What follows belongs to an exercise in optimizing a design on an open flow for small area; a production flow would make more cautious choices. Function was checked by simulation only, so behaviour that the tests miss may differ from the original. Not every run is shown, and edits may drop behaviour that the tests do not exercise.

$ cat flow/config.mk
export PLATFORM = sky130hd
export DESIGN_NAME = conv_window
export DESIGN_NICKNAME = conv_window
export VERILOG_FILES = /design/flow/design.v
export SDC_FILE = /design/flow/constraint.sdc
export NUM_CORES = 8
export LEC_CHECK = 0
export CAP_MARGIN = 30
export CORE_MARGIN = 2
export CORE_UTILIZATION = 40
export SLEW_MARGIN = 30
$ cat flow/run.sh
#!/bin/bash
# synth_recipe.tcl (not shown) runs the flow's synth.tcl, then flattens the netlist and writes it again
# the make line also repeats each setting of config.mk as NAME=value (left out here)
make -C /OpenROAD-flow-scripts/flow DESIGN_CONFIG=/design/flow/config.mk WORK_HOME=/design/flow/orfs CLKGATE_MAP_FILE= SYNTH_SCRIPT=/design/flow/synth_recipe.tcl finish
$ cat flow/design.v
`timescale 1ns / 1ps
module line_buffer #(
    parameter DATA_WIDTH = 16,
    parameter IMG_WIDTH  = 64
)(
    input  wire                     clk,
    input  wire                     rst_n,
    input  wire [DATA_WIDTH-1:0]    pixel_in,
    input  wire                     valid_in,
    output reg  [DATA_WIDTH-1:0]    row0,   
    output reg  [DATA_WIDTH-1:0]    row1,   
    output reg  [DATA_WIDTH-1:0]    row2,   
    output reg                      valid_out
);
    (* ram_style = "block" *)
    reg [DATA_WIDTH-1:0] linebuf1 [0:IMG_WIDTH-1];
    (* ram_style = "block" *)
    reg [DATA_WIDTH-1:0] linebuf2 [0:IMG_WIDTH-1];
    reg [$clog2(IMG_WIDTH)-1:0] col;
    reg [1:0] row_cnt;
    always @(posedge clk or negedge rst_n) begin
        if (!rst_n) begin
            col       <= 0;
            row_cnt   <= 0;
            valid_out <= 0;
            row0 <= 0;
            row1 <= 0;
            row2 <= 0;
        end
        else if (valid_in) begin
            row0 <= linebuf2[col];
            row1 <= linebuf1[col];
            row2 <= pixel_in;
            linebuf2[col] <= linebuf1[col];
            linebuf1[col] <= pixel_in;
            if (col == IMG_WIDTH-1) begin
                col <= 0;
                if (row_cnt < 2)
                    row_cnt <= row_cnt + 1;
            end
            else begin
                col <= col + 1;
            end
            if (row_cnt >= 2)
                valid_out <= 1;
            else
                valid_out <= 0;
        end
        else begin
            valid_out <= 0;
        end
    end
endmodule
`timescale 1ns / 1ps
module sliding_window #(
    parameter DATA_WIDTH = 16
)(
    input  wire                     clk,
    input  wire                     rst_n,
    input  wire [DATA_WIDTH-1:0]    row0,
    input  wire [DATA_WIDTH-1:0]    row1,
    input  wire [DATA_WIDTH-1:0]    row2,
    input  wire                     valid_in,
    output reg  [DATA_WIDTH-1:0]    w00, w01, w02,
    output reg  [DATA_WIDTH-1:0]    w10, w11, w12,
    output reg  [DATA_WIDTH-1:0]    w20, w21, w22,
    output reg                      valid_out
);
    reg [1:0] col_cnt;
    reg [DATA_WIDTH-1:0] s0_0, s0_1, s0_2;
    reg [DATA_WIDTH-1:0] s1_0, s1_1, s1_2;
    reg [DATA_WIDTH-1:0] s2_0, s2_1, s2_2;
    always @(posedge clk or negedge rst_n) begin
        if (!rst_n) begin
            col_cnt   <= 0;
            valid_out <= 0;
            s0_0 <= 0; s0_1 <= 0; s0_2 <= 0;
            s1_0 <= 0; s1_1 <= 0; s1_2 <= 0;
            s2_0 <= 0; s2_1 <= 0; s2_2 <= 0;
        end
        else if (valid_in) begin
            s0_0 <= s0_1;
            s0_1 <= s0_2;
            s0_2 <= row0;
            s1_0 <= s1_1;
            s1_1 <= s1_2;
            s1_2 <= row1;
            s2_0 <= s2_1;
            s2_1 <= s2_2;
            s2_2 <= row2;
            if (col_cnt < 2)
                col_cnt <= col_cnt + 1;
            w00 <= s0_1; w01 <= s0_2; w02 <= row0;
            w10 <= s1_1; w11 <= s1_2; w12 <= row1;
            w20 <= s2_1; w21 <= s2_2; w22 <= row2;
            if (col_cnt >= 2)
                valid_out <= 1;
            else
                valid_out <= 0;
        end
        else begin
            valid_out <= 0;
        end
    end
endmodule
`timescale 1ns / 1ps
module conv_window #(
    parameter DATA_WIDTH = 16,
    parameter IMG_WIDTH  = 64
)(
    input  wire                  clk,
    input  wire                  rst_n,
    input  wire [DATA_WIDTH-1:0] pixel_in,
    input  wire                  valid_in,
    output wire [DATA_WIDTH-1:0] w00, w01, w02,
    output wire [DATA_WIDTH-1:0] w10, w11, w12,
    output wire [DATA_WIDTH-1:0] w20, w21, w22,
    output wire                  valid_out
);
    wire [DATA_WIDTH-1:0] row0, row1, row2;
    wire                  col_valid;
    line_buffer #(
        .DATA_WIDTH(DATA_WIDTH),
        .IMG_WIDTH (IMG_WIDTH)
    ) u_lb (
        .clk      (clk),
        .rst_n    (rst_n),
        .pixel_in (pixel_in),
        .valid_in (valid_in),
        .row0     (row0),
        .row1     (row1),
        .row2     (row2),
        .valid_out(col_valid)
    );
    sliding_window #(
        .DATA_WIDTH(DATA_WIDTH)
    ) u_sw (
        .clk      (clk),
        .rst_n    (rst_n),
        .row0     (row0),
        .row1     (row1),
        .row2     (row2),
        .valid_in (col_valid),
        .w00(w00), .w01(w01), .w02(w02),
        .w10(w10), .w11(w11), .w12(w12),
        .w20(w20), .w21(w21), .w22(w22),
        .valid_out(valid_out)
    );
endmodule
$ cat flow/constraint.sdc
create_clock -name core_clock -period 7.0 [get_ports {clk}]
set_input_delay 1.4000 -clock core_clock [delete_from_list [all_inputs] [get_ports {clk}]]
set_output_delay 1.4000 -clock core_clock [all_outputs]
set_load 0.01 [all_outputs]
==> results_dict.tcl, run 1 <==
set metrics [dict create \
    synth.net_count 4778 \
    worst_path_largest_cell_delay_ns 0.66 \
    detailroute.via_count 56388 \
    critical_path.cell_chain "buf_4, nand3b_1, nor2_4, or4_1, nor4b_1, nand4_1, buf_12, and4b_1, nor2_4, buf_4" \
    dp.cells 7780 \
    synth_top_area_share_pct 76.7 \
    regArea_um2 69700 \
    min-delay-path-class "input port to async pin" \
    num_ports 164 \
    top_regs "u_lb.linebuf1 x1024, u_lb.linebuf2 x1024" \
    clk_pin_slew_worst_paths_ns 0.06 \
    dpl_cell_area_um2 93300 \
    io_buffer_count 163 \
    fin_setup_tns_ns 0 \
    drtPass1Iterations 7 \
    synth_area_leader_cell "edfxtp_1" \
    drv_slew 0 \
    drt_wl_total_um 362000 \
    critPathCaptureType "register" \
    finClkSkew_ns 0.0841 \
    status "finished clean" \
    dpl_worst_slack_ns 1.92 \
    rsz0062_at_grt "no" \
    die_height_um 467 \
    fin_ws_ns 1.61 \
    post_cts_repair_timing_setup_buffer_count 0 \
    drc 0 \
    synth_flop_cell "edfxtp_1" \
    synthesized_instance_count 4754 \
    wire_length_of_the_first_global_routing_pass_um 472000 \
    timing_worst_setup_path_type "register to register" \
    ant_nets 0 \
    hpwlAfterDp_um 212000 \
    synthesis.yosys.warnings 4 \
    fillCellCount 17816 \
    detail_route.vias_per_cell 6.85 \
    gpl.final_weighted_congestion 0.990 \
    flow.area_growth_from_synthesis_pct 17.3 \
    critPathRequiredTime_ns 7.57 \
    critPathLaunchType "register" \
    post-route-min-period_ns 5.39 \
    worst_pin_slew_ns 1.18 \
    grt_max_degree 145 \
    post_synthesis_sequential_area_ratio_pct 81.3 \
    post_cts_resize_count 0 \
    core_area_um2 213000 \
    final_design_area_no_fill_um2 101000 \
    area_of_the_die_um2 218000 \
    antenna_found_initial 34 \
    holdWs_ns 0.397 \
    fin_crit_sh_pct 77.1 \
    cts_tree "yes" \
    layout.core_utilization_pct 47.3 \
    fmaxAchievable_ghz 0.185 \
    post_synth_num_cell_types 74 \
    rows 169 \
    r2r_cells 10 \
    maxCapViolations 0 \
    timing.critical_path.slowest_stage_cell "nand4_1" \
    worst_slew_margin_pct 21.3 \
    synth_register_bits 2348 \
    cp_max_fo 64 \
    nets 5211 \
    setup-violations-final 0 \
    clock_tree.htree_level_count 4 \
    number_of_global_route_vias_before_repair 50976 \
    final_hold_viol_count 0 \
    chipWidth_um 467 \
    synth.top_cells.by_area "edfxtp_1 77%, a22oi_1 5.6%, dfrtp_1 4.6%" \
    timing.critical_path.arrival_ns 5.97 \
    avgRoutedWirePerCell_um 44.0 \
    final-instance-count-excl-fill 8226 \
    globalRouteOverflowTotal 0 \
    initial_utilization_pct 40.3 \
    multi_input_comb_area_um2 15800 \
    clk_path_buf_depth 3 \
    cts_root_buffer "clkbuf_16" \
    drt_iter0_markers 11702 \
    synth_area_per_cell_um2 18.0 \
    synth_enable_flop_cells 2192 \
    grt_util_all_layers_pct 32.5 \
    ctsHoldBuffers 0 \
    synth_area_um2 85800 \
    timing.reg2reg.setup_slack_ns 1.61 \
    drive_gt1_share_pct 18.6 \
    asyncSetResetFlopFracSynth_pct 6.64 \
]
[run 1: final timing paths]
kind | from | endpoint
min in group core_clock | u_sw.s0_1[1]$_DFFE_PN0P_ | u_sw.w00[1]$_DFFE_PP_
setup reg to reg | u_lb.col[2]$_DFFE_PN0P_ | u_lb.linebuf2[29][7]$_DFFE_PP_
max in group asynchronous | rst_n | u_sw.s0_2[0]$_DFFE_PN0P_
setup / recovery | u_lb.col[2]$_DFFE_PN0P_ | u_lb.linebuf2[29][7]$_DFFE_PP_
hold / removal | rst_n | u_lb.row2[10]$_DFFE_PN0P_
hold reg to reg | u_sw.s0_1[1]$_DFFE_PN0P_ | u_sw.w00[1]$_DFFE_PP_
[run 1: placed cells by master, fill, tap and decap left out, types with 36 or more instances in the layout]
cell	instances
nand3_1	171
nor3_1	41
clkbuf_1	54
nor2_4	60
buf_4	325
mux2_2	135
nor4_1	36
nor3_2	59
clkbuf_16	226
and3_1	126
edfxtp_1	2192
nand2_1	121
clkdlybuf4s50_1	145
clkinv_2	42
dfrtp_1	151
a221oi_1	54
nand4_1	160
a22oi_1	639
clkinv_1	46
a22o_1	83
nor2_1	38
[run 1: layer usage]
metal	vias to the layer above	GRT usage, %	share of wire [%]
li1	20615	-	-
met2	5855	45.3	41
met4	32	20.7	8.0
met1	28511	42.0	34
met3	1375	13.0	17
met5	-	0	0.079
[run 1: kinds of logic after synthesis]
logic type,synth area share [%]
adders and majority gates,0.0729
buffers and inverters,1.44
DFF,81.3
muxes,2.08
AOI/OAI and AO/OA,9.11
and+or+nand+nor,5.95
xor gates and xnor gates,0.0613
[run 1: critical path, delay by kind of cell (launching register included)]
family                 cells  cell delay, ns
buffers and inverters      3            1.29
DFF                        1            0.62
and+or+nand+nor            7            2.92
[run 1: cells in the mapped netlist (all sizes together), types with 17 or more instances]
cell     number
a2111oi      39
and3        127
a221oi       54
o21ai        30
nor3        105
buf          84
o2bb2ai      24
clkbuf      203
nor2        106
a22oi       639
mux2i        17
or4          18
nand3       173
nor4         41
nand2       123
a21oi        31
a22o         83
dfrtp       156
edfxtp     2192
mux2        140
nand4       160
[run 1: cell type report]
| class | instances | share of cell area (%) |
|---|---|---|
| Sequential cell | 2348 | 69.3 |
| Multi-Input combinational cell | 2111 | 15.7 |
| Clock buffer | 294 | 6.01 |
| Timing Repair Buffer | 493 | 4.17 |
| Tap cell | 2821 | 3.51 |
| Clock inverter | 129 | 1.17 |
| Antenna cell | 22 | 0.0547 |
| Inverter | 8 | 0.0298 |
Figure 1. Clock wiring as the flow saved it (run 1).
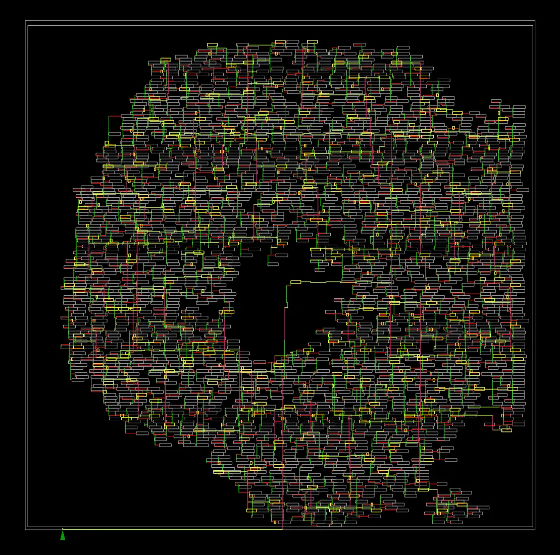
clock latency at the later pin of the worst-skew pair: 0.94 ns
number of clock-tree buffers in the layout: 294
num sequential: 2348
Clock Sink Count: 2348
number of buffers created by CTS: 225

Figure 2. The metal 4 layer (run 1).
Bar = 100 µm.
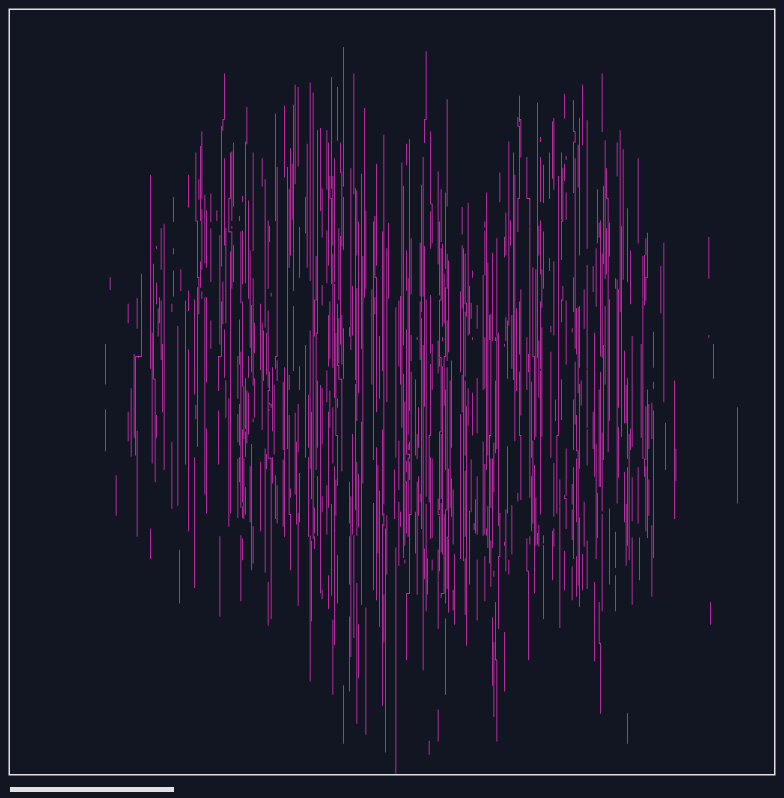
- longest straight run: 273 µm
- main direction: vertical
- wire length on this layer: 29.1 mm
- share of all routed wire: 8.0%

Figure 3. Clock wires, drivers and flops (run 1).
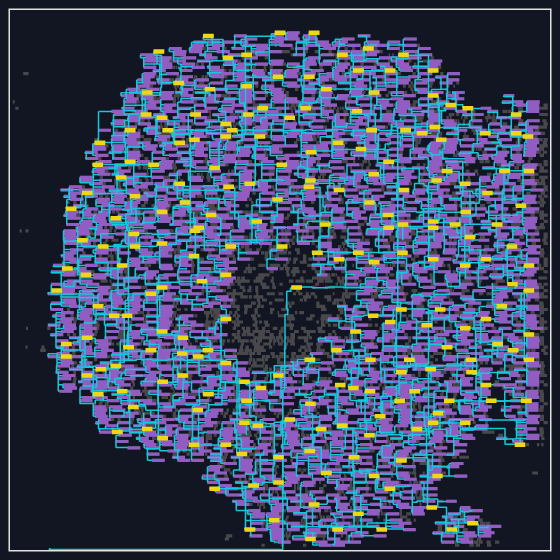
- clock-net drivers: yellow (count 225)
- flip-flops: purple (count 2348)
- clock wires: cyan (length 25.6 mm)
- routed clock nets: 226
- flops lie: spread over the die

==> run 2: changes to the inputs <==
==> flow/design.v (replaced) <==
`timescale 1ns / 1ps
module line_buffer #(
    parameter DATA_WIDTH = 16,
    parameter IMG_WIDTH  = 64
)(
    input  wire                  clk,
    input  wire [DATA_WIDTH-1:0] pixel_in,
    input  wire                  valid_in,
    output wire [DATA_WIDTH-1:0] w01, w02,
    output wire [DATA_WIDTH-1:0] w10, w11, w12,
    output wire [DATA_WIDTH-1:0] w20, w21, w22,
    output wire [DATA_WIDTH-1:0] tap_last      
);
    localparam DEPTH = 2*IMG_WIDTH + 2;
    reg [DATA_WIDTH-1:0] sr [0:DEPTH-1];
    integer k;
    always @(posedge clk) begin
        if (valid_in) begin
            sr[0] <= pixel_in;
            for (k = 1; k < DEPTH; k = k + 1)
                sr[k] <= sr[k-1];
        end
    end
    assign w22 = sr[0];
    assign w21 = sr[1];
    assign w20 = sr[2];
    assign w12 = sr[IMG_WIDTH];
    assign w11 = sr[IMG_WIDTH+1];
    assign w10 = sr[IMG_WIDTH+2];
    assign w02 = sr[2*IMG_WIDTH];
    assign w01 = sr[2*IMG_WIDTH+1];
    assign tap_last = sr[2*IMG_WIDTH+1];
endmodule
`timescale 1ns / 1ps
module sliding_window #(
    parameter DATA_WIDTH = 16,
    parameter IMG_WIDTH  = 64
)(
    input  wire                  clk,
    input  wire                  rst_n,
    input  wire                  valid_in,
    input  wire [DATA_WIDTH-1:0] tap_last,
    output reg  [DATA_WIDTH-1:0] w00,
    output reg                   valid_out
);
    localparam FIRST = 2*IMG_WIDTH + 2;    
    reg [7:0] cnt;
    wire      full = (cnt == FIRST);
    always @(posedge clk)
        w00 <= tap_last;
    always @(posedge clk or negedge rst_n) begin
        if (!rst_n) begin
            cnt       <= 0;
            valid_out <= 0;
        end else begin
            if (valid_in && !full)
                cnt <= cnt + 1'b1;
            valid_out <= valid_in && full;
        end
    end
endmodule
`timescale 1ns / 1ps
module conv_window #(
    parameter DATA_WIDTH = 16,
    parameter IMG_WIDTH  = 64
)(
    input  wire                  clk,
    input  wire                  rst_n,
    input  wire [DATA_WIDTH-1:0] pixel_in,
    input  wire                  valid_in,
    output wire [DATA_WIDTH-1:0] w00, w01, w02,
    output wire [DATA_WIDTH-1:0] w10, w11, w12,
    output wire [DATA_WIDTH-1:0] w20, w21, w22,
    output wire                  valid_out
);
    wire [DATA_WIDTH-1:0] tap_last;
    line_buffer #(
        .DATA_WIDTH(DATA_WIDTH),
        .IMG_WIDTH (IMG_WIDTH)
    ) u_lb (
        .clk      (clk),
        .pixel_in (pixel_in),
        .valid_in (valid_in),
        .w01(w01), .w02(w02),
        .w10(w10), .w11(w11), .w12(w12),
        .w20(w20), .w21(w21), .w22(w22),
        .tap_last (tap_last)
    );
    sliding_window #(
        .DATA_WIDTH(DATA_WIDTH),
        .IMG_WIDTH (IMG_WIDTH)
    ) u_sw (
        .clk      (clk),
        .rst_n    (rst_n),
        .valid_in (valid_in),
        .tap_last (tap_last),
        .w00      (w00),
        .valid_out(valid_out)
    );
endmodule
--- a/flow/config.mk
+++ b/flow/config.mk
@@ -8,4 +8,5 @@
 export CAP_MARGIN = 30
 export CORE_MARGIN = 2
 export CORE_UTILIZATION = 40
+export CTS_BUF_LIST = sky130_fd_sc_hd__clkbuf_8
 export SLEW_MARGIN = 30
Figure 4. Clock wiring as the flow saved it (run 2).
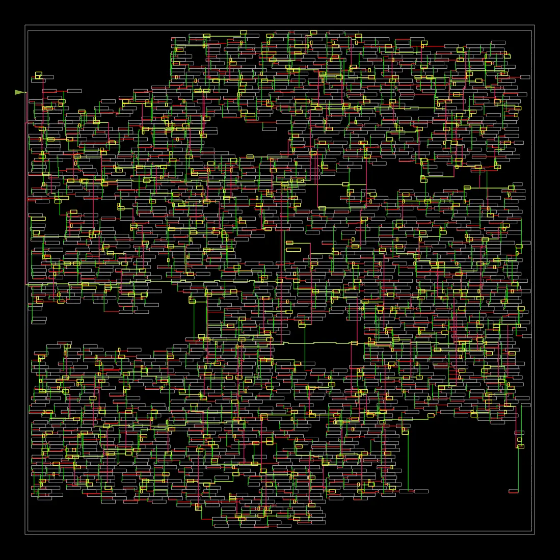
clock latency at the later pin of the worst-skew pair: 0.96 ns
number of buffers created by CTS: 347

Figure 5. Signal wires on met2 (run 2).
Cells faint in the background.
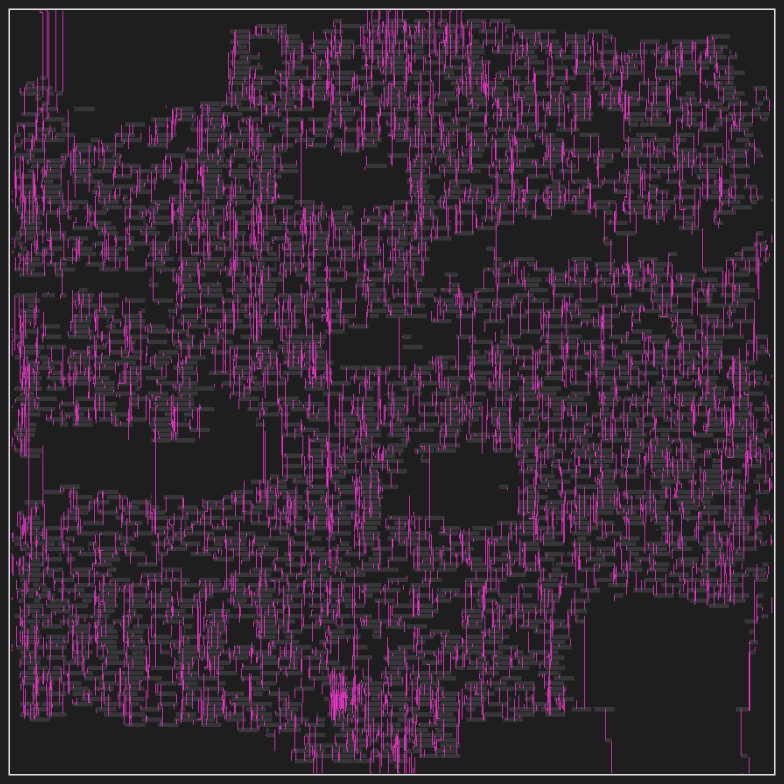
- share of all routed wire: 42%
- longest straight run: 83.6 µm

==> results_dict.tcl, run 2 <==
set metrics [dict create \
    critPathCaptureType "primary output" \
    detail_route.vias_per_cell 4.39 \
    synth_area_per_cell_um2 29.6 \
    gpl.final_weighted_congestion 0.721 \
    synth_register_bits 2105 \
    synth.net_count 2154 \
    post_synthesis_sequential_area_ratio_pct 99.7 \
    synth_flop_cell "edfxtp_1" \
    layout.core_utilization_pct 47.2 \
    fin_crit_sh_pct 49.3 \
    critical_path.cell_chain "clkdlybuf4s50_1" \
    groute.layer.met1.usage_pct 13.4 \
    drv_slew 0 \
    avgRoutedWirePerCell_um 15.6 \
    synth.top_cells.by_area "edfxtp_1 99%, dfxtp_1 0.51%, dfrtp_1 0.36%" \
    post_synth_num_cell_types 17 \
    holdPathEnd "u_lb.sr[17][3]$_DFFE_PP_" \
    synth_top_area_share_pct 98.8 \
    chipWidth_um 402 \
    num_ports 164 \
    max_reg_flops 2080 \
    grt_max_degree 189 \
    r2r_cells 5 \
    holdWs_ns 0.367 \
    min-delay-path-class "register to register" \
    critPathLaunchType "register" \
    top_regs "u_lb.sr x2080, u_sw.w00 x16, u_sw.cnt x8" \
    drt_iter0_markers 1981 \
    setup-violations-final 0 \
    fmaxAchievable_ghz 0.290 \
    globalRouteMet2Util_pct 12.4 \
    rsz0062_at_grt "no" \
    synth_area_leader_cell "edfxtp_1" \
    drc 0 \
    cp_top_family "buffers and inverters" \
    clk_pin_slew_worst_paths_ns 0.06 \
    drive_gt1_share_pct 15.6 \
    r2r_start "u_sw.cnt[0]$_DFFE_PN0P_" \
    final_common_cell "edfxtp_1" \
    ant_nets 0 \
    core_area_um2 157000 \
    synth_area_um2 63200 \
    asyncSetResetFlopFracSynth_pct 0.428 \
    die_height_um 402 \
    initial_utilization_pct 40.4 \
    hpwlAfterDp_um 31000 \
    finClkSkew_ns 0.0543 \
    whs_path_depth 0 \
    rows 145 \
    netlist_top_cells_count "2080 x edfxtp_1, 16 x dfxtp_1, 9 x dfrtp_1, 4 x nand4_1, 4 x xnor2_1" \
    dpl_worst_slack_ns 3.41 \
    synth_enable_flop_cells 2080 \
    final-instance-count-excl-fill 4974 \
    post-route-min-period_ns 3.45 \
    grt.met3_usage_pct 3.55 \
    clock_tree.htree_level_count 5 \
    most_instantiated_library_cell_after_synthesis "edfxtp_1" \
    drt_wl_total_um 77700 \
    busiest_layer "met1" \
    worst_pin_slew_ns 0.917 \
    drtPass1Iterations 5 \
    timing.critical_path.slowest_stage_cell "clkdlybuf4s50_1" \
    maxCapViolations 0 \
    synthesized_instance_count 2133 \
    area_of_the_die_um2 161000 \
    timing.reg2reg.setup_slack_ns 5.26 \
    largest-register "u_lb.sr" \
    buffers_inverters_on_critical_path 1 \
    cp_max_fo 2 \
    clk_path_buf_depth 4 \
    fillCellCount 12572 \
    status "finished clean" \
    synthesis.yosys.warnings 3 \
    critPathRequiredTime_ns 5.60 \
    fin_ws_ns 3.55 \
    io_buffer_count 163 \
    grt_util_all_layers_pct 9.43 \
    cts.sink_count 2105 \
    detailroute.via_count 21843 \
    wire_length_of_the_first_global_routing_pass_um 123000 \
    fin_setup_tns_ns 0 \
    globalRouteOverflowTotal 0 \
    antenna_found_initial 2 \
    dp.cells 4383 \
    ctsHoldBuffers 0 \
    final_hold_viol_count 0 \
    commonest_cells_after_routing_fill_and_taps_aside "2080 x edfxtp_1, 357 x clkbuf_8, 162 x clkdlybuf4s50_1" \
    nets 2697 \
    timing.hold.worst.start "u_lb.sr[16][3]$_DFFE_PP_" \
    worst_slew_margin_pct 38.9 \
    flow.area_growth_from_synthesis_pct 17.0 \
    worstReg2RegEnd "u_sw.cnt[1]$_DFFE_PN0P_" \
    worst_path_largest_cell_delay_ns 0.76 \
    cts_tree "yes" \
    timing.critical_path.arrival_ns 2.05 \
    cts_root_buffer "clkbuf_8" \
    number_of_global_route_vias_before_repair 22710 \
    post_cts_resize_count 0 \
    timing_worst_setup_path_type "register to primary output" \
    post_cts_repair_timing_setup_buffer_count 0 \
]
Figure 6. Clock wires, drivers and flops (run 2).
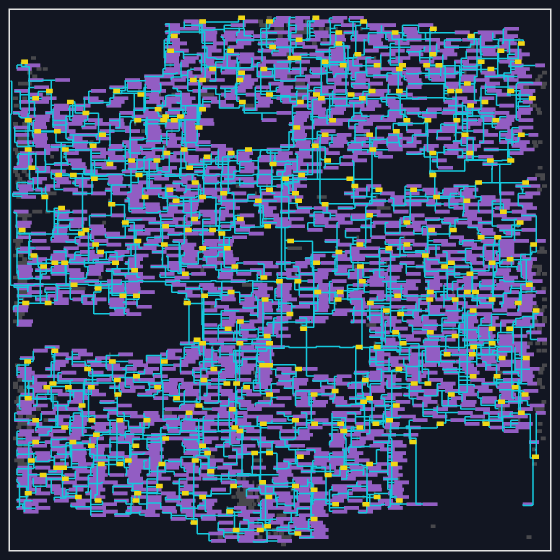
- clock wires: cyan (length 26.6 mm)
- clock-net drivers: yellow (count 347)
- flip-flops: purple (count 2105)
- routed clock nets: 348
- flops lie: spread over the die

Figure 7. The metal 4 layer (run 2).
Bar = 100 µm.
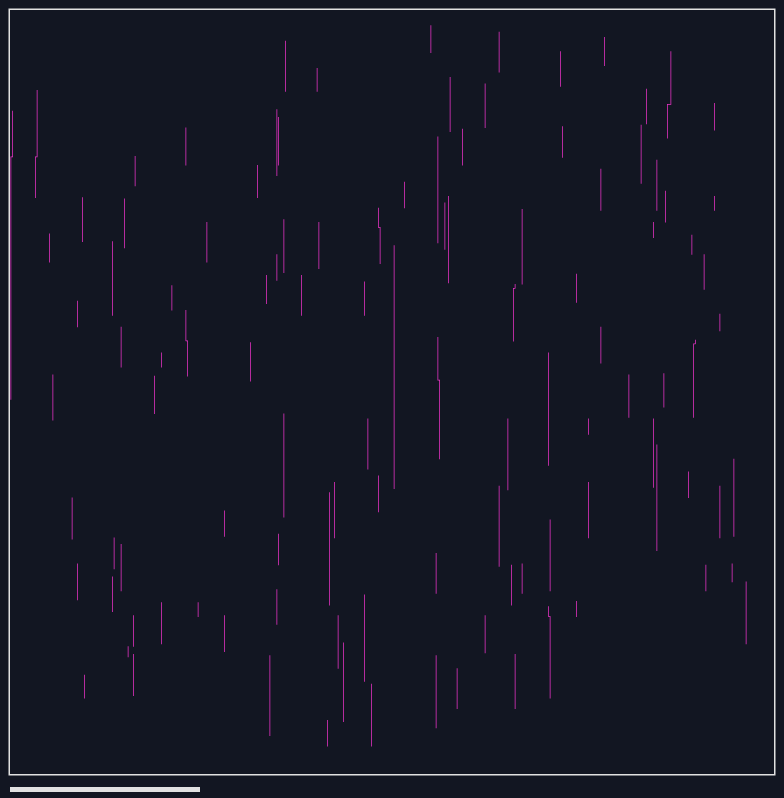
- main direction: vertical
- wire length on this layer: 3000 µm
- share of all routed wire: 3.9%

==> run 2: changes by cell type after synthesis, sizes merged, moves of 120 or more <==
cell and delta:
nand2 -120, nand4 -156, mux2 -140, clkbuf -203, dfrtp -147, a22oi -639
and3 -127, nand3 -173
==> run 2: worst max path at each step <==
stage,start,end,slack (ns),depth (start not counted)
5_1_grt,u_lb.sr[64][9]$_DFFE_PP_,w12[9],3.25,1
6_report,u_lb.sr[64][9]$_DFFE_PP_,w12[9],3.55,1
2_1_floorplan,valid_in,u_sw.cnt[2]$_DFFE_PN0P_,5.08,3
3_3_place_gp,valid_in,u_sw.cnt[0]$_DFFE_PN0P_,3.51,5
4_1_cts,u_lb.sr[64][9]$_DFFE_PP_,w12[9],3.32,1
3_5_place_dp,valid_in,u_lb.sr[102][1]$_DFFE_PP_,3.41,3
==> run 2: worst reg2reg max path, delay by kind of cell, from the launching register on <==
kind | cells | cell delay, ns
DFF | 1 | 0.44
buffers and inverters | 1 | 0.08
AOI/OAI and AO/OA | 1 | 0.28
muxes | 1 | 0.25
adders and majority gates | 1 | 0.13
and+or+nand+nor | 1 | 0.48
==> run 2: metrics by stage <==
step           area [µm²]
6_report            73900
2_1_floorplan       63200
3_3_place_gp        67800
5_1_grt             73900
4_1_cts             73900
3_5_place_dp        67800
==> run 2: metal layers <==
metal / vias up / wire length [µm]
li1: 9876 / -
met1: 11144 / 37400
met2: 546 / 32600
met3: 277 / 4770
met4: 0 / 3000
met5: - / 0
==> run 2: cells by family after synthesis <==
logic type	Yosys count	share of synthesized area [%]
AOI/OAI and AO/OA	2	0.0515
buffers and inverters	3	0.0178
and+or+nand+nor	14	0.127
xor gates and xnor gates	6	0.0831
muxes	1	0.0158
adders and majority gates	2	0.0396
DFF	2105	99.7
==> run 2: final cells by class <==
cell class,instances,area [µm²],area share [%]
Clock buffer,357,4910,6.65
Sequential cell,2105,63000,85.2
Tap cell,2058,2570,3.48
Clock inverter,228,1170,1.58
Inverter,3,11.3,0.0152
Timing Repair Buffer,194,2050,2.77
Antenna cell,4,10.0,0.0135
Multi-Input combinational cell,25,200,0.271
==> run 3: changes to the inputs <==
--- a/flow/config.mk
+++ b/flow/config.mk
@@ -9,4 +9,6 @@
 export CORE_MARGIN = 2
 export CORE_UTILIZATION = 40
 export CTS_BUF_LIST = sky130_fd_sc_hd__clkbuf_8
+export CTS_CLUSTER_DIAMETER = 60
+export CTS_CLUSTER_SIZE = 20
 export SLEW_MARGIN = 30
Figure 8. Clock wires, drivers and flops (run 3).
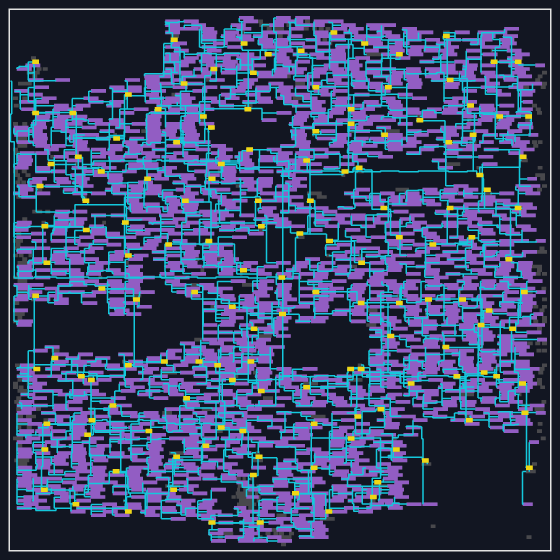
- clock-net drivers: yellow (count 145)
- clock wires: cyan (length 22.5 mm)
- flip-flops: purple (count 2105)
- flops lie: spread over the die

Figure 9. Clock wiring as the flow saved it (run 3).
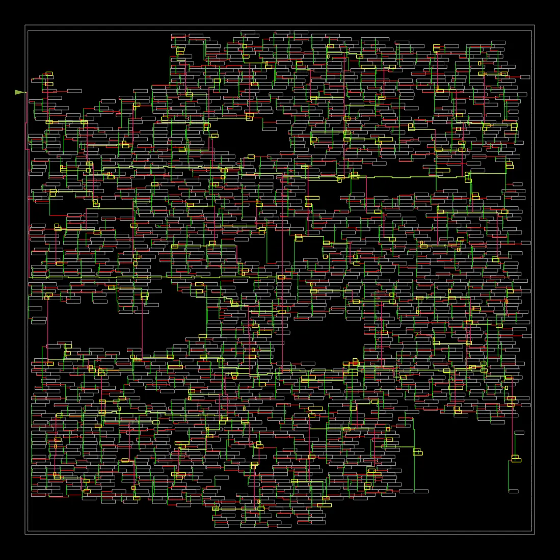
Clock Sink Count: 2105
Layout Skew: 0.0266 ns
number of buffers created by CTS: 145

==> results_dict.tcl, run 3 <==
set metrics [dict create \
    number_of_global_route_vias_before_repair 20570 \
    drtPass1Iterations 4 \
    min-delay-path-class "register to register" \
    ant_nets 0 \
    detailroute.via_count 20564 \
    worst_path_largest_cell_delay_ns 0.77 \
    fin_ws_ns 3.63 \
    flow.area_growth_from_synthesis_pct 12.3 \
    synth.net_count 2154 \
    post_cts_repair_timing_setup_buffer_count 0 \
    fin_crit_sh_pct 48.2 \
    critPathLaunchType "register" \
    core_area_um2 157000 \
    asyncSetResetFlopFracSynth_pct 0.428 \
    drt_iter0_markers 2167 \
    regArea_um2 63000 \
    synth_top_area_share_pct 98.8 \
    rows 145 \
    hpwlAfterDp_um 31000 \
    multi_input_comb_area_um2 200 \
    antenna_found_initial 2 \
    drv_slew 0 \
    maxCapViolations 0 \
    final_design_area_no_fill_um2 71000 \
    nets 2494 \
    setup-violations-final 0 \
    largest-register "u_lb.sr" \
    initial_utilization_pct 40.4 \
    max_reg_flops 2080 \
    clock_insertion_delay_worst_skew_ns 0.85 \
    grt_util_all_layers_pct 8.73 \
    post_synth_num_cell_types 17 \
    cts_root_buffer "clkbuf_8" \
    most_instantiated_library_cell_after_synthesis "edfxtp_1" \
    globalRouteOverflowTotal 0 \
    synth_area_per_cell_um2 29.6 \
    fin_setup_tns_ns 0 \
    netlist_top_cells_count "2080 x edfxtp_1, 16 x dfxtp_1, 9 x dfrtp_1, 4 x nand4_1, 4 x xnor2_1" \
    post-route-min-period_ns 3.37 \
    cts_tree "yes" \
    fmaxAchievable_ghz 0.296 \
    synth_area_leader_cell "edfxtp_1" \
    worst_pin_slew_ns 0.977 \
    fillCellCount 12723 \
    synth_register_bits 2105 \
    clk_pin_slew_worst_paths_ns 0.12 \
    clock_tree.htree_level_count 4 \
    avgRoutedWirePerCell_um 15.7 \
    top_regs "u_lb.sr x2080, u_sw.w00 x16, u_sw.cnt x8" \
    timing.critical_path.arrival_ns 1.97 \
    clk_path_buf_depth 3 \
    synth_enable_flop_cells 2080 \
    status "finished clean" \
    die_height_um 402 \
    drt_wl_total_um 72500 \
    wire_length_of_the_first_global_routing_pass_um 114000 \
    critPathRequiredTime_ns 5.60 \
    dpl_worst_slack_ns 3.41 \
    final_hold_viol_count 0 \
    synthesized_instance_count 2133 \
    chipWidth_um 402 \
    critPathCaptureType "primary output" \
    cp_top_family "buffers and inverters" \
    post_synthesis_sequential_area_ratio_pct 99.7 \
    dpl_cell_area_um2 67800 \
    io_buffer_count 163 \
    drc 0 \
    final_common_cell "edfxtp_1" \
    worst_slew_margin_pct 34.9 \
    buffers_inverters_on_critical_path 1 \
    timing_worst_setup_path_type "register to primary output" \
    critical_path.cell_chain "clkdlybuf4s50_1" \
    drive_gt1_share_pct 9.86 \
    synthesis.yosys.warnings 3 \
    area_of_the_die_um2 161000 \
    gpl.final_weighted_congestion 0.721 \
    synth_area_um2 63200 \
    cp_max_fo 2 \
    synth.top_cells.by_area "edfxtp_1 99%, dfxtp_1 0.51%, dfrtp_1 0.36%" \
    rsz0062_at_grt "no" \
    num_ports 164 \
    commonest_cells_after_routing_fill_and_taps_aside "2080 x edfxtp_1, 162 x clkdlybuf4s50_1, 150 x clkbuf_8" \
    ctsHoldBuffers 0 \
    synth_flop_cell "edfxtp_1" \
    layout.core_utilization_pct 45.3 \
    timing.critical_path.slowest_stage_cell "clkdlybuf4s50_1" \
    grt_max_degree 189 \
    post_cts_resize_count 0 \
    detail_route.vias_per_cell 4.44 \
]
Figure 10. Signal wires by layer (run 3).
Two of the layers only.
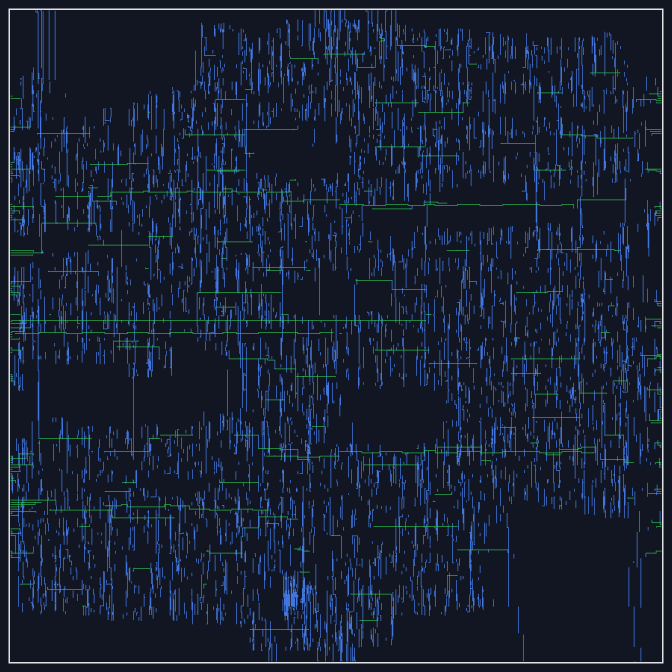
- M3: green (wire length 3820 µm)
- M2: blue (wire length 30.6 mm)

Figure 11. Signal wires on met2 (run 3).
Cells faint in the background.
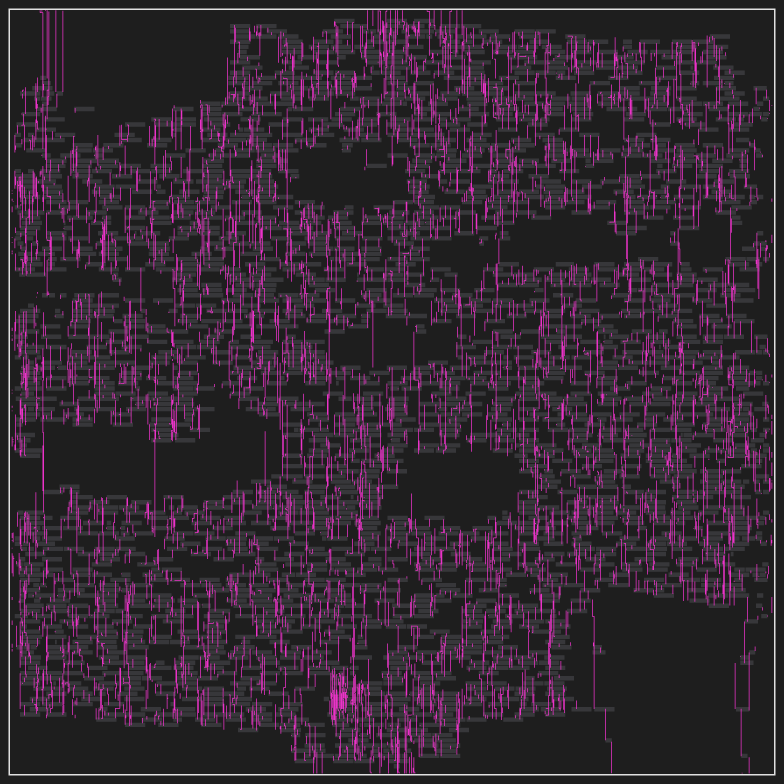
- nets with wire on the layer: 2412
- wire length on this layer: 30.6 mm
- main direction: vertical
- longest straight run: 56.9 µm

-- run 3: logic make-up (layout without fill, tap and decap cells) --
| family | Yosys count | count (layout) | share of synthesized area, % |
|---|---|---|---|
| buf+inv | 3 | 437 | 0.0178 |
| compound gates | 2 | 2 | 0.0515 |
| mux | 1 | 1 | 0.0158 |
| simple gates | 14 | 14 | 0.127 |
| flops | 2105 | 2105 | 99.7 |
| xor+xnor | 6 | 6 | 0.0831 |
| fa+ha+maj | 2 | 2 | 0.0396 |
| other cells | 0 | 2 | 0 |
-- run 3: routing by layer --
metal,vias up,share of wire [%],track usage [%]
met5,-,0,0
met4,0,2.8,3.59
met3,162,5.3,2.76
met2,378,42,11.9
met1,10712,50,13.0
li1,9312,-,-
-- run 3: cell type report --
type	instances	share of cell area, %
multi-input cells	25	0.282
diodes	2	0.00705
clock buffers	150	2.91
flip-flops and latches	2105	88.8
clock inverters	91	1.52
inverters	3	0.0159
well taps	2058	3.63
repair buffers	193	2.85
-- run 3: final timing paths --
| kind | from | end | slack (ns) | cells past startpoint |
|---|---|---|---|---|
| worst max-delay path | u_lb.sr[64][9]$_DFFE_PP_ | w12[9] | 3.63 | 1 |
| worst min-delay path | u_lb.sr[129][3]$_DFFE_PP_ | u_sw.w00[3]$_DFF_P_ | 0.37 | 0 |
| worst max register to register | u_sw.cnt[0]$_DFFE_PN0P_ | u_sw.cnt[1]$_DFFE_PN0P_ | 5.24 | 5 |
| worst min register to register | u_lb.sr[129][3]$_DFFE_PP_ | u_sw.w00[3]$_DFF_P_ | 0.37 | 0 |
| max in group asynchronous | rst_n | u_sw.cnt[2]$_DFFE_PN0P_ | 5.87 | 1 |
| min in group asynchronous | rst_n | u_sw.cnt[1]$_DFFE_PN0P_ | 0.83 | 1 |
-- run 3: through the flow --
step           hold WS, ns  instances
2_1_floorplan        0.400       2133
3_3_place_gp         0.352       4383
3_5_place_dp         0.357       4383
4_1_cts              0.377       4624
5_1_grt              0.398       4627
6_report             0.369       4627
==> run 4: changes to the inputs <==
--- a/flow/config.mk
+++ b/flow/config.mk
@@ -8,7 +8,7 @@
 export CAP_MARGIN = 30
 export CORE_MARGIN = 2
 export CORE_UTILIZATION = 40
-export CTS_BUF_LIST = sky130_fd_sc_hd__clkbuf_8
+export CTS_BUF_LIST = sky130_fd_sc_hd__clkbuf_16
 export CTS_CLUSTER_DIAMETER = 60
-export CTS_CLUSTER_SIZE = 20
+export CTS_CLUSTER_SIZE = 35
 export SLEW_MARGIN = 30
Figure 12. Signal wires on met2 (run 4).
Cells faint in the background.
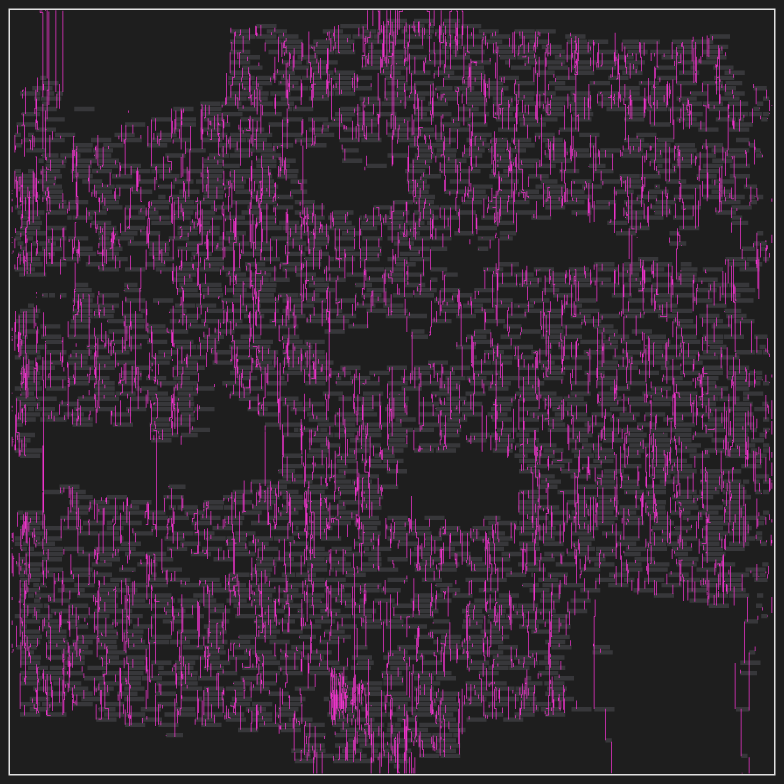
- share of all routed wire: 42%
- main direction: vertical
- wire length on this layer: 30.3 mm

Figure 13. Clock wires, drivers and flops (run 4).
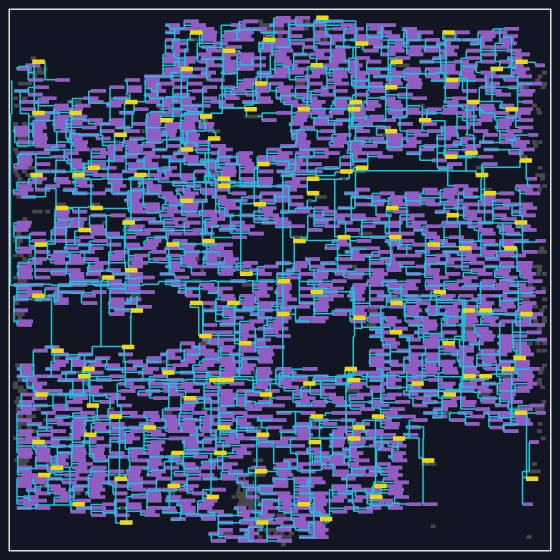
- clock-net drivers: yellow (count 135)
- clock wires: cyan (length 22.1 mm)
- flip-flops: purple (count 2105)
- flops lie: spread over the die
- routed clock nets: 136

==> results_dict.tcl, run 4 <==
set metrics [dict create \
    status "finished clean" \
    globalRouteOverflowTotal 0 \
    rsz0062_at_grt "no" \
    detailroute.via_count 20518 \
    rows 145 \
    cts.sink_count 2105 \
    synth_enable_flop_cells 2080 \
    nets 2484 \
    synth.top_cells.by_area "edfxtp_1 99%, dfxtp_1 0.51%, dfrtp_1 0.36%" \
    final-instance-count-excl-fill 4635 \
    synthesis.yosys.warnings 3 \
    drv_slew 0 \
    cts-buffers-inserted 135 \
    most_instantiated_library_cell_after_synthesis "edfxtp_1" \
    critPathLaunchType "register" \
    num_ports 164 \
    finClkSkew_ns 0.0277 \
    fillCellCount 12567 \
    max_reg_flops 2080 \
    commonest_cells_after_routing_fill_and_taps_aside "2080 x edfxtp_1, 162 x clkdlybuf4s50_1, 137 x clkbuf_16" \
    maxCapViolations 0 \
    synth_top_area_share_pct 98.8 \
    synth_flop_cell "edfxtp_1" \
    fmaxAchievable_ghz 0.304 \
    initial_utilization_pct 40.4 \
    area_of_the_die_um2 161000 \
    drt_wl_total_um 72200 \
    flow.area_growth_from_synthesis_pct 14.9 \
    cts_tree "yes" \
    number_of_global_route_vias_before_repair 20542 \
    final_hold_viol_count 0 \
    cts_root_buffer "clkbuf_16" \
    synth_area_per_cell_um2 29.6 \
    antenna_found_initial 0 \
    asyncSetResetFlopFracSynth_pct 0.428 \
    post_cts_repair_timing_setup_buffer_count 0 \
    detail_route.vias_per_cell 4.43 \
    post_cts_resize_count 0 \
    post_synth_num_cell_types 17 \
    fin_setup_tns_ns 0 \
    min-delay-path-class "register to register" \
    wire_length_of_the_first_global_routing_pass_um 114000 \
    ctsHoldBuffers 0 \
    chipWidth_um 402 \
    drtPass1Iterations 4 \
    layout.core_utilization_pct 46.4 \
    clk_pin_slew_worst_paths_ns 0.09 \
    cp_top_family "buffers and inverters" \
    timing_worst_setup_path_type "register to primary output" \
    final_common_cell "edfxtp_1" \
    die_height_um 402 \
    synth_area_leader_cell "edfxtp_1" \
    cp_max_fo 2 \
    drive_gt1_share_pct 10.4 \
    critical_path.cell_chain "clkdlybuf4s50_1" \
    core_area_um2 157000 \
    ant_nets 0 \
    regArea_um2 63000 \
    synth.net_count 2154 \
    netlist_top_cells_count "2080 x edfxtp_1, 16 x dfxtp_1, 9 x dfrtp_1, 4 x nand4_1, 4 x xnor2_1" \
    synthesized_instance_count 2133 \
    clock_tree.htree_level_count 4 \
    dp.cells 4383 \
]
Figure 14. Clock wiring as the flow saved it (run 4).
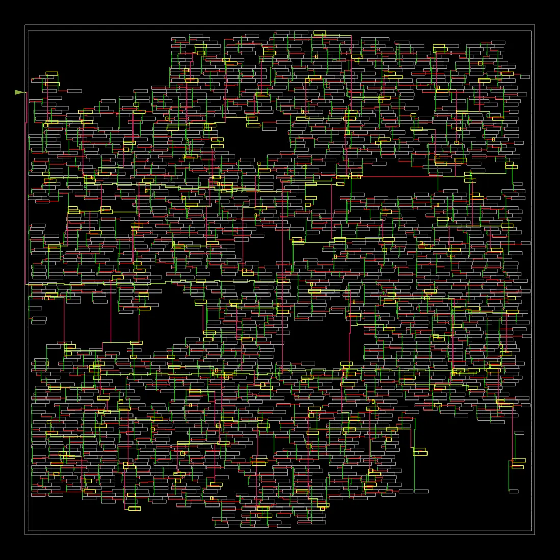
number of clock-tree buffers in the layout: 137
clock latency at the later pin of the worst-skew pair: 0.76 ns

Figure 15. Signal wires by layer (run 4).
Two of the layers only.
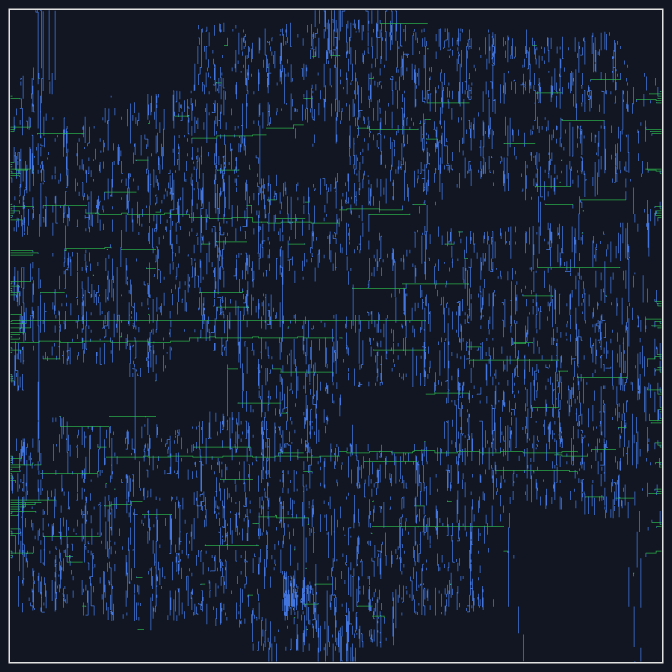
- M2: blue (wire length 30.3 mm)
- M3: green (wire length 3330 µm)

-- run 4: changes by cell type in the layout (fill, tap and decap cells not counted), sizes merged --
cell and change:
bufinv -8, clkinvlp -7, clkinv +28, diode -2, clkbuf -13, inv +10
-- run 4: cell type report --
class                      count  share of cell area (%)
clock inverter               114                    1.94
multi-input combinational     25                   0.276
timing repair buffer         193                    2.78
inverter                       3                  0.0155
sequential                  2105                    86.7
tap                         2058                    3.54
clock buffer                 137                    4.72
-- run 4: cells by family after synthesis --
group           Yosys count  synth area share, %
simple gates             14                0.127
fa+ha+maj                 2               0.0396
mux                       1               0.0158
xor+xnor                  6               0.0831
flops                  2105                 99.7
compound gates            2               0.0515
buf+inv                   3               0.0178
-- run 4: final timing paths --
kind                                           start                       to  slack (ns)  cells past startpoint
setup / recovery            u_lb.sr[64][9]$_DFFE_PP_                   w12[9]        3.71                      1
min in group asynchronous                      rst_n  u_sw.cnt[7]$_DFFE_PN0P_        0.93                      1
setup reg to reg             u_sw.cnt[0]$_DFFE_PN0P_  u_sw.cnt[1]$_DFFE_PN0P_        5.25                      5
hold / removal             u_lb.sr[129][3]$_DFFE_PP_      u_sw.w00[3]$_DFF_P_        0.38                      0
hold reg to reg            u_lb.sr[129][3]$_DFFE_PP_      u_sw.w00[3]$_DFF_P_        0.38                      0
max in group asynchronous                      rst_n  u_sw.cnt[6]$_DFFE_PN0P_        5.78                      1
-- run 4: layer usage --
layer / share of wire (%) / track usage [%]
met4: 3.1 / 3.73
met2: 42 / 11.8
met5: 0 / 0
met1: 50 / 13.0
met3: 4.6 / 2.62
-- run 4: through the flow --
stage               worst slack, ns  hold slack (ns)
floorplan                      5.08            0.400
global placement               3.51            0.352
detailed placement             3.41            0.357
CTS                            3.56            0.380
global route                   3.47            0.395
finish                         3.71            0.375
==> run 5: changes to the inputs <==
--- a/flow/config.mk
+++ b/flow/config.mk
@@ -8,7 +8,4 @@
 export CAP_MARGIN = 30
 export CORE_MARGIN = 2
 export CORE_UTILIZATION = 40
-export CTS_BUF_LIST = sky130_fd_sc_hd__clkbuf_16
-export CTS_CLUSTER_DIAMETER = 60
-export CTS_CLUSTER_SIZE = 35
 export SLEW_MARGIN = 30
Figure 16. Signal wires by layer (run 5).
Two of the layers only.
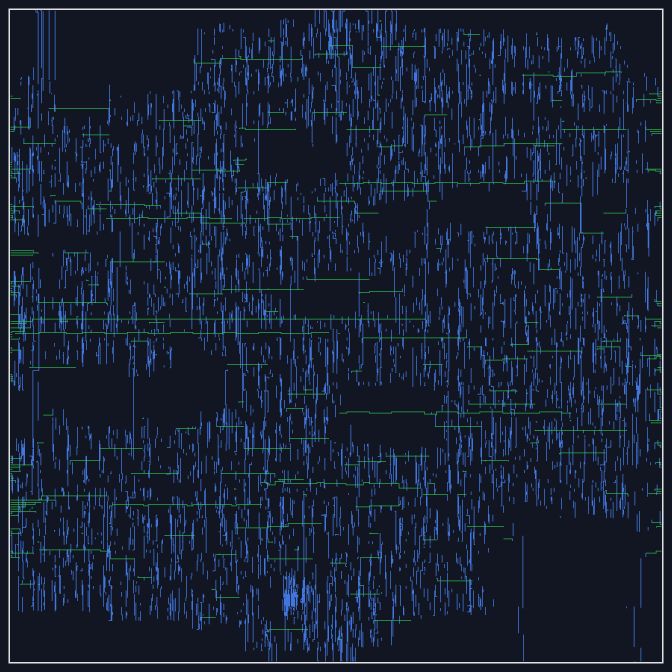
via count: 21060
total routed wirelength: 74100 µm
average detailed-routed wire length per instance: 15.5 µm

Figure 17. Clock wiring as the flow saved it (run 5).
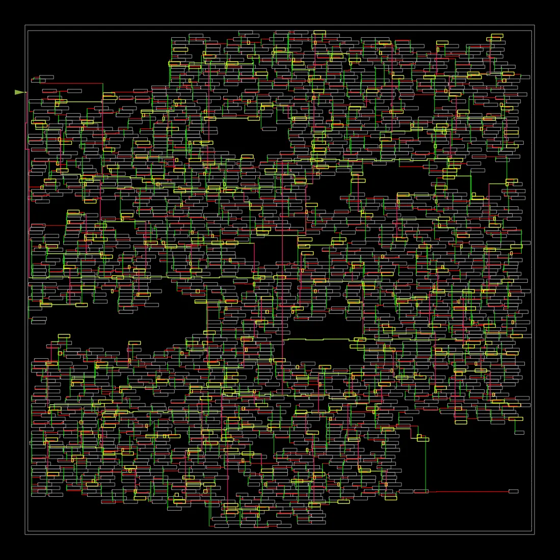
Layout Skew: 0.0506 ns
num sequential: 2105
number of clock-tree buffers in the layout: 250
clock latency at the later pin of the worst-skew pair: 0.83 ns

==> results_dict.tcl, run 5 <==
set metrics [dict create \
    post_synthesis_sequential_area_ratio_pct 99.7 \
    area_of_the_die_um2 161000 \
    synth-xor-area-share_pct 0.0831 \
    commonest_cells_after_routing_fill_and_taps_aside "2080 x edfxtp_1, 208 x clkbuf_16, 162 x clkdlybuf4s50_1" \
    timing.critical_path.slowest_stage_cell "clkdlybuf4s50_1" \
    nets 2557 \
    ctsHoldBuffers 0 \
    synth_area_um2 63200 \
    min-delay-path-class "register to register" \
    top_regs "u_lb.sr x2080, u_sw.w00 x16, u_sw.cnt x8" \
    largest_family_of_logic_cells_by_synthesized_area "simple AND/OR/NAND/NOR gates" \
    ant_nets 0 \
    flow.area_growth_from_synthesis_pct 18.2 \
    critPathLaunchType "register" \
    buffers_inverters_on_critical_path 1 \
    post_synth_mux_area_share_pct 0.0158 \
    diodes 0 \
    worst_slew_margin_pct 36.5 \
    critical_path_sink "w12[9]" \
    globalRouteOverflowTotal 0 \
    simple_gate_portion_of_the_synthesized_area_pct 0.127 \
    antenna_found_initial 0 \
    timing_worst_setup_path_type "register to primary output" \
    post_cts_repair_timing_setup_buffer_count 0 \
    hpwlAfterDp_um 31000 \
    number_of_global_route_vias_before_repair 21380 \
    wire_length_of_the_first_global_routing_pass_um 118000 \
    cp_top_family "buffers and inverters" \
    synth_top_area_share_pct 98.8 \
    post_synth_num_cell_types 17 \
    synth_register_bits 2105 \
    synthesis.yosys.warnings 3 \
    most_instantiated_library_cell_after_synthesis "edfxtp_1" \
    drv_slew 0 \
    synth.top_cells.by_area "edfxtp_1 99%, dfxtp_1 0.51%, dfrtp_1 0.36%" \
    timing.critical_path.arrival_ns 1.90 \
    worstSetupPathDepth 1 \
    worst_pin_slew_ns 0.953 \
    synth_area_leader_cell "edfxtp_1" \
    synth_compound_area_share_pct 0.0515 \
    critPathRequiredTime_ns 5.60 \
    num_ports 164 \
    drive_gt1_share_pct 12.4 \
    drtPass1Iterations 5 \
    origin_of_the_worst_setup_path "u_lb.sr[64][9]$_DFFE_PP_" \
    fin_crit_sh_pct 47.1 \
    synthesized_instance_count 2133 \
    fmaxAchievable_ghz 0.303 \
    fin_setup_tns_ns 0 \
    grt_util_all_layers_pct 9.00 \
    r2r_start "u_sw.cnt[0]$_DFFE_PN0P_" \
    clk_path_buf_depth 3 \
    final_hold_viol_count 0 \
    status "finished clean" \
    holdWs_ns 0.369 \
    rsz0062_at_grt "no" \
    drc 0 \
    die_height_um 402 \
    cts_root_buffer "clkbuf_16" \
    post-route-min-period_ns 3.30 \
    setup-violations-final 0 \
    asyncSetResetFlopFracSynth_pct 0.428 \
    critPathCaptureType "primary output" \
    cts.sink_count 2105 \
    regArea_um2 63000 \
    post_cts_resize_count 0 \
    synth_enable_flop_cells 2080 \
    cts-buffers-inserted 208 \
    initial_utilization_pct 40.4 \
    detail_route.vias_per_cell 4.41 \
    multi_input_comb_area_um2 200 \
    grt_max_degree 189 \
    synth_area_per_cell_um2 29.6 \
    fin_ws_ns 3.70 \
    max_reg_flops 2080 \
    netlist_top_cells_count "2080 x edfxtp_1, 16 x dfxtp_1, 9 x dfrtp_1, 4 x nand4_1, 4 x xnor2_1" \
    gpl.final_weighted_congestion 0.721 \
    worst_path_largest_cell_delay_ns 0.77 \
    largest-register "u_lb.sr" \
    synth.net_count 2154 \
    final_common_cell "edfxtp_1" \
    cp_max_fo 2 \
    clk_pin_slew_worst_paths_ns 0.06 \
    critical_path.cell_chain "clkdlybuf4s50_1" \
    clock_tree.htree_level_count 4 \
    r2r_cells 5 \
    dpl_worst_slack_ns 3.41 \
    synth_flop_cell "edfxtp_1" \
    yosys.area_share.adder_pct 0.0396 \
    worstReg2RegEnd "u_sw.cnt[1]$_DFFE_PN0P_" \
    io_buffer_count 163 \
    maxCapViolations 0 \
    fillCellCount 12411 \
    core_area_um2 157000 \
    drt_iter0_markers 1979 \
    cts_tree "yes" \
    rows 145 \
    chipWidth_um 402 \
    timing.reg2reg.setup_slack_ns 5.25 \
]
Figure 18. The metal 4 layer (run 5).
Bar = 100 µm.
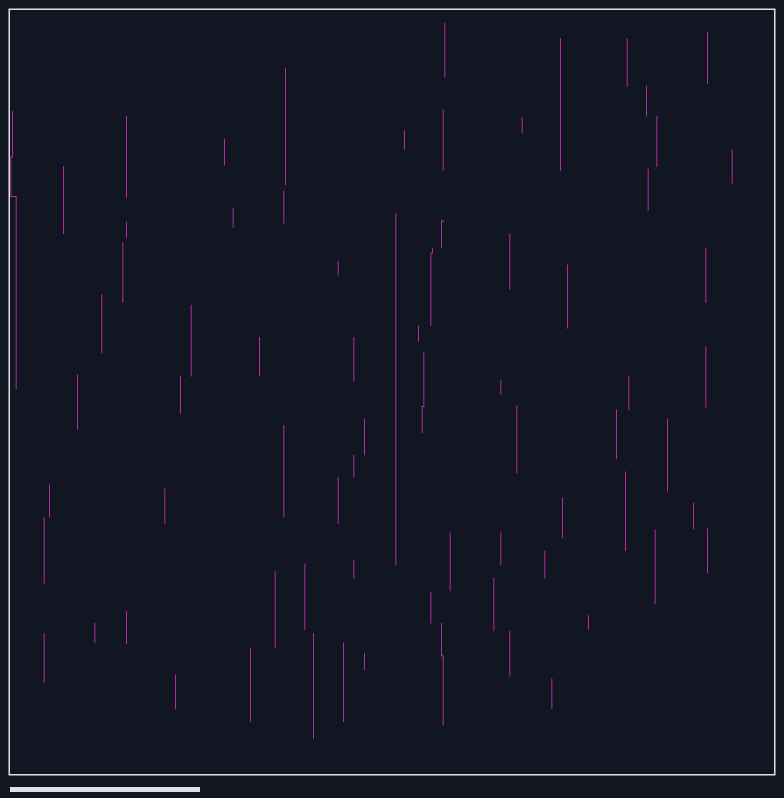

Figure 19. Signal wires on met2 (run 5).
Cells faint in the background.
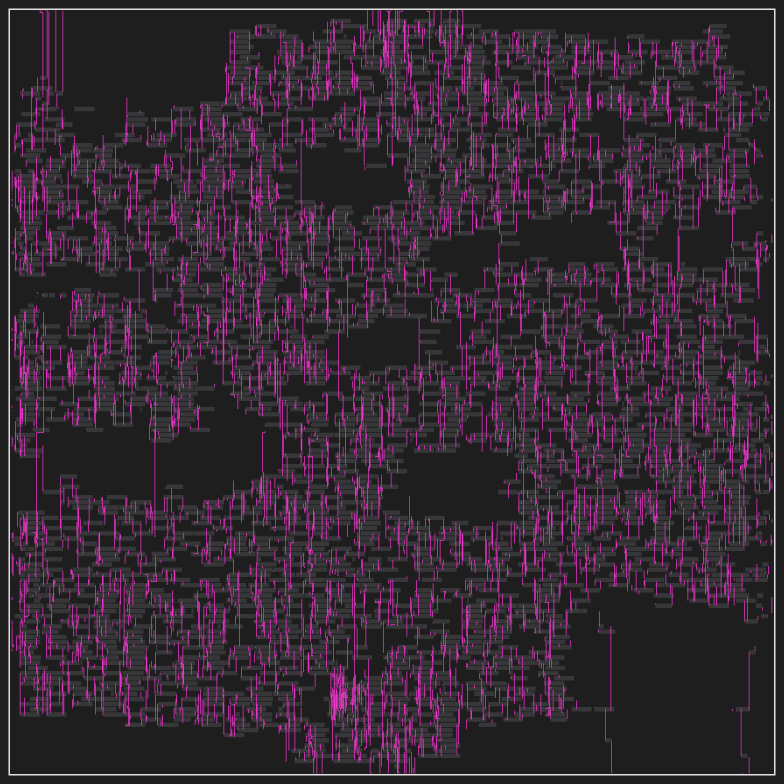
- main direction: vertical
- nets with wire on the layer: 2475

## run 5: cell counts after synthesis
No cell type changed its count.
## run 5: cell families (layout without fill, tap and decap cells)
group,after synthesis,in the layout
XOR/XNOR,6,6
flip-flops,2105,2105
buffers and inverters,3,588
AND/OR/NAND/NOR,14,14
multiplexers,1,1
AO/OA/AOI/OAI,2,2
adder cells (fa/ha/maj),2,2
## run 5: through the flow
step	util (%)	std cells	instance area, µm²
global placement	43.3	4383	67800
CTS	47.7	4775	74700
global route	47.7	4776	74700
floorplan	-	2133	63200
detailed placement	43.3	4383	67800
finish	47.7	4776	74700
## run 5: layout make-up
type / instances / share of cell area [%]
flip-flops and latches: 2105 / 84.3
clock buffers: 250 / 7.25
well taps: 2058 / 3.45
repair buffers: 193 / 2.71
clock inverters: 142 / 1.97
multi-input cells: 25 / 0.268
inverters: 3 / 0.0151
## run 5: worst min path at each step
stage	cells past startpoint	to	slack (ns)	startpoint
6_report	0	u_sw.w00[5]$_DFF_P_	0.37	u_lb.sr[129][5]$_DFFE_PP_
5_1_grt	0	u_lb.sr[15][10]$_DFFE_PP_	0.38	u_lb.sr[14][10]$_DFFE_PP_
4_1_cts	0	u_sw.w00[7]$_DFF_P_	0.37	u_lb.sr[129][7]$_DFFE_PP_
3_5_place_dp	0	u_sw.w00[7]$_DFF_P_	0.36	u_lb.sr[129][7]$_DFFE_PP_
3_3_place_gp	0	u_sw.w00[8]$_DFF_P_	0.35	u_lb.sr[129][8]$_DFFE_PP_
2_1_floorplan	0	u_lb.sr[100][0]$_DFFE_PP_	0.40	u_lb.sr[99][0]$_DFFE_PP_
## run 5: metal layers
layer	vias up	routed length (µm)	global-route usage (%)
li1	9554	-	-
met5	-	0	0
met4	0	2180	3.95
met1	10887	36600	13.3
met3	187	4290	3.19
met2	432	31100	12.0
==> run 6: changes to the inputs <==
--- a/flow/config.mk
+++ b/flow/config.mk
@@ -7,5 +7,8 @@
 export LEC_CHECK = 0
 export CAP_MARGIN = 30
 export CORE_MARGIN = 2
-export CORE_UTILIZATION = 40
+export CORE_UTILIZATION = 70
+export CTS_BUF_LIST = sky130_fd_sc_hd__clkbuf_8
+export CTS_CLUSTER_DIAMETER = 40
+export CTS_CLUSTER_SIZE = 20
 export SLEW_MARGIN = 30
Figure 20. Signal wires on met2 (run 6).
Cells faint in the background.
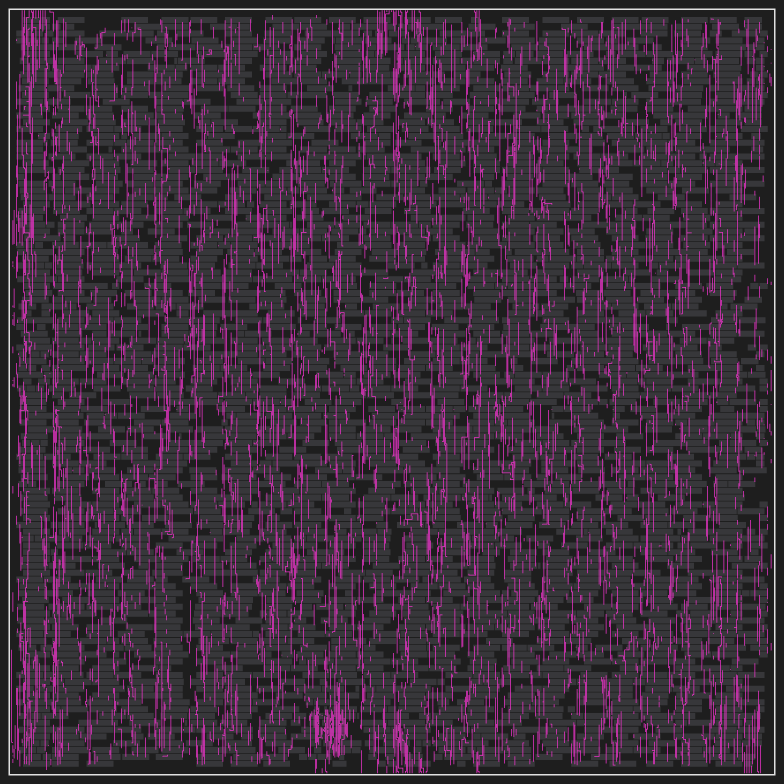
- main direction: vertical
- share of all routed wire: 43%

Figure 21. Clock wires, drivers and flops (run 6).
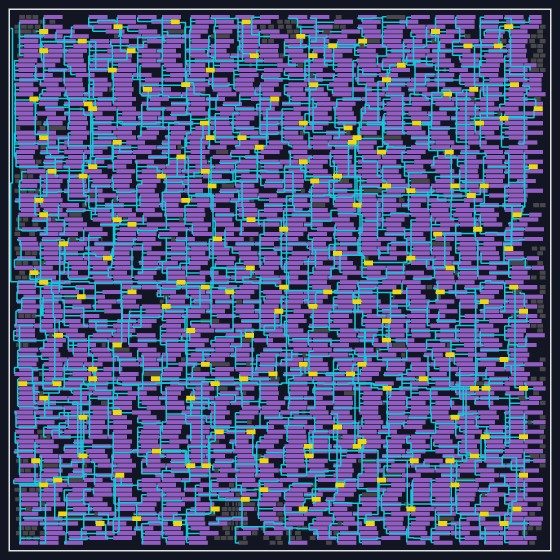
- flip-flops: purple (count 2105)
- clock wires: cyan (length 19400 µm)
- clock-net drivers: yellow (count 171)
- flops lie: spread over the die
- routed clock nets: 172

==> results_dict.tcl, run 6 <==
set metrics [dict create \
    fillCellCount 4234 \
    detailroute.via_count 20566 \
    die_height_um 305 \
    buffers_inverters_on_critical_path 1 \
    fin_ws_ns 3.63 \
    maxCapViolations 0 \
    worst_slew_margin_pct 34.2 \
    holdPathEnd "u_sw.w00[7]$_DFF_P_" \
    clock_tree.htree_level_count 4 \
    fin_setup_tns_ns 0 \
    netlist_top_cells_count "2080 x edfxtp_1, 16 x dfxtp_1, 9 x dfrtp_1, 4 x nand4_1, 4 x xnor2_1" \
    rsz0062_at_grt "no" \
    number_of_global_route_vias_before_repair 19750 \
    num_ports 164 \
    fin_crit_sh_pct 48.2 \
    core_area_um2 89700 \
    drtPass1Iterations 5 \
    min-delay-path-class "register to register" \
    initial_utilization_pct 70.4 \
    detail_route.vias_per_cell 5.39 \
    synth.top_cells.by_area "edfxtp_1 99%, dfxtp_1 0.51%, dfrtp_1 0.36%" \
    grt_util_all_layers_pct 14.6 \
    critPathLaunchType "register" \
    worst_path_largest_cell_delay_ns 0.79 \
    post_synth_num_cell_types 17 \
    fmaxAchievable_ghz 0.297 \
    gpl.final_weighted_congestion 0.705 \
    cts_root_buffer "clkbuf_8" \
    synth_top_area_share_pct 98.8 \
    synth_area_per_cell_um2 29.6 \
    cp_top_family "buffers and inverters" \
    post_cts_resize_count 0 \
    avgRoutedWirePerCell_um 18.0 \
    drc 0 \
    critical_path.cell_chain "clkdlybuf4s50_1" \
    worst_pin_slew_ns 0.987 \
    worstReg2RegEnd "u_sw.cnt[1]$_DFFE_PN0P_" \
    wire_length_of_the_first_global_routing_pass_um 106000 \
    drt_iter0_markers 1950 \
    synthesized_instance_count 2133 \
    max_reg_flops 2080 \
    post-route-min-period_ns 3.37 \
    area_of_the_die_um2 92700 \
    multi_input_comb_area_um2 200 \
    synth_enable_flop_cells 2080 \
    most_instantiated_library_cell_after_synthesis "edfxtp_1" \
    commonest_cells_after_routing_fill_and_taps_aside "2080 x edfxtp_1, 179 x clkbuf_8, 162 x clkdlybuf4s50_1" \
    cp_max_fo 2 \
    post_cts_repair_timing_setup_buffer_count 0 \
    synth_area_leader_cell "edfxtp_1" \
    chipWidth_um 305 \
    timing.reg2reg.setup_slack_ns 5.27 \
    final_hold_viol_count 0 \
    clk_path_buf_depth 3 \
    regArea_um2 63000 \
    grt_max_degree 219 \
    ctsHoldBuffers 0 \
    timing.hold.worst.start "u_lb.sr[129][7]$_DFFE_PP_" \
    antenna_found_initial 1 \
    synth_flop_cell "edfxtp_1" \
    timing.critical_path.slowest_stage_cell "clkdlybuf4s50_1" \
    dpl_worst_slack_ns 3.43 \
    ant_nets 0 \
    largest-register "u_lb.sr" \
    flow.area_growth_from_synthesis_pct 11.9 \
    top_regs "u_lb.sr x2080, u_sw.w00 x16, u_sw.cnt x8" \
    synth_area_um2 63200 \
    whs_path_depth 0 \
    timing_worst_setup_path_type "register to primary output" \
    critPathRequiredTime_ns 5.60 \
    status "finished clean" \
    synthesis.yosys.warnings 3 \
    synth.net_count 2154 \
    synth_register_bits 2105 \
    timing.critical_path.arrival_ns 1.97 \
    drv_slew 0 \
    final_common_cell "edfxtp_1" \
    hpwlAfterDp_um 28800 \
    cts_tree "yes" \
    r2r_cells 5 \
    post_synthesis_sequential_area_ratio_pct 99.7 \
    drive_gt1_share_pct 12.4 \
    nets 2513 \
    r2r_start "u_sw.cnt[0]$_DFFE_PN0P_" \
    asyncSetResetFlopFracSynth_pct 0.428 \
    rows 110 \
    io_buffer_count 163 \
    setup-violations-final 0 \
    globalRouteOverflowTotal 0 \
    drt_wl_total_um 68800 \
    clk_pin_slew_worst_paths_ns 0.09 \
    cts.sink_count 2105 \
    critPathCaptureType "primary output" \
]
Figure 22. Signal wires by layer (run 6).
Two of the layers only.
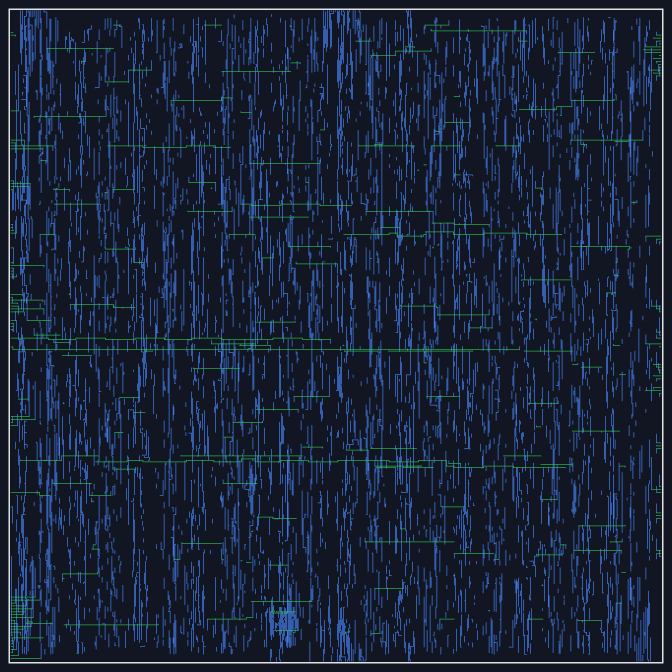
- M3: green (wire length 3220 µm)
- M2: blue (wire length 29.6 mm)

Figure 23. Clock wiring as the flow saved it (run 6).
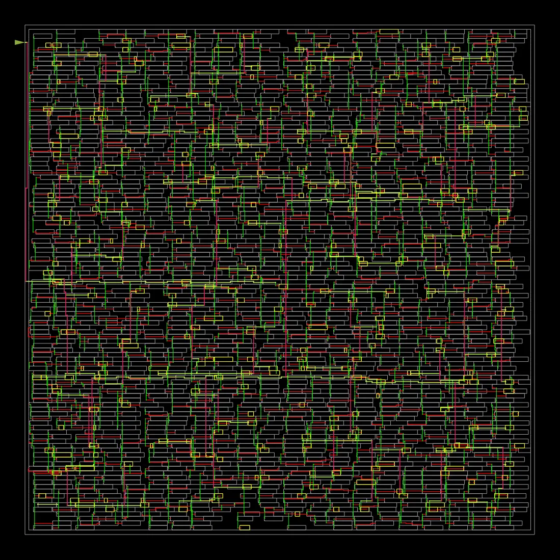
clock latency at the later pin of the worst-skew pair: 0.85 ns
number of buffers created by CTS: 171
Layout Skew: 0.0307 ns

run 6: routing by layer:
metal,vias to the layer above,GRT usage [%],routed length [µm]
met5,-,0,0
met4,0,5.91,1690
met3,144,3.82,3220
met2,401,19.8,29600
met1,10586,23.5,34300
li1,9435,-,-
run 6: layout make-up:
cell class                 count  area share [%]
sequential                  2105            89.0
tap                         1176            2.08
clock inverter               141            2.29
timing repair buffer         186            2.82
clock buffer                 179            3.48
multi-input combinational     25           0.283
inverter                       3          0.0159
antenna                        1         0.00354
run 6: cell families (layout without fill, tap and decap cells):
family,Yosys count,after routing,share of synthesized area (%)
DFF,2105,2105,99.7
and+or+nand+nor,14,14,0.127
xor gates and xnor gates,6,6,0.0831
buffers and inverters,3,509,0.0178
adders and majority gates,2,2,0.0396
AOI/OAI and AO/OA,2,2,0.0515
muxes,1,1,0.0158
other,0,1,0
run 6: metrics by stage:
step / hold slack [ns] / cell area (µm²) / utilization, % / std cells
after CTS: 0.376 / 70700 / 78.8 / 3813
after global routing: 0.381 / 70800 / 78.9 / 3816
after floorplan: 0.400 / 63200 / - / 2133
after global placement: 0.350 / 66600 / 74.2 / 3493
final: 0.374 / 70800 / 78.9 / 3816
after detailed placement: 0.352 / 66600 / 74.2 / 3493
run 6: how the worst max path moves through the flow:
stage / depth (start not counted) / end / from / slack, ns
after floorplan: 3 / u_sw.cnt[2]$_DFFE_PN0P_ / valid_in / 5.08
after global routing: 1 / w12[7] / u_lb.sr[64][7]$_DFFE_PP_ / 3.44
after detailed placement: 2 / u_lb.sr[128][1]$_DFFE_PP_ / valid_in / 3.43
after CTS: 1 / w12[7] / u_lb.sr[64][7]$_DFFE_PP_ / 3.49
final: 1 / w12[7] / u_lb.sr[64][7]$_DFFE_PP_ / 3.63
after global placement: 5 / u_sw.cnt[2]$_DFFE_PN0P_ / valid_in / 3.54
run 6: worst register-to-register path, stage by stage (launching register included):
cell     delay (ns)
dfrtp_1        0.45
inv_1          0.09
ha_1           0.14
or4b_4         0.48
o41ai_4        0.29
mux2i_1        0.22
==> run 7: changes to the inputs <==
--- a/flow/config.mk
+++ b/flow/config.mk
@@ -9,6 +9,6 @@
 export CORE_MARGIN = 2
 export CORE_UTILIZATION = 70
 export CTS_BUF_LIST = sky130_fd_sc_hd__clkbuf_8
-export CTS_CLUSTER_DIAMETER = 40
-export CTS_CLUSTER_SIZE = 20
+export CTS_CLUSTER_DIAMETER = 50
+export CTS_CLUSTER_SIZE = 24
 export SLEW_MARGIN = 30
Figure 24. Signal wires by layer (run 7).
Two of the layers only.
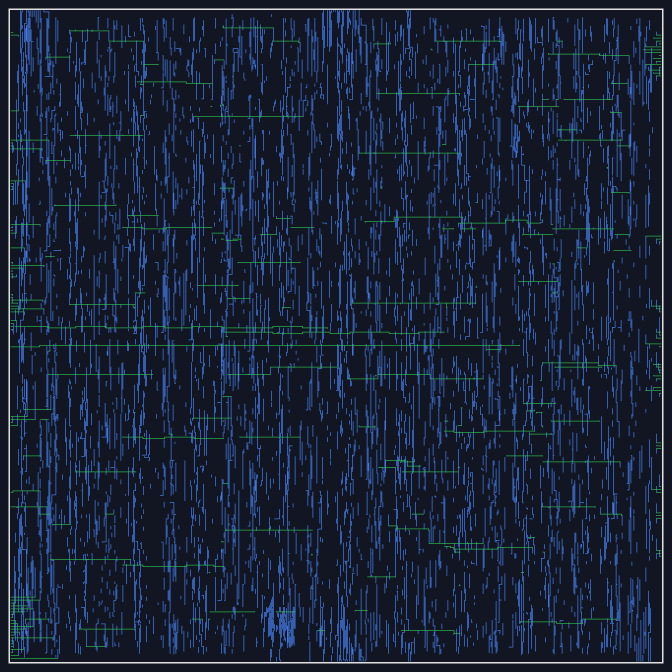
- M2: blue (wire length 28.8 mm)
- M3: green (wire length 3030 µm)

Figure 25. Clock wiring as the flow saved it (run 7).
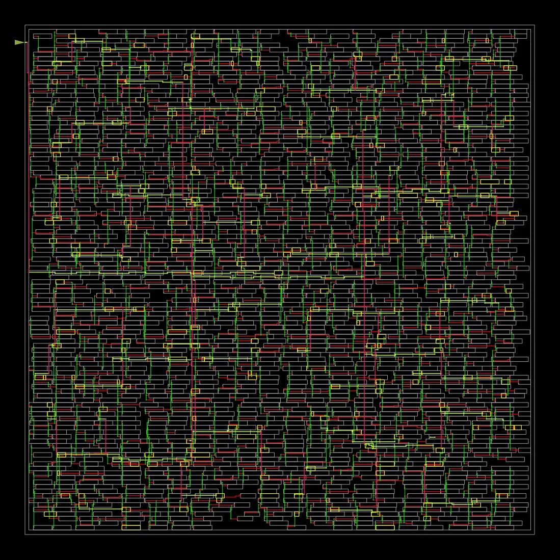
Layout Skew: 0.0286 ns
number of clock-tree buffers in the layout: 145

==> results_dict.tcl, run 7 <==
set metrics [dict create \
    synth_register_bits 2105 \
    asyncSetResetFlopFracSynth_pct 0.428 \
    post_cts_repair_timing_setup_buffer_count 0 \
    drt_iter0_markers 1981 \
    cts_tree "yes" \
    worst_path_largest_cell_delay_ns 0.76 \
    status "finished clean" \
    antenna_found_initial 1 \
    synth_area_per_cell_um2 29.6 \
    final_common_cell "edfxtp_1" \
    dpl_cell_area_um2 66600 \
    worst_pin_slew_ns 0.983 \
    clock_tree.htree_level_count 4 \
    critPathCaptureType "primary output" \
    rows 110 \
    area_of_the_die_um2 92700 \
    fin_ws_ns 3.67 \
    drc 0 \
    hpwlAfterDp_um 28800 \
    synth_flop_cell "edfxtp_1" \
    drtPass1Iterations 7 \
    synthesis.yosys.warnings 3 \
    most_instantiated_library_cell_after_synthesis "edfxtp_1" \
    largest-register "u_lb.sr" \
    post_synth_num_cell_types 17 \
    post_synthesis_sequential_area_ratio_pct 99.7 \
    critPathLaunchType "register" \
    num_ports 164 \
    clock_insertion_delay_worst_skew_ns 0.82 \
    die_height_um 305 \
    final_design_area_no_fill_um2 69800 \
    netlist_top_cells_count "2080 x edfxtp_1, 16 x dfxtp_1, 9 x dfrtp_1, 4 x nand4_1, 4 x xnor2_1" \
    post-route-min-period_ns 3.33 \
    clk_pin_slew_worst_paths_ns 0.11 \
    cts.sink_count 2105 \
    fillCellCount 4306 \
    timing_worst_setup_path_type "register to primary output" \
    ctsHoldBuffers 0 \
    synth_area_um2 63200 \
    critical_path.cell_chain "clkdlybuf4s50_1" \
    flow.area_growth_from_synthesis_pct 10.5 \
    fin_setup_tns_ns 0 \
    timing.critical_path.slowest_stage_cell "clkdlybuf4s50_1" \
    fmaxAchievable_ghz 0.301 \
    io_buffer_count 163 \
    final_hold_viol_count 0 \
    cts-buffers-inserted 141 \
    clk_path_buf_depth 3 \
    grt_util_all_layers_pct 14.3 \
    top_regs "u_lb.sr x2080, u_sw.w00 x16, u_sw.cnt x8" \
    core_area_um2 89700 \
    timing.reg2reg.setup_slack_ns 5.25 \
    globalRouteOverflowTotal 0 \
    synth_top_area_share_pct 98.8 \
    chipWidth_um 305 \
    avgRoutedWirePerCell_um 17.8 \
    commonest_cells_after_routing_fill_and_taps_aside "2080 x edfxtp_1, 162 x clkdlybuf4s50_1, 145 x clkbuf_8" \
    timing.critical_path.arrival_ns 1.93 \
    buffers_inverters_on_critical_path 1 \
    ant_nets 0 \
    synth.top_cells.by_area "edfxtp_1 99%, dfxtp_1 0.51%, dfrtp_1 0.36%" \
    nets 2483 \
    synth_enable_flop_cells 2080 \
    wire_length_of_the_first_global_routing_pass_um 104000 \
    drive_gt1_share_pct 9.97 \
    drv_slew 0 \
    maxCapViolations 0 \
    gpl.final_weighted_congestion 0.705 \
    dpl_worst_slack_ns 3.43 \
    worst_slew_margin_pct 34.5 \
    detail_route.vias_per_cell 5.41 \
    synthesized_instance_count 2133 \
    grt_max_degree 219 \
    synth.net_count 2154 \
    fin_crit_sh_pct 47.5 \
    initial_utilization_pct 70.4 \
    critPathRequiredTime_ns 5.60 \
    synth_area_leader_cell "edfxtp_1" \
    number_of_global_route_vias_before_repair 19412 \
    cts_root_buffer "clkbuf_8" \
    post_cts_resize_count 0 \
    setup-violations-final 0 \
    cp_max_fo 2 \
    cp_top_family "buffers and inverters" \
    min-delay-path-class "register to register" \
    max_reg_flops 2080 \
    rsz0062_at_grt "no" \
]
Figure 26. Signal wires on met2 (run 7).
Cells faint in the background.
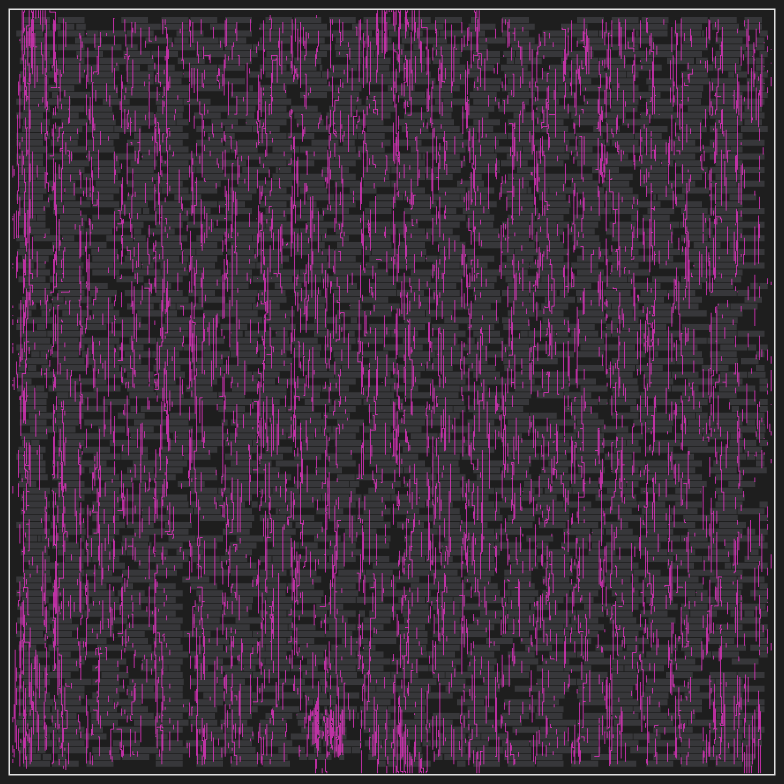
met2 demand-to-capacity share in global routing: 19.3%
via count: 20250
total routed wirelength: 66700 µm

Figure 27. Clock wires, drivers and flops (run 7).
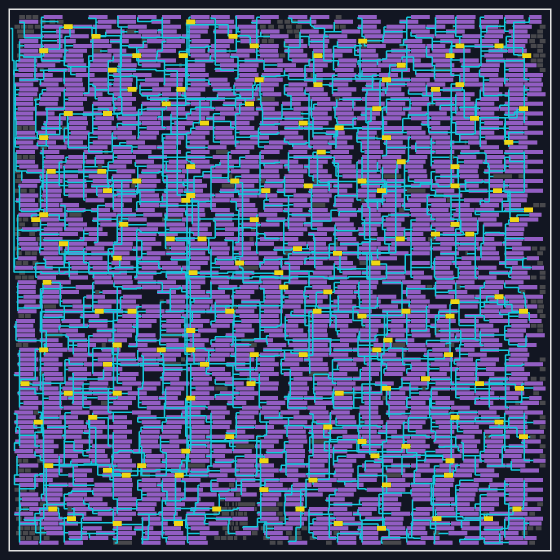
- clock-net drivers: yellow (count 141)
- clock wires: cyan (length 18300 µm)
- flip-flops: purple (count 2105)
- flops lie: spread over the die

run 7: path summary, 6_finish.rpt:
check / startpoint / endpoint / depth (start not counted)
worst max register to register: u_sw.cnt[0]$_DFFE_PN0P_ / u_sw.cnt[1]$_DFFE_PN0P_ / 5
min in group asynchronous: rst_n / u_sw.cnt[3]$_DFFE_PN0P_ / 1
max in group asynchronous: rst_n / u_sw.cnt[5]$_DFFE_PN0P_ / 1
worst min register to register: u_lb.sr[129][13]$_DFFE_PP_ / u_sw.w00[13]$_DFF_P_ / 0
worst min-delay path: u_lb.sr[129][13]$_DFFE_PP_ / u_sw.w00[13]$_DFF_P_ / 0
worst max-delay path: u_lb.sr[64][7]$_DFFE_PP_ / w12[7] / 1
run 7: through the flow:
stage	util [%]	hold WS, ns	std cells
floorplan	-	0.400	2133
detailed placement	74.2	0.352	3493
global placement	74.2	0.350	3493
finish	77.8	0.377	3744
global route	77.8	0.385	3744
CTS	77.7	0.379	3741
run 7: layout make-up:
| type | count | area (µm²) | area share (%) |
|---|---|---|---|
| Antenna cell | 1 | 2.50 | 0.00358 |
| Inverter | 3 | 11.3 | 0.0161 |
| Clock inverter | 103 | 1140 | 1.64 |
| Sequential cell | 2105 | 63000 | 90.2 |
| Multi-Input combinational cell | 25 | 200 | 0.287 |
| Timing Repair Buffer | 186 | 1990 | 2.86 |
| Tap cell | 1176 | 1470 | 2.11 |
| Clock buffer | 145 | 2000 | 2.86 |
run 7: metal layers:
layer  track usage, %  routed length [µm]  vias up
met1             23.3               33500    10462
met4             5.23                1380        0
met5                0                   0        -
li1                 -                   -     9321
met2             19.3               28800      357
met3             3.63                3030      110
run 7: logic make-up (layout without fill, tap and decap cells):
logic type,count (synthesis),count (layout),share of synthesized area [%]
flip-flops,2105,2105,99.7
AND/OR/NAND/NOR,14,14,0.127
XOR/XNOR,6,6,0.0831
buffers and inverters,3,437,0.0178
adder cells (fa/ha/maj),2,2,0.0396
AO/OA/AOI/OAI,2,2,0.0515
multiplexers,1,1,0.0158
other,0,1,0
==> run 8: changes to the inputs <==
--- a/flow/config.mk
+++ b/flow/config.mk
@@ -5,10 +5,10 @@
 export SDC_FILE = /design/flow/constraint.sdc
 export NUM_CORES = 8
 export LEC_CHECK = 0
-export CAP_MARGIN = 30
+export CAP_MARGIN = 0
 export CORE_MARGIN = 2
 export CORE_UTILIZATION = 70
 export CTS_BUF_LIST = sky130_fd_sc_hd__clkbuf_8
 export CTS_CLUSTER_DIAMETER = 50
 export CTS_CLUSTER_SIZE = 24
-export SLEW_MARGIN = 30
+export SLEW_MARGIN = 0
Figure 28. Signal wires by layer (run 8).
Two of the layers only.
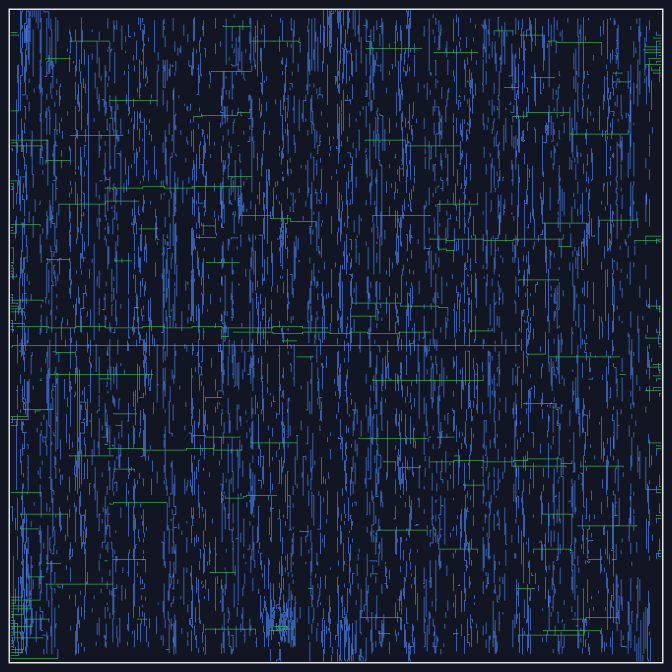
- M3: green (wire length 2780 µm)
- M2: blue (wire length 28.6 mm)

Figure 29. Clock wires, drivers and flops (run 8).
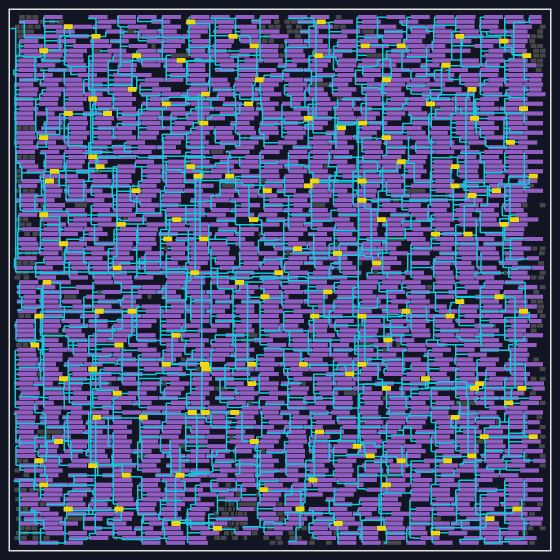
- clock wires: cyan (length 18500 µm)
- clock-net drivers: yellow (count 142)
- flip-flops: purple (count 2105)
- routed clock nets: 143
- flops lie: spread over the die

==> results_dict.tcl, run 8 <==
set metrics [dict create \
    nets 2482 \
    origin_of_the_worst_setup_path "u_lb.sr[64][7]$_DFFE_PP_" \
    timing.critical_path.arrival_ns 1.92 \
    largest-register "u_lb.sr" \
    final-instance-count-excl-fill 3746 \
    timing.critical_path.slowest_stage_cell "clkdlybuf4s50_1" \
    detail_route.vias_per_cell 5.37 \
    die_height_um 305 \
    worstReg2RegEnd "u_sw.cnt[1]$_DFFE_PN0P_" \
    synth_area_um2 63200 \
    clk_pin_slew_worst_paths_ns 0.11 \
    post-route-min-period_ns 3.32 \
    finClkSkew_ns 0.0293 \
    rows 110 \
    top_regs "u_lb.sr x2080, u_sw.w00 x16, u_sw.cnt x8" \
    final_common_cell "edfxtp_1" \
    synth.net_count 2154 \
    critPathLaunchType "register" \
    critPathCaptureType "primary output" \
    synthesized_instance_count 2133 \
    wire_length_of_the_first_global_routing_pass_um 104000 \
    critical_path_sink "w12[7]" \
    max_reg_flops 2080 \
    synth.top_cells.by_area "edfxtp_1 99%, dfxtp_1 0.51%, dfrtp_1 0.36%" \
    setup-violations-final 0 \
    synth_area_per_cell_um2 29.6 \
    buffers_inverters_on_critical_path 1 \
    detailroute.wirelength.met2_um 28600 \
    flow.area_growth_from_synthesis_pct 10.2 \
    post_synthesis_sequential_area_ratio_pct 99.7 \
    synth_register_bits 2105 \
    io_buffer_count 163 \
    rsz0062_at_grt "no" \
    fillCellCount 4371 \
    asyncSetResetFlopFracSynth_pct 0.428 \
    r2r_cells 5 \
    antenna_found_initial 1 \
    met1_length_um 33900 \
    critical_path.cell_chain "clkdlybuf4s50_1" \
    ant_nets 0 \
    number_of_global_route_vias_before_repair 19531 \
    initial_utilization_pct 70.4 \
    worst_path_largest_cell_delay_ns 0.76 \
    wl_met3_um 2780 \
    cts_tree "yes" \
    most_instantiated_library_cell_after_synthesis "edfxtp_1" \
    timing_worst_setup_path_type "register to primary output" \
    synth_area_leader_cell "edfxtp_1" \
    synth_flop_cell "edfxtp_1" \
    critPathRequiredTime_ns 5.60 \
    clock_tree.htree_level_count 4 \
    fin_crit_sh_pct 47.4 \
    worstSetupPathDepth 1 \
    fmaxAchievable_ghz 0.301 \
    dpl_worst_slack_ns 3.43 \
    min-delay-path-class "register to register" \
    dr.max_layer_used "met4" \
    final_hold_viol_count 0 \
    drc 0 \
    cts.sink_count 2105 \
    core_area_um2 89700 \
    worst_slew_margin_pct 25.3 \
    timing.reg2reg.setup_slack_ns 5.25 \
    clk_path_buf_depth 3 \
    synth_enable_flop_cells 2080 \
    gpl.final_weighted_congestion 0.705 \
    cts_root_buffer "clkbuf_8" \
    drive_gt1_share_pct 9.89 \
    worst_pin_slew_ns 1.12 \
    post_synth_num_cell_types 17 \
    fin_ws_ns 3.68 \
    regArea_um2 63000 \
    drtPass1Iterations 5 \
    grt_util_all_layers_pct 14.3 \
    drt_iter0_markers 2089 \
    avgRoutedWirePerCell_um 17.8 \
    synthesis.yosys.warnings 3 \
    globalRouteOverflowTotal 0 \
    post_cts_repair_timing_setup_buffer_count 0 \
    status "finished clean" \
    commonest_cells_after_routing_fill_and_taps_aside "2080 x edfxtp_1, 162 x clkdlybuf4s50_1, 148 x clkbuf_8" \
    multi_input_comb_area_um2 200 \
    area_of_the_die_um2 92700 \
    synth_top_area_share_pct 98.8 \
    cp_max_fo 2 \
    fin_setup_tns_ns 0 \
    num_ports 164 \
    dp.cells 3493 \
]
Figure 30. Clock wiring as the flow saved it (run 8).
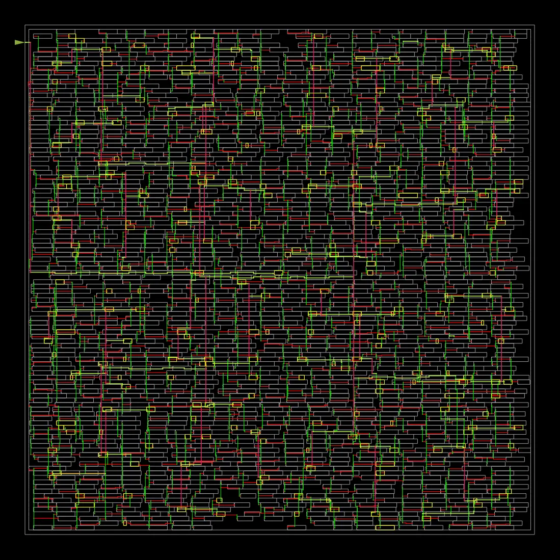
clock latency at the later pin of the worst-skew pair: 0.81 ns
number of clock-tree buffers in the layout: 148
number of buffers created by CTS: 142

Figure 31. Signal wires on met2 (run 8).
Cells faint in the background.
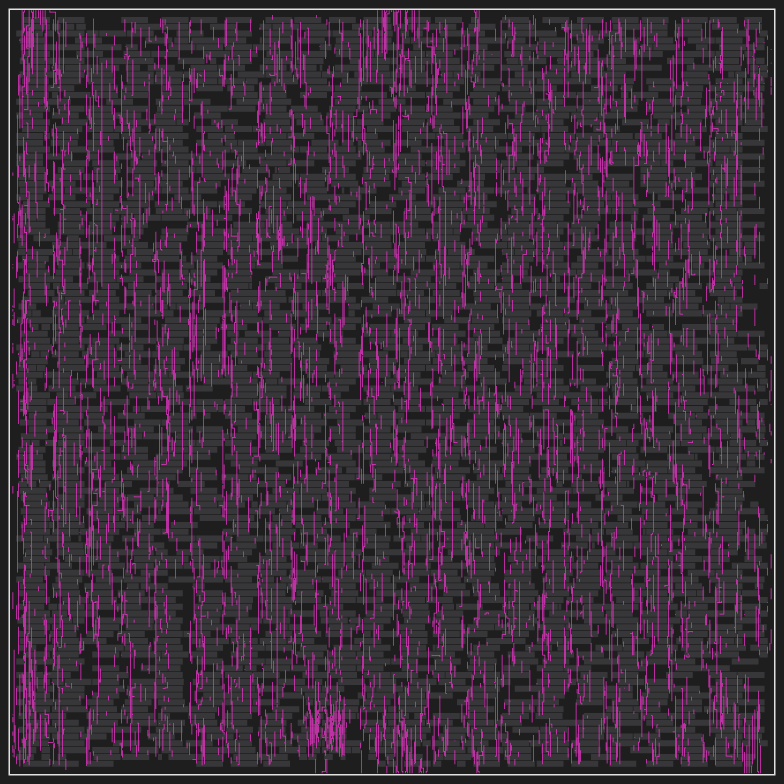
met2 demand-to-capacity share in global routing: 19.4%
total routed wirelength: 66800 µm
via count: 20104

[run 8: area by class of cell]
type                    count  share of cell area [%]
diodes                      1                 0.00359
repair buffers            184                    2.77
clock buffers             148                    2.92
clock inverters           104                    1.44
inverters                   3                  0.0162
flip-flops and latches   2105                    90.4
multi-input cells          25                   0.287
well taps                1176                    2.11
[run 8: metal layers]
metal	vias to the layer above	global-route usage (%)
li1	9307	-
met3	106	3.21
met4	0	5.84
met2	337	19.4
met1	10354	23.4
met5	-	0
[run 8: cells by family after synthesis]
family	share of synthesized area (%)
simple gates	0.127
buf+inv	0.0178
xor+xnor	0.0831
flops	99.7
mux	0.0158
fa+ha+maj	0.0396
compound gates	0.0515
[run 8: worst min path at each step]
stage                                     startpoint                         to  slack (ns)  cells after the start
after floorplan             u_lb.sr[99][0]$_DFFE_PP_  u_lb.sr[100][0]$_DFFE_PP_        0.40                      0
after global placement    u_lb.sr[129][14]$_DFFE_PP_       u_sw.w00[14]$_DFF_P_        0.35                      0
after detailed placement  u_lb.sr[129][13]$_DFFE_PP_       u_sw.w00[13]$_DFF_P_        0.35                      0
after CTS                  u_lb.sr[129][3]$_DFFE_PP_        u_sw.w00[3]$_DFF_P_        0.37                      0
after global routing       u_lb.sr[129][3]$_DFFE_PP_        u_sw.w00[3]$_DFF_P_        0.37                      0
final                      u_lb.sr[129][3]$_DFFE_PP_        u_sw.w00[3]$_DFF_P_        0.36                      0
[run 8: stage by stage]
step,hold WS (ns),utilization (%),area (µm²)
CTS,0.370,77.6,69700
global placement,0.350,74.2,66600
floorplan,0.400,-,63200
finish,0.358,77.6,69700
global route,0.370,77.6,69700
detailed placement,0.352,74.2,66600
==> run 9: changes to the inputs <==
==> flow/flow/run.sh (new file) <==
#!/bin/bash
# Standard layout, with two changes: port buffers use the smallest buffer,
# and clock tree synthesis gets explicit clustering and no dummy loads.
set -euo pipefail
export BUFFER_PORTS_ARGS="-buffer_cell sky130_fd_sc_hd__buf_1"
export CTS_ARGS="-sink_clustering_enable -repair_clock_nets -sink_clustering_size 40 -sink_clustering_max_diameter 60 -buf_list sky130_fd_sc_hd__clkbuf_16 -dont_use_dummy_load"

bash standard.sh finish > standard.log 2>&1
==> flow/standard.sh (new file) <==
#!/bin/bash
# synth_recipe.tcl (not shown) runs the flow's synth.tcl, then flattens the netlist and writes it again
# the make line also repeats each setting of config.mk as NAME=value (left out here)
make -C /OpenROAD-flow-scripts/flow DESIGN_CONFIG=/design/flow/config.mk WORK_HOME=/design/flow/orfs CLKGATE_MAP_FILE= SYNTH_SCRIPT=/design/flow/synth_recipe.tcl "${@:-finish}"
==> flow/config.mk (replaced) <==
export PLATFORM = sky130hd
export DESIGN_NAME = conv_window
export DESIGN_NICKNAME = conv_window
export VERILOG_FILES = /design/flow/design.v
export SDC_FILE = /design/flow/constraint.sdc
export NUM_CORES = 8
export LEC_CHECK = 0
export CAP_MARGIN = 30
export CORE_MARGIN = 2
export CORE_UTILIZATION = 70
export SLEW_MARGIN = 30
removed: flow/run.sh
Figure 32. The metal 4 layer (run 9).
Bar = 100 µm.
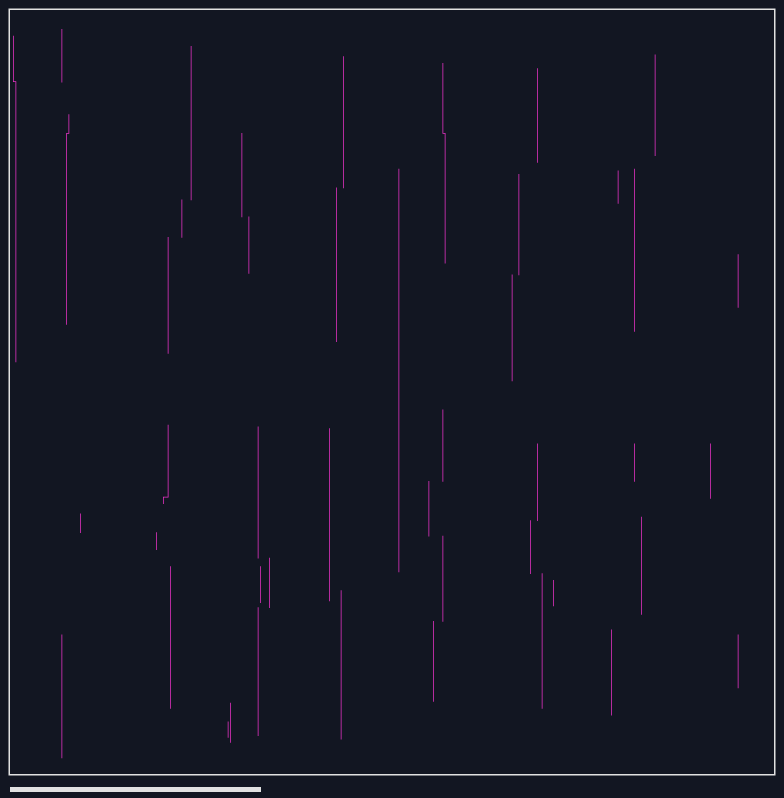
total routed wirelength: 65200 µm
via count: 19823

Figure 33. Signal wires on met2 (run 9).
Cells faint in the background.
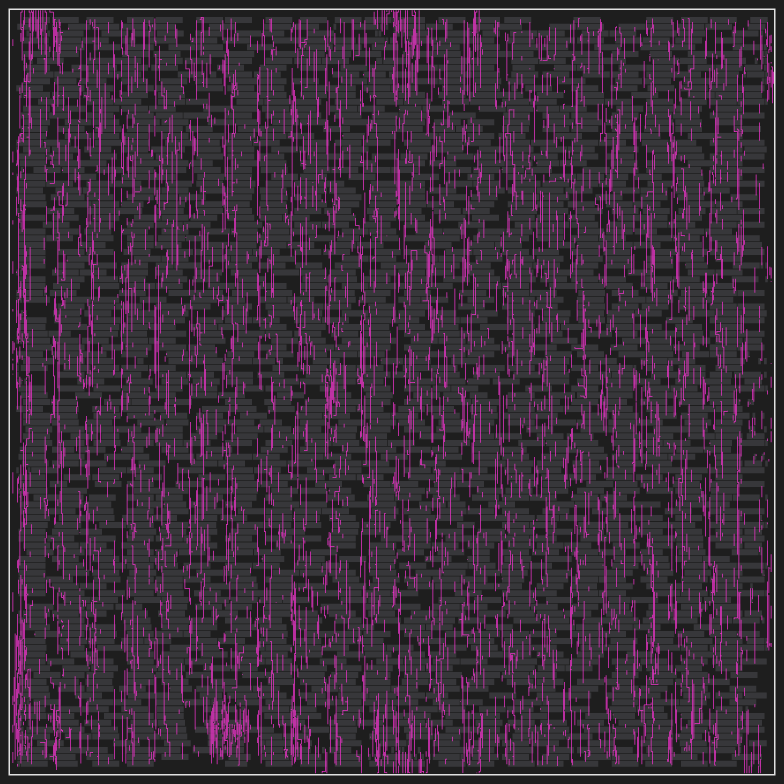
- share of all routed wire: 42%
- longest straight run: 71.7 µm
- wire length on this layer: 27.7 mm
- nets with wire on the layer: 2325

==> results_dict.tcl, run 9 <==
set metrics [dict create \
    ant_nets 0 \
    diodes 0 \
    netlist_top_cells_count "2080 x edfxtp_1, 16 x dfxtp_1, 9 x dfrtp_1, 4 x nand4_1, 4 x xnor2_1" \
    worstReg2RegEnd "u_sw.cnt[2]$_DFFE_PN0P_" \
    io_buffer_count 163 \
    post_cts_resize_count 0 \
    critPathCaptureType "register" \
    cts-buffers-inserted 112 \
    cp_max_fo 164 \
    drtPass1Iterations 5 \
    globalRouteOverflowTotal 0 \
    area_of_the_die_um2 92700 \
    post-route-min-period_ns 2.95 \
    most_instantiated_library_cell_after_synthesis "edfxtp_1" \
    dpl_worst_slack_ns 3.37 \
    synth.net_count 2154 \
    synth.top_cells.by_area "edfxtp_1 99%, dfxtp_1 0.51%, dfrtp_1 0.36%" \
    commonest_cells_after_routing_fill_and_taps_aside "2080 x edfxtp_1, 162 x buf_1, 112 x clkbuf_16" \
    rsz0062_at_grt "no" \
    nets 2456 \
    whs_path_depth 0 \
    worst_slew_margin_pct 35.6 \
    wire_length_of_the_first_global_routing_pass_um 103000 \
    die_height_um 305 \
    ctsHoldBuffers 0 \
    gpl.final_weighted_congestion 0.697 \
    final_design_area_no_fill_um2 68400 \
    fin_crit_sh_pct 42.1 \
    layout.core_utilization_pct 76.3 \
    cts_root_buffer "clkbuf_16" \
    fin_setup_tns_ns 0 \
    worst_path_largest_cell_delay_ns 0.59 \
    top_regs "u_lb.sr x2080, u_sw.w00 x16, u_sw.cnt x8" \
    multi_input_comb_area_um2 200 \
    regArea_um2 63000 \
    synth_register_bits 2105 \
    synthesized_instance_count 2133 \
    synth_area_per_cell_um2 29.6 \
    number_of_global_route_vias_before_repair 18908 \
    setup-violations-final 0 \
    num_ports 164 \
    status "finished clean" \
    fin_ws_ns 4.05 \
    synth_area_leader_cell "edfxtp_1" \
    timing.hold.worst.start "u_lb.sr[86][8]$_DFFE_PP_" \
    hpwlAfterDp_um 28500 \
    clock_tree.htree_level_count 3 \
    r2r_start "u_sw.cnt[0]$_DFFE_PN0P_" \
    timing_worst_setup_path_type "input port to register" \
    critPathLaunchType "input port" \
    synth_top_area_share_pct 98.8 \
    critical_path.cell_chain "clkbuf_4, buf_12, buf_12" \
    synth_enable_flop_cells 2080 \
    rows 110 \
    dpl_cell_area_um2 65600 \
    cts.sink_count 2105 \
    detail_route.vias_per_cell 5.49 \
    antenna_found_initial 0 \
    maxCapViolations 0 \
    post_synthesis_sequential_area_ratio_pct 99.7 \
    worst_pin_slew_ns 0.966 \
    r2r_cells 5 \
    post_synth_num_cell_types 17 \
    post_cts_repair_timing_setup_buffer_count 0 \
    drt_iter0_markers 1781 \
    grt_util_all_layers_pct 14.0 \
    timing.critical_path.slowest_stage_cell "clkbuf_4" \
]
Figure 34. Clock wiring as the flow saved it (run 9).
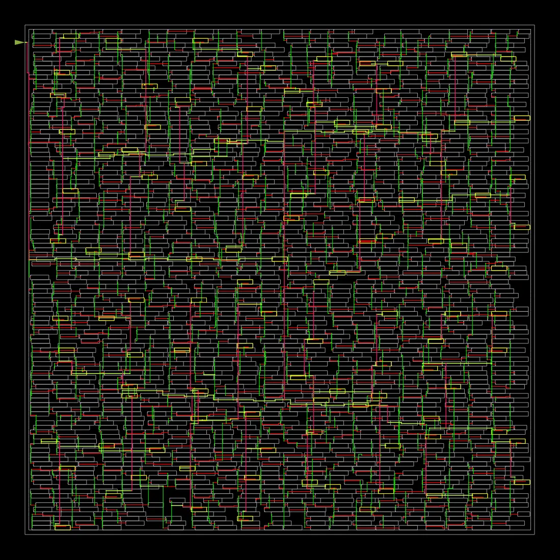
number of clock-tree buffers in the layout: 112
Layout Skew: 0.0638 ns
clock latency at the later pin of the worst-skew pair: 0.71 ns

Figure 35. Signal wires by layer (run 9).
Two of the layers only.
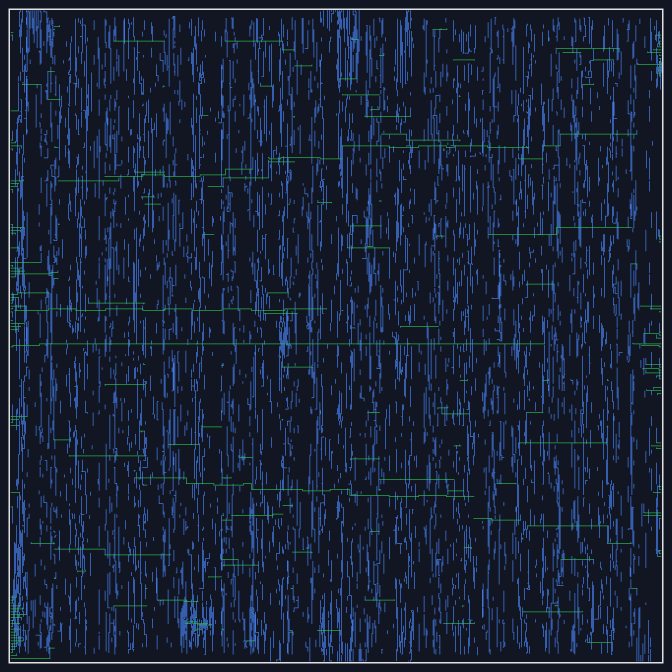
- M2: blue (wire length 27.7 mm)
- M3: green (wire length 2440 µm)

run 9: logic make-up after synthesis:
kind of cell | count (synthesis) | synth area share (%)
flops | 2105 | 99.7
simple gates | 14 | 0.127
xor+xnor | 6 | 0.0831
buf+inv | 3 | 0.0178
compound gates | 2 | 0.0515
fa+ha+maj | 2 | 0.0396
mux | 1 | 0.0158
run 9: worst max path at each step:
stage | start | to | slack (ns)
CTS | u_lb.sr[64][7]$_DFFE_PP_ | w12[7] | 3.98
floorplan | valid_in | u_sw.cnt[2]$_DFFE_PN0P_ | 5.08
detailed placement | valid_in | u_lb.sr[129][10]$_DFFE_PP_ | 3.37
global placement | valid_in | u_lb.sr[129][10]$_DFFE_PP_ | 3.44
global route | u_lb.sr[64][7]$_DFFE_PP_ | w12[7] | 3.87
finish | valid_in | u_lb.sr[117][5]$_DFFE_PP_ | 4.05
run 9: through the flow:
stage / hold WS (ns) / instances
after floorplan: 0.400 / 2133
after global placement: 0.353 / 3497
after detailed placement: 0.358 / 3497
after CTS: 0.349 / 3609
after global routing: 0.363 / 3609
final: 0.356 / 3609
run 9: critical path: cells and delay by family:
kind / cells / cell delay, ns
buffers and inverters: 3 / 1.55
run 9: per-layer routing:
layer / track usage [%] / vias to the layer above / share of wire (%)
met1: 23.5 / 10233 / 51
met2: 19.0 / 317 / 42
met4: 4.66 / 0 / 2.8
li1: - / 9146 / -
met5: 0 / - / 0
met3: 3.00 / 127 / 3.7
run 9: layout make-up:
class | count | share of cell area (%)
Inverter | 3 | 0.0165
Multi-Input combinational cell | 25 | 0.292
Clock buffer | 112 | 4.09
Tap cell | 1176 | 2.15
Sequential cell | 2105 | 92.1
Timing Repair Buffer | 188 | 1.39
==> run 10: changes to the inputs <==
==> flow/flow/run.sh (replaced) <==
#!/bin/bash
# Standard layout, with two changes: port buffers use the smallest buffer,
# and clock tree synthesis gets explicit clustering and no dummy loads.
set -euo pipefail
export BUFFER_PORTS_ARGS="-buffer_cell sky130_fd_sc_hd__buf_1"
export CTS_ARGS="-sink_clustering_enable -repair_clock_nets -sink_clustering_size 32 -sink_clustering_max_diameter 50 -buf_list sky130_fd_sc_hd__clkbuf_16 -dont_use_dummy_load"

bash standard.sh finish > standard.log 2>&1
Figure 36. Signal wires on met2 (run 10).
Cells faint in the background.
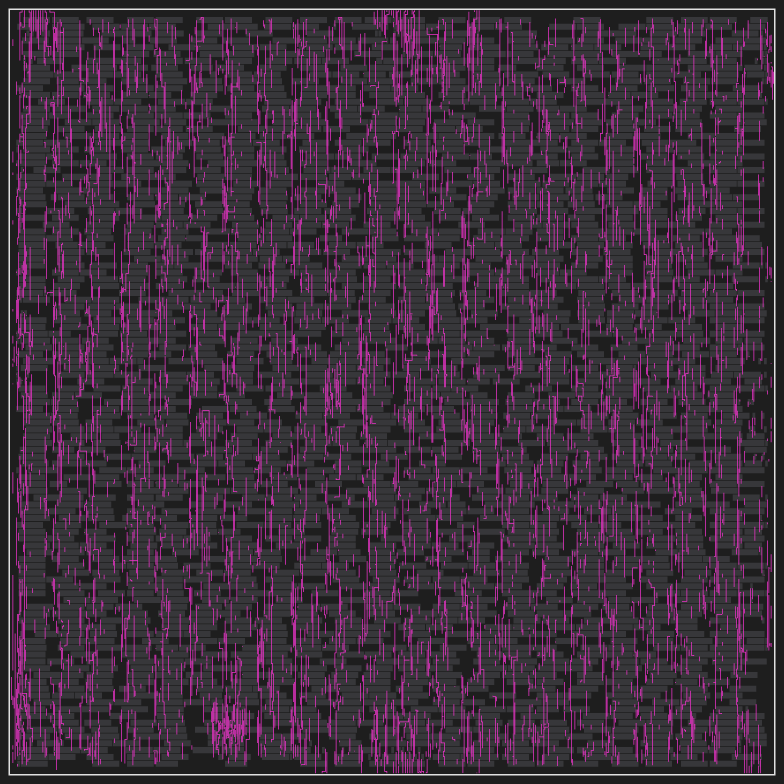
- nets with wire on the layer: 2363
- longest straight run: 63.6 µm
- main direction: vertical

Figure 37. Clock wiring as the flow saved it (run 10).
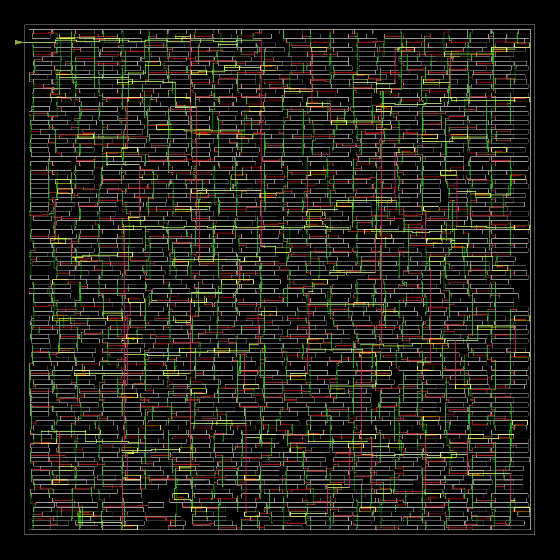
number of buffers created by CTS: 144
clock latency at the later pin of the worst-skew pair: 0.72 ns
Layout Skew: 0.0221 ns

==> results_dict.tcl, run 10 <==
set metrics [dict create \
    cts_tree "yes" \
    drt_wl_total_um 66100 \
    detailroute.via_count 20057 \
    initial_utilization_pct 70.4 \
    worst_path_largest_cell_delay_ns 0.42 \
    synth.top_cells.by_area "edfxtp_1 99%, dfxtp_1 0.51%, dfrtp_1 0.36%" \
    holdWs_ns 0.373 \
    fin_crit_sh_pct 41.2 \
    r2r_cells 5 \
    die_height_um 305 \
    num_ports 164 \
    nets 2488 \
    buffers_inverters_on_critical_path 1 \
    avgRoutedWirePerCell_um 18.1 \
    post_synth_num_cell_types 17 \
    cts_root_buffer "clkbuf_16" \
    core_area_um2 89700 \
    grt_max_degree 182 \
    rsz0062_at_grt "no" \
    synthesized_instance_count 2133 \
    grt_util_all_layers_pct 14.3 \
    drt_iter0_markers 1797 \
    post_synthesis_sequential_area_ratio_pct 99.7 \
    post-route-min-period_ns 2.89 \
    largest-register "u_lb.sr" \
    most_instantiated_library_cell_after_synthesis "edfxtp_1" \
    wire_length_of_the_first_global_routing_pass_um 104000 \
    diodes 0 \
    cp_top_family "buffers and inverters" \
    chipWidth_um 305 \
    cts.sink_count 2105 \
    post_cts_repair_timing_setup_buffer_count 0 \
    worst_pin_slew_ns 0.925 \
    worst_slew_margin_pct 38.3 \
    synth_area_um2 63200 \
    drv_slew 0 \
    fin_setup_tns_ns 0 \
    drc 0 \
    globalRouteOverflowTotal 0 \
    drtPass1Iterations 7 \
    cp_max_fo 2 \
    synthesis.yosys.warnings 3 \
    clock_tree.htree_level_count 4 \
    worstReg2RegEnd "u_sw.cnt[2]$_DFFE_PN0P_" \
    holdPathEnd "u_sw.w00[0]$_DFF_P_" \
    antenna_found_initial 0 \
    final_hold_viol_count 0 \
    timing.critical_path.arrival_ns 1.49 \
    ctsHoldBuffers 0 \
    gpl.final_weighted_congestion 0.697 \
    synth_enable_flop_cells 2080 \
    fmaxAchievable_ghz 0.346 \
    critPathLaunchType "register" \
    commonest_cells_after_routing_fill_and_taps_aside "2080 x edfxtp_1, 162 x buf_1, 144 x clkbuf_16" \
    fin_ws_ns 4.11 \
    maxCapViolations 0 \
    critPathCaptureType "primary output" \
    netlist_top_cells_count "2080 x edfxtp_1, 16 x dfxtp_1, 9 x dfrtp_1, 4 x nand4_1, 4 x xnor2_1" \
    rows 110 \
    critPathRequiredTime_ns 5.60 \
    clk_pin_slew_worst_paths_ns 0.08 \
    hpwlAfterDp_um 28500 \
    io_buffer_count 163 \
    status "finished clean" \
    critical_path.cell_chain "buf_1" \
    dpl_worst_slack_ns 3.37 \
    top_regs "u_lb.sr x2080, u_sw.w00 x16, u_sw.cnt x8" \
    min-delay-path-class "register to register" \
    number_of_global_route_vias_before_repair 19473 \
    synth_top_area_share_pct 98.8 \
    drive_gt1_share_pct 7.02 \
    setup-violations-final 0 \
    timing_worst_setup_path_type "register to primary output" \
]
Figure 38. Clock wires, drivers and flops (run 10).
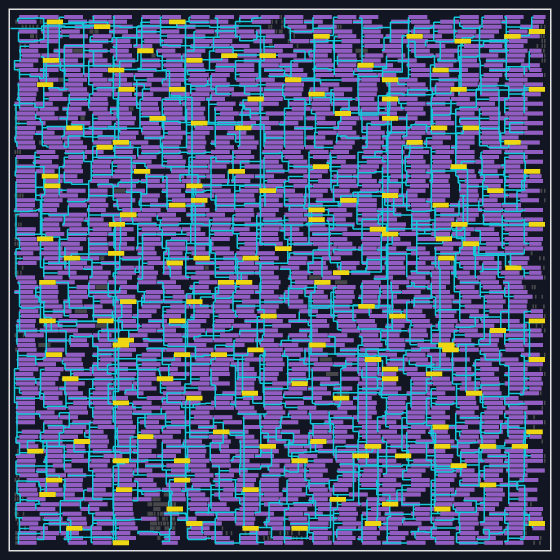
- clock-net drivers: yellow (count 144)
- clock wires: cyan (length 18700 µm)
- flip-flops: purple (count 2105)
- flops lie: spread over the die
- routed clock nets: 145

Figure 39. Signal wires by layer (run 10).
Two of the layers only.
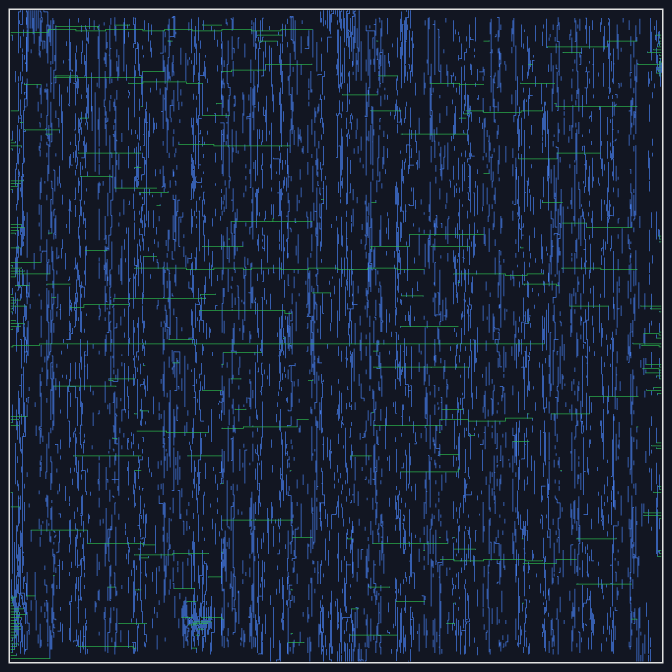
- M3: green (wire length 3030 µm)
- M2: blue (wire length 28.4 mm)

## run 10: cell count changes in the layout (fill, tap and decap cells not counted), sizes merged
cell | previous run | this run
clkbuf | 113 | 145
## run 10: logic make-up after synthesis
kind of cell             share of synthesized area, %
adder cells (fa/ha/maj)                        0.0396
buffers and inverters                          0.0178
multiplexers                                   0.0158
XOR/XNOR                                       0.0831
AO/OA/AOI/OAI                                  0.0515
AND/OR/NAND/NOR                                 0.127
flip-flops                                       99.7
## run 10: worst max path at each step
stage                                       to  slack, ns  cells after the start
finish                                  w12[7]       4.11                      1
global route                            w12[7]       3.85                      1
CTS                                     w12[7]       3.95                      1
detailed placement  u_lb.sr[129][10]$_DFFE_PP_       3.37                      3
global placement    u_lb.sr[129][10]$_DFFE_PP_       3.44                      3
floorplan              u_sw.cnt[2]$_DFFE_PN0P_       5.08                      3
## run 10: final cells by class
class	count	share of cell area (%)
multi-input combinational	25	0.289
sequential	2105	91.0
tap	1176	2.12
timing repair buffer	188	1.38
inverter	3	0.0163
clock buffer	144	5.20
## run 10: routing by layer
| metal | vias up | track usage (%) | share of wire (%) |
|---|---|---|---|
| li1 | 9219 | - | - |
| met2 | 372 | 19.3 | 43 |
| met5 | - | 0 | 0 |
| met4 | 0 | 5.46 | 2.3 |
| met1 | 10354 | 23.4 | 50 |
| met3 | 112 | 3.62 | 4.6 |
## run 10: metrics by stage
stage	instances	instance area (µm²)
6_report	3641	69200
4_1_cts	3641	69200
5_1_grt	3641	69200
2_1_floorplan	2133	63200
3_3_place_gp	3497	65600
3_5_place_dp	3497	65600

## port drivers added, routing unchanged
Ports are ideal in the flow. The routed layouts listed here were re-timed in OpenROAD.
Step 1 sets driving cells, clkbuf_16 on the clock port and buf_2 on the other inputs (assumed; they add their load-dependent delay and slew).
Step 2 adds t to the input delays and takes it off the output delays; t is the mean of the earliest and latest rising clock arrival at the registers after step 1. Input paths then give back, and output paths get back, about the clock's delay inside the block.
Three values: ideal, step 1, step 2; two values: the first two.
run	t, ns	slack for setup (ns)	worst setup path after step 2	latest minus earliest clock arrival (ns)	worst slew at a driven data input, ns
run 1	0.978	1.605 / 1.605 / 1.605	register to register	0.089 / 0.089	0.05
run 2	1.017	3.549 / 3.482 / 3.267	input to register	0.088 / 0.088	0.08
run 3	0.911	3.627 / 3.559 / 3.316	input to register	0.050 / 0.050	0.08
run 4	0.826	3.714 / 3.644 / 3.309	input to register	0.044 / 0.044	0.08
run 5	0.865	3.704 / 3.632 / 3.354	input to register	0.073 / 0.073	0.08
run 6	0.895	3.629 / 3.565 / 3.335	input to register	0.036 / 0.036	0.08
run 7	0.869	3.672 / 3.608 / 3.343	input to register	0.036 / 0.035	0.08
run 8	0.867	3.682 / 3.614 / 3.334	input to register	0.047 / 0.047	0.08
run 9	0.746	4.052 / 4.065 / 3.345	input to register	0.078 / 0.078	0.06
run 10	0.772	4.113 / 4.045 / 3.389	input to register	0.030 / 0.029	0.05
After both steps every run listed still meets setup and hold. The setup slack of run 10, which loses most, moves by -0.068 ns with the drivers and by -0.724 ns with both steps.
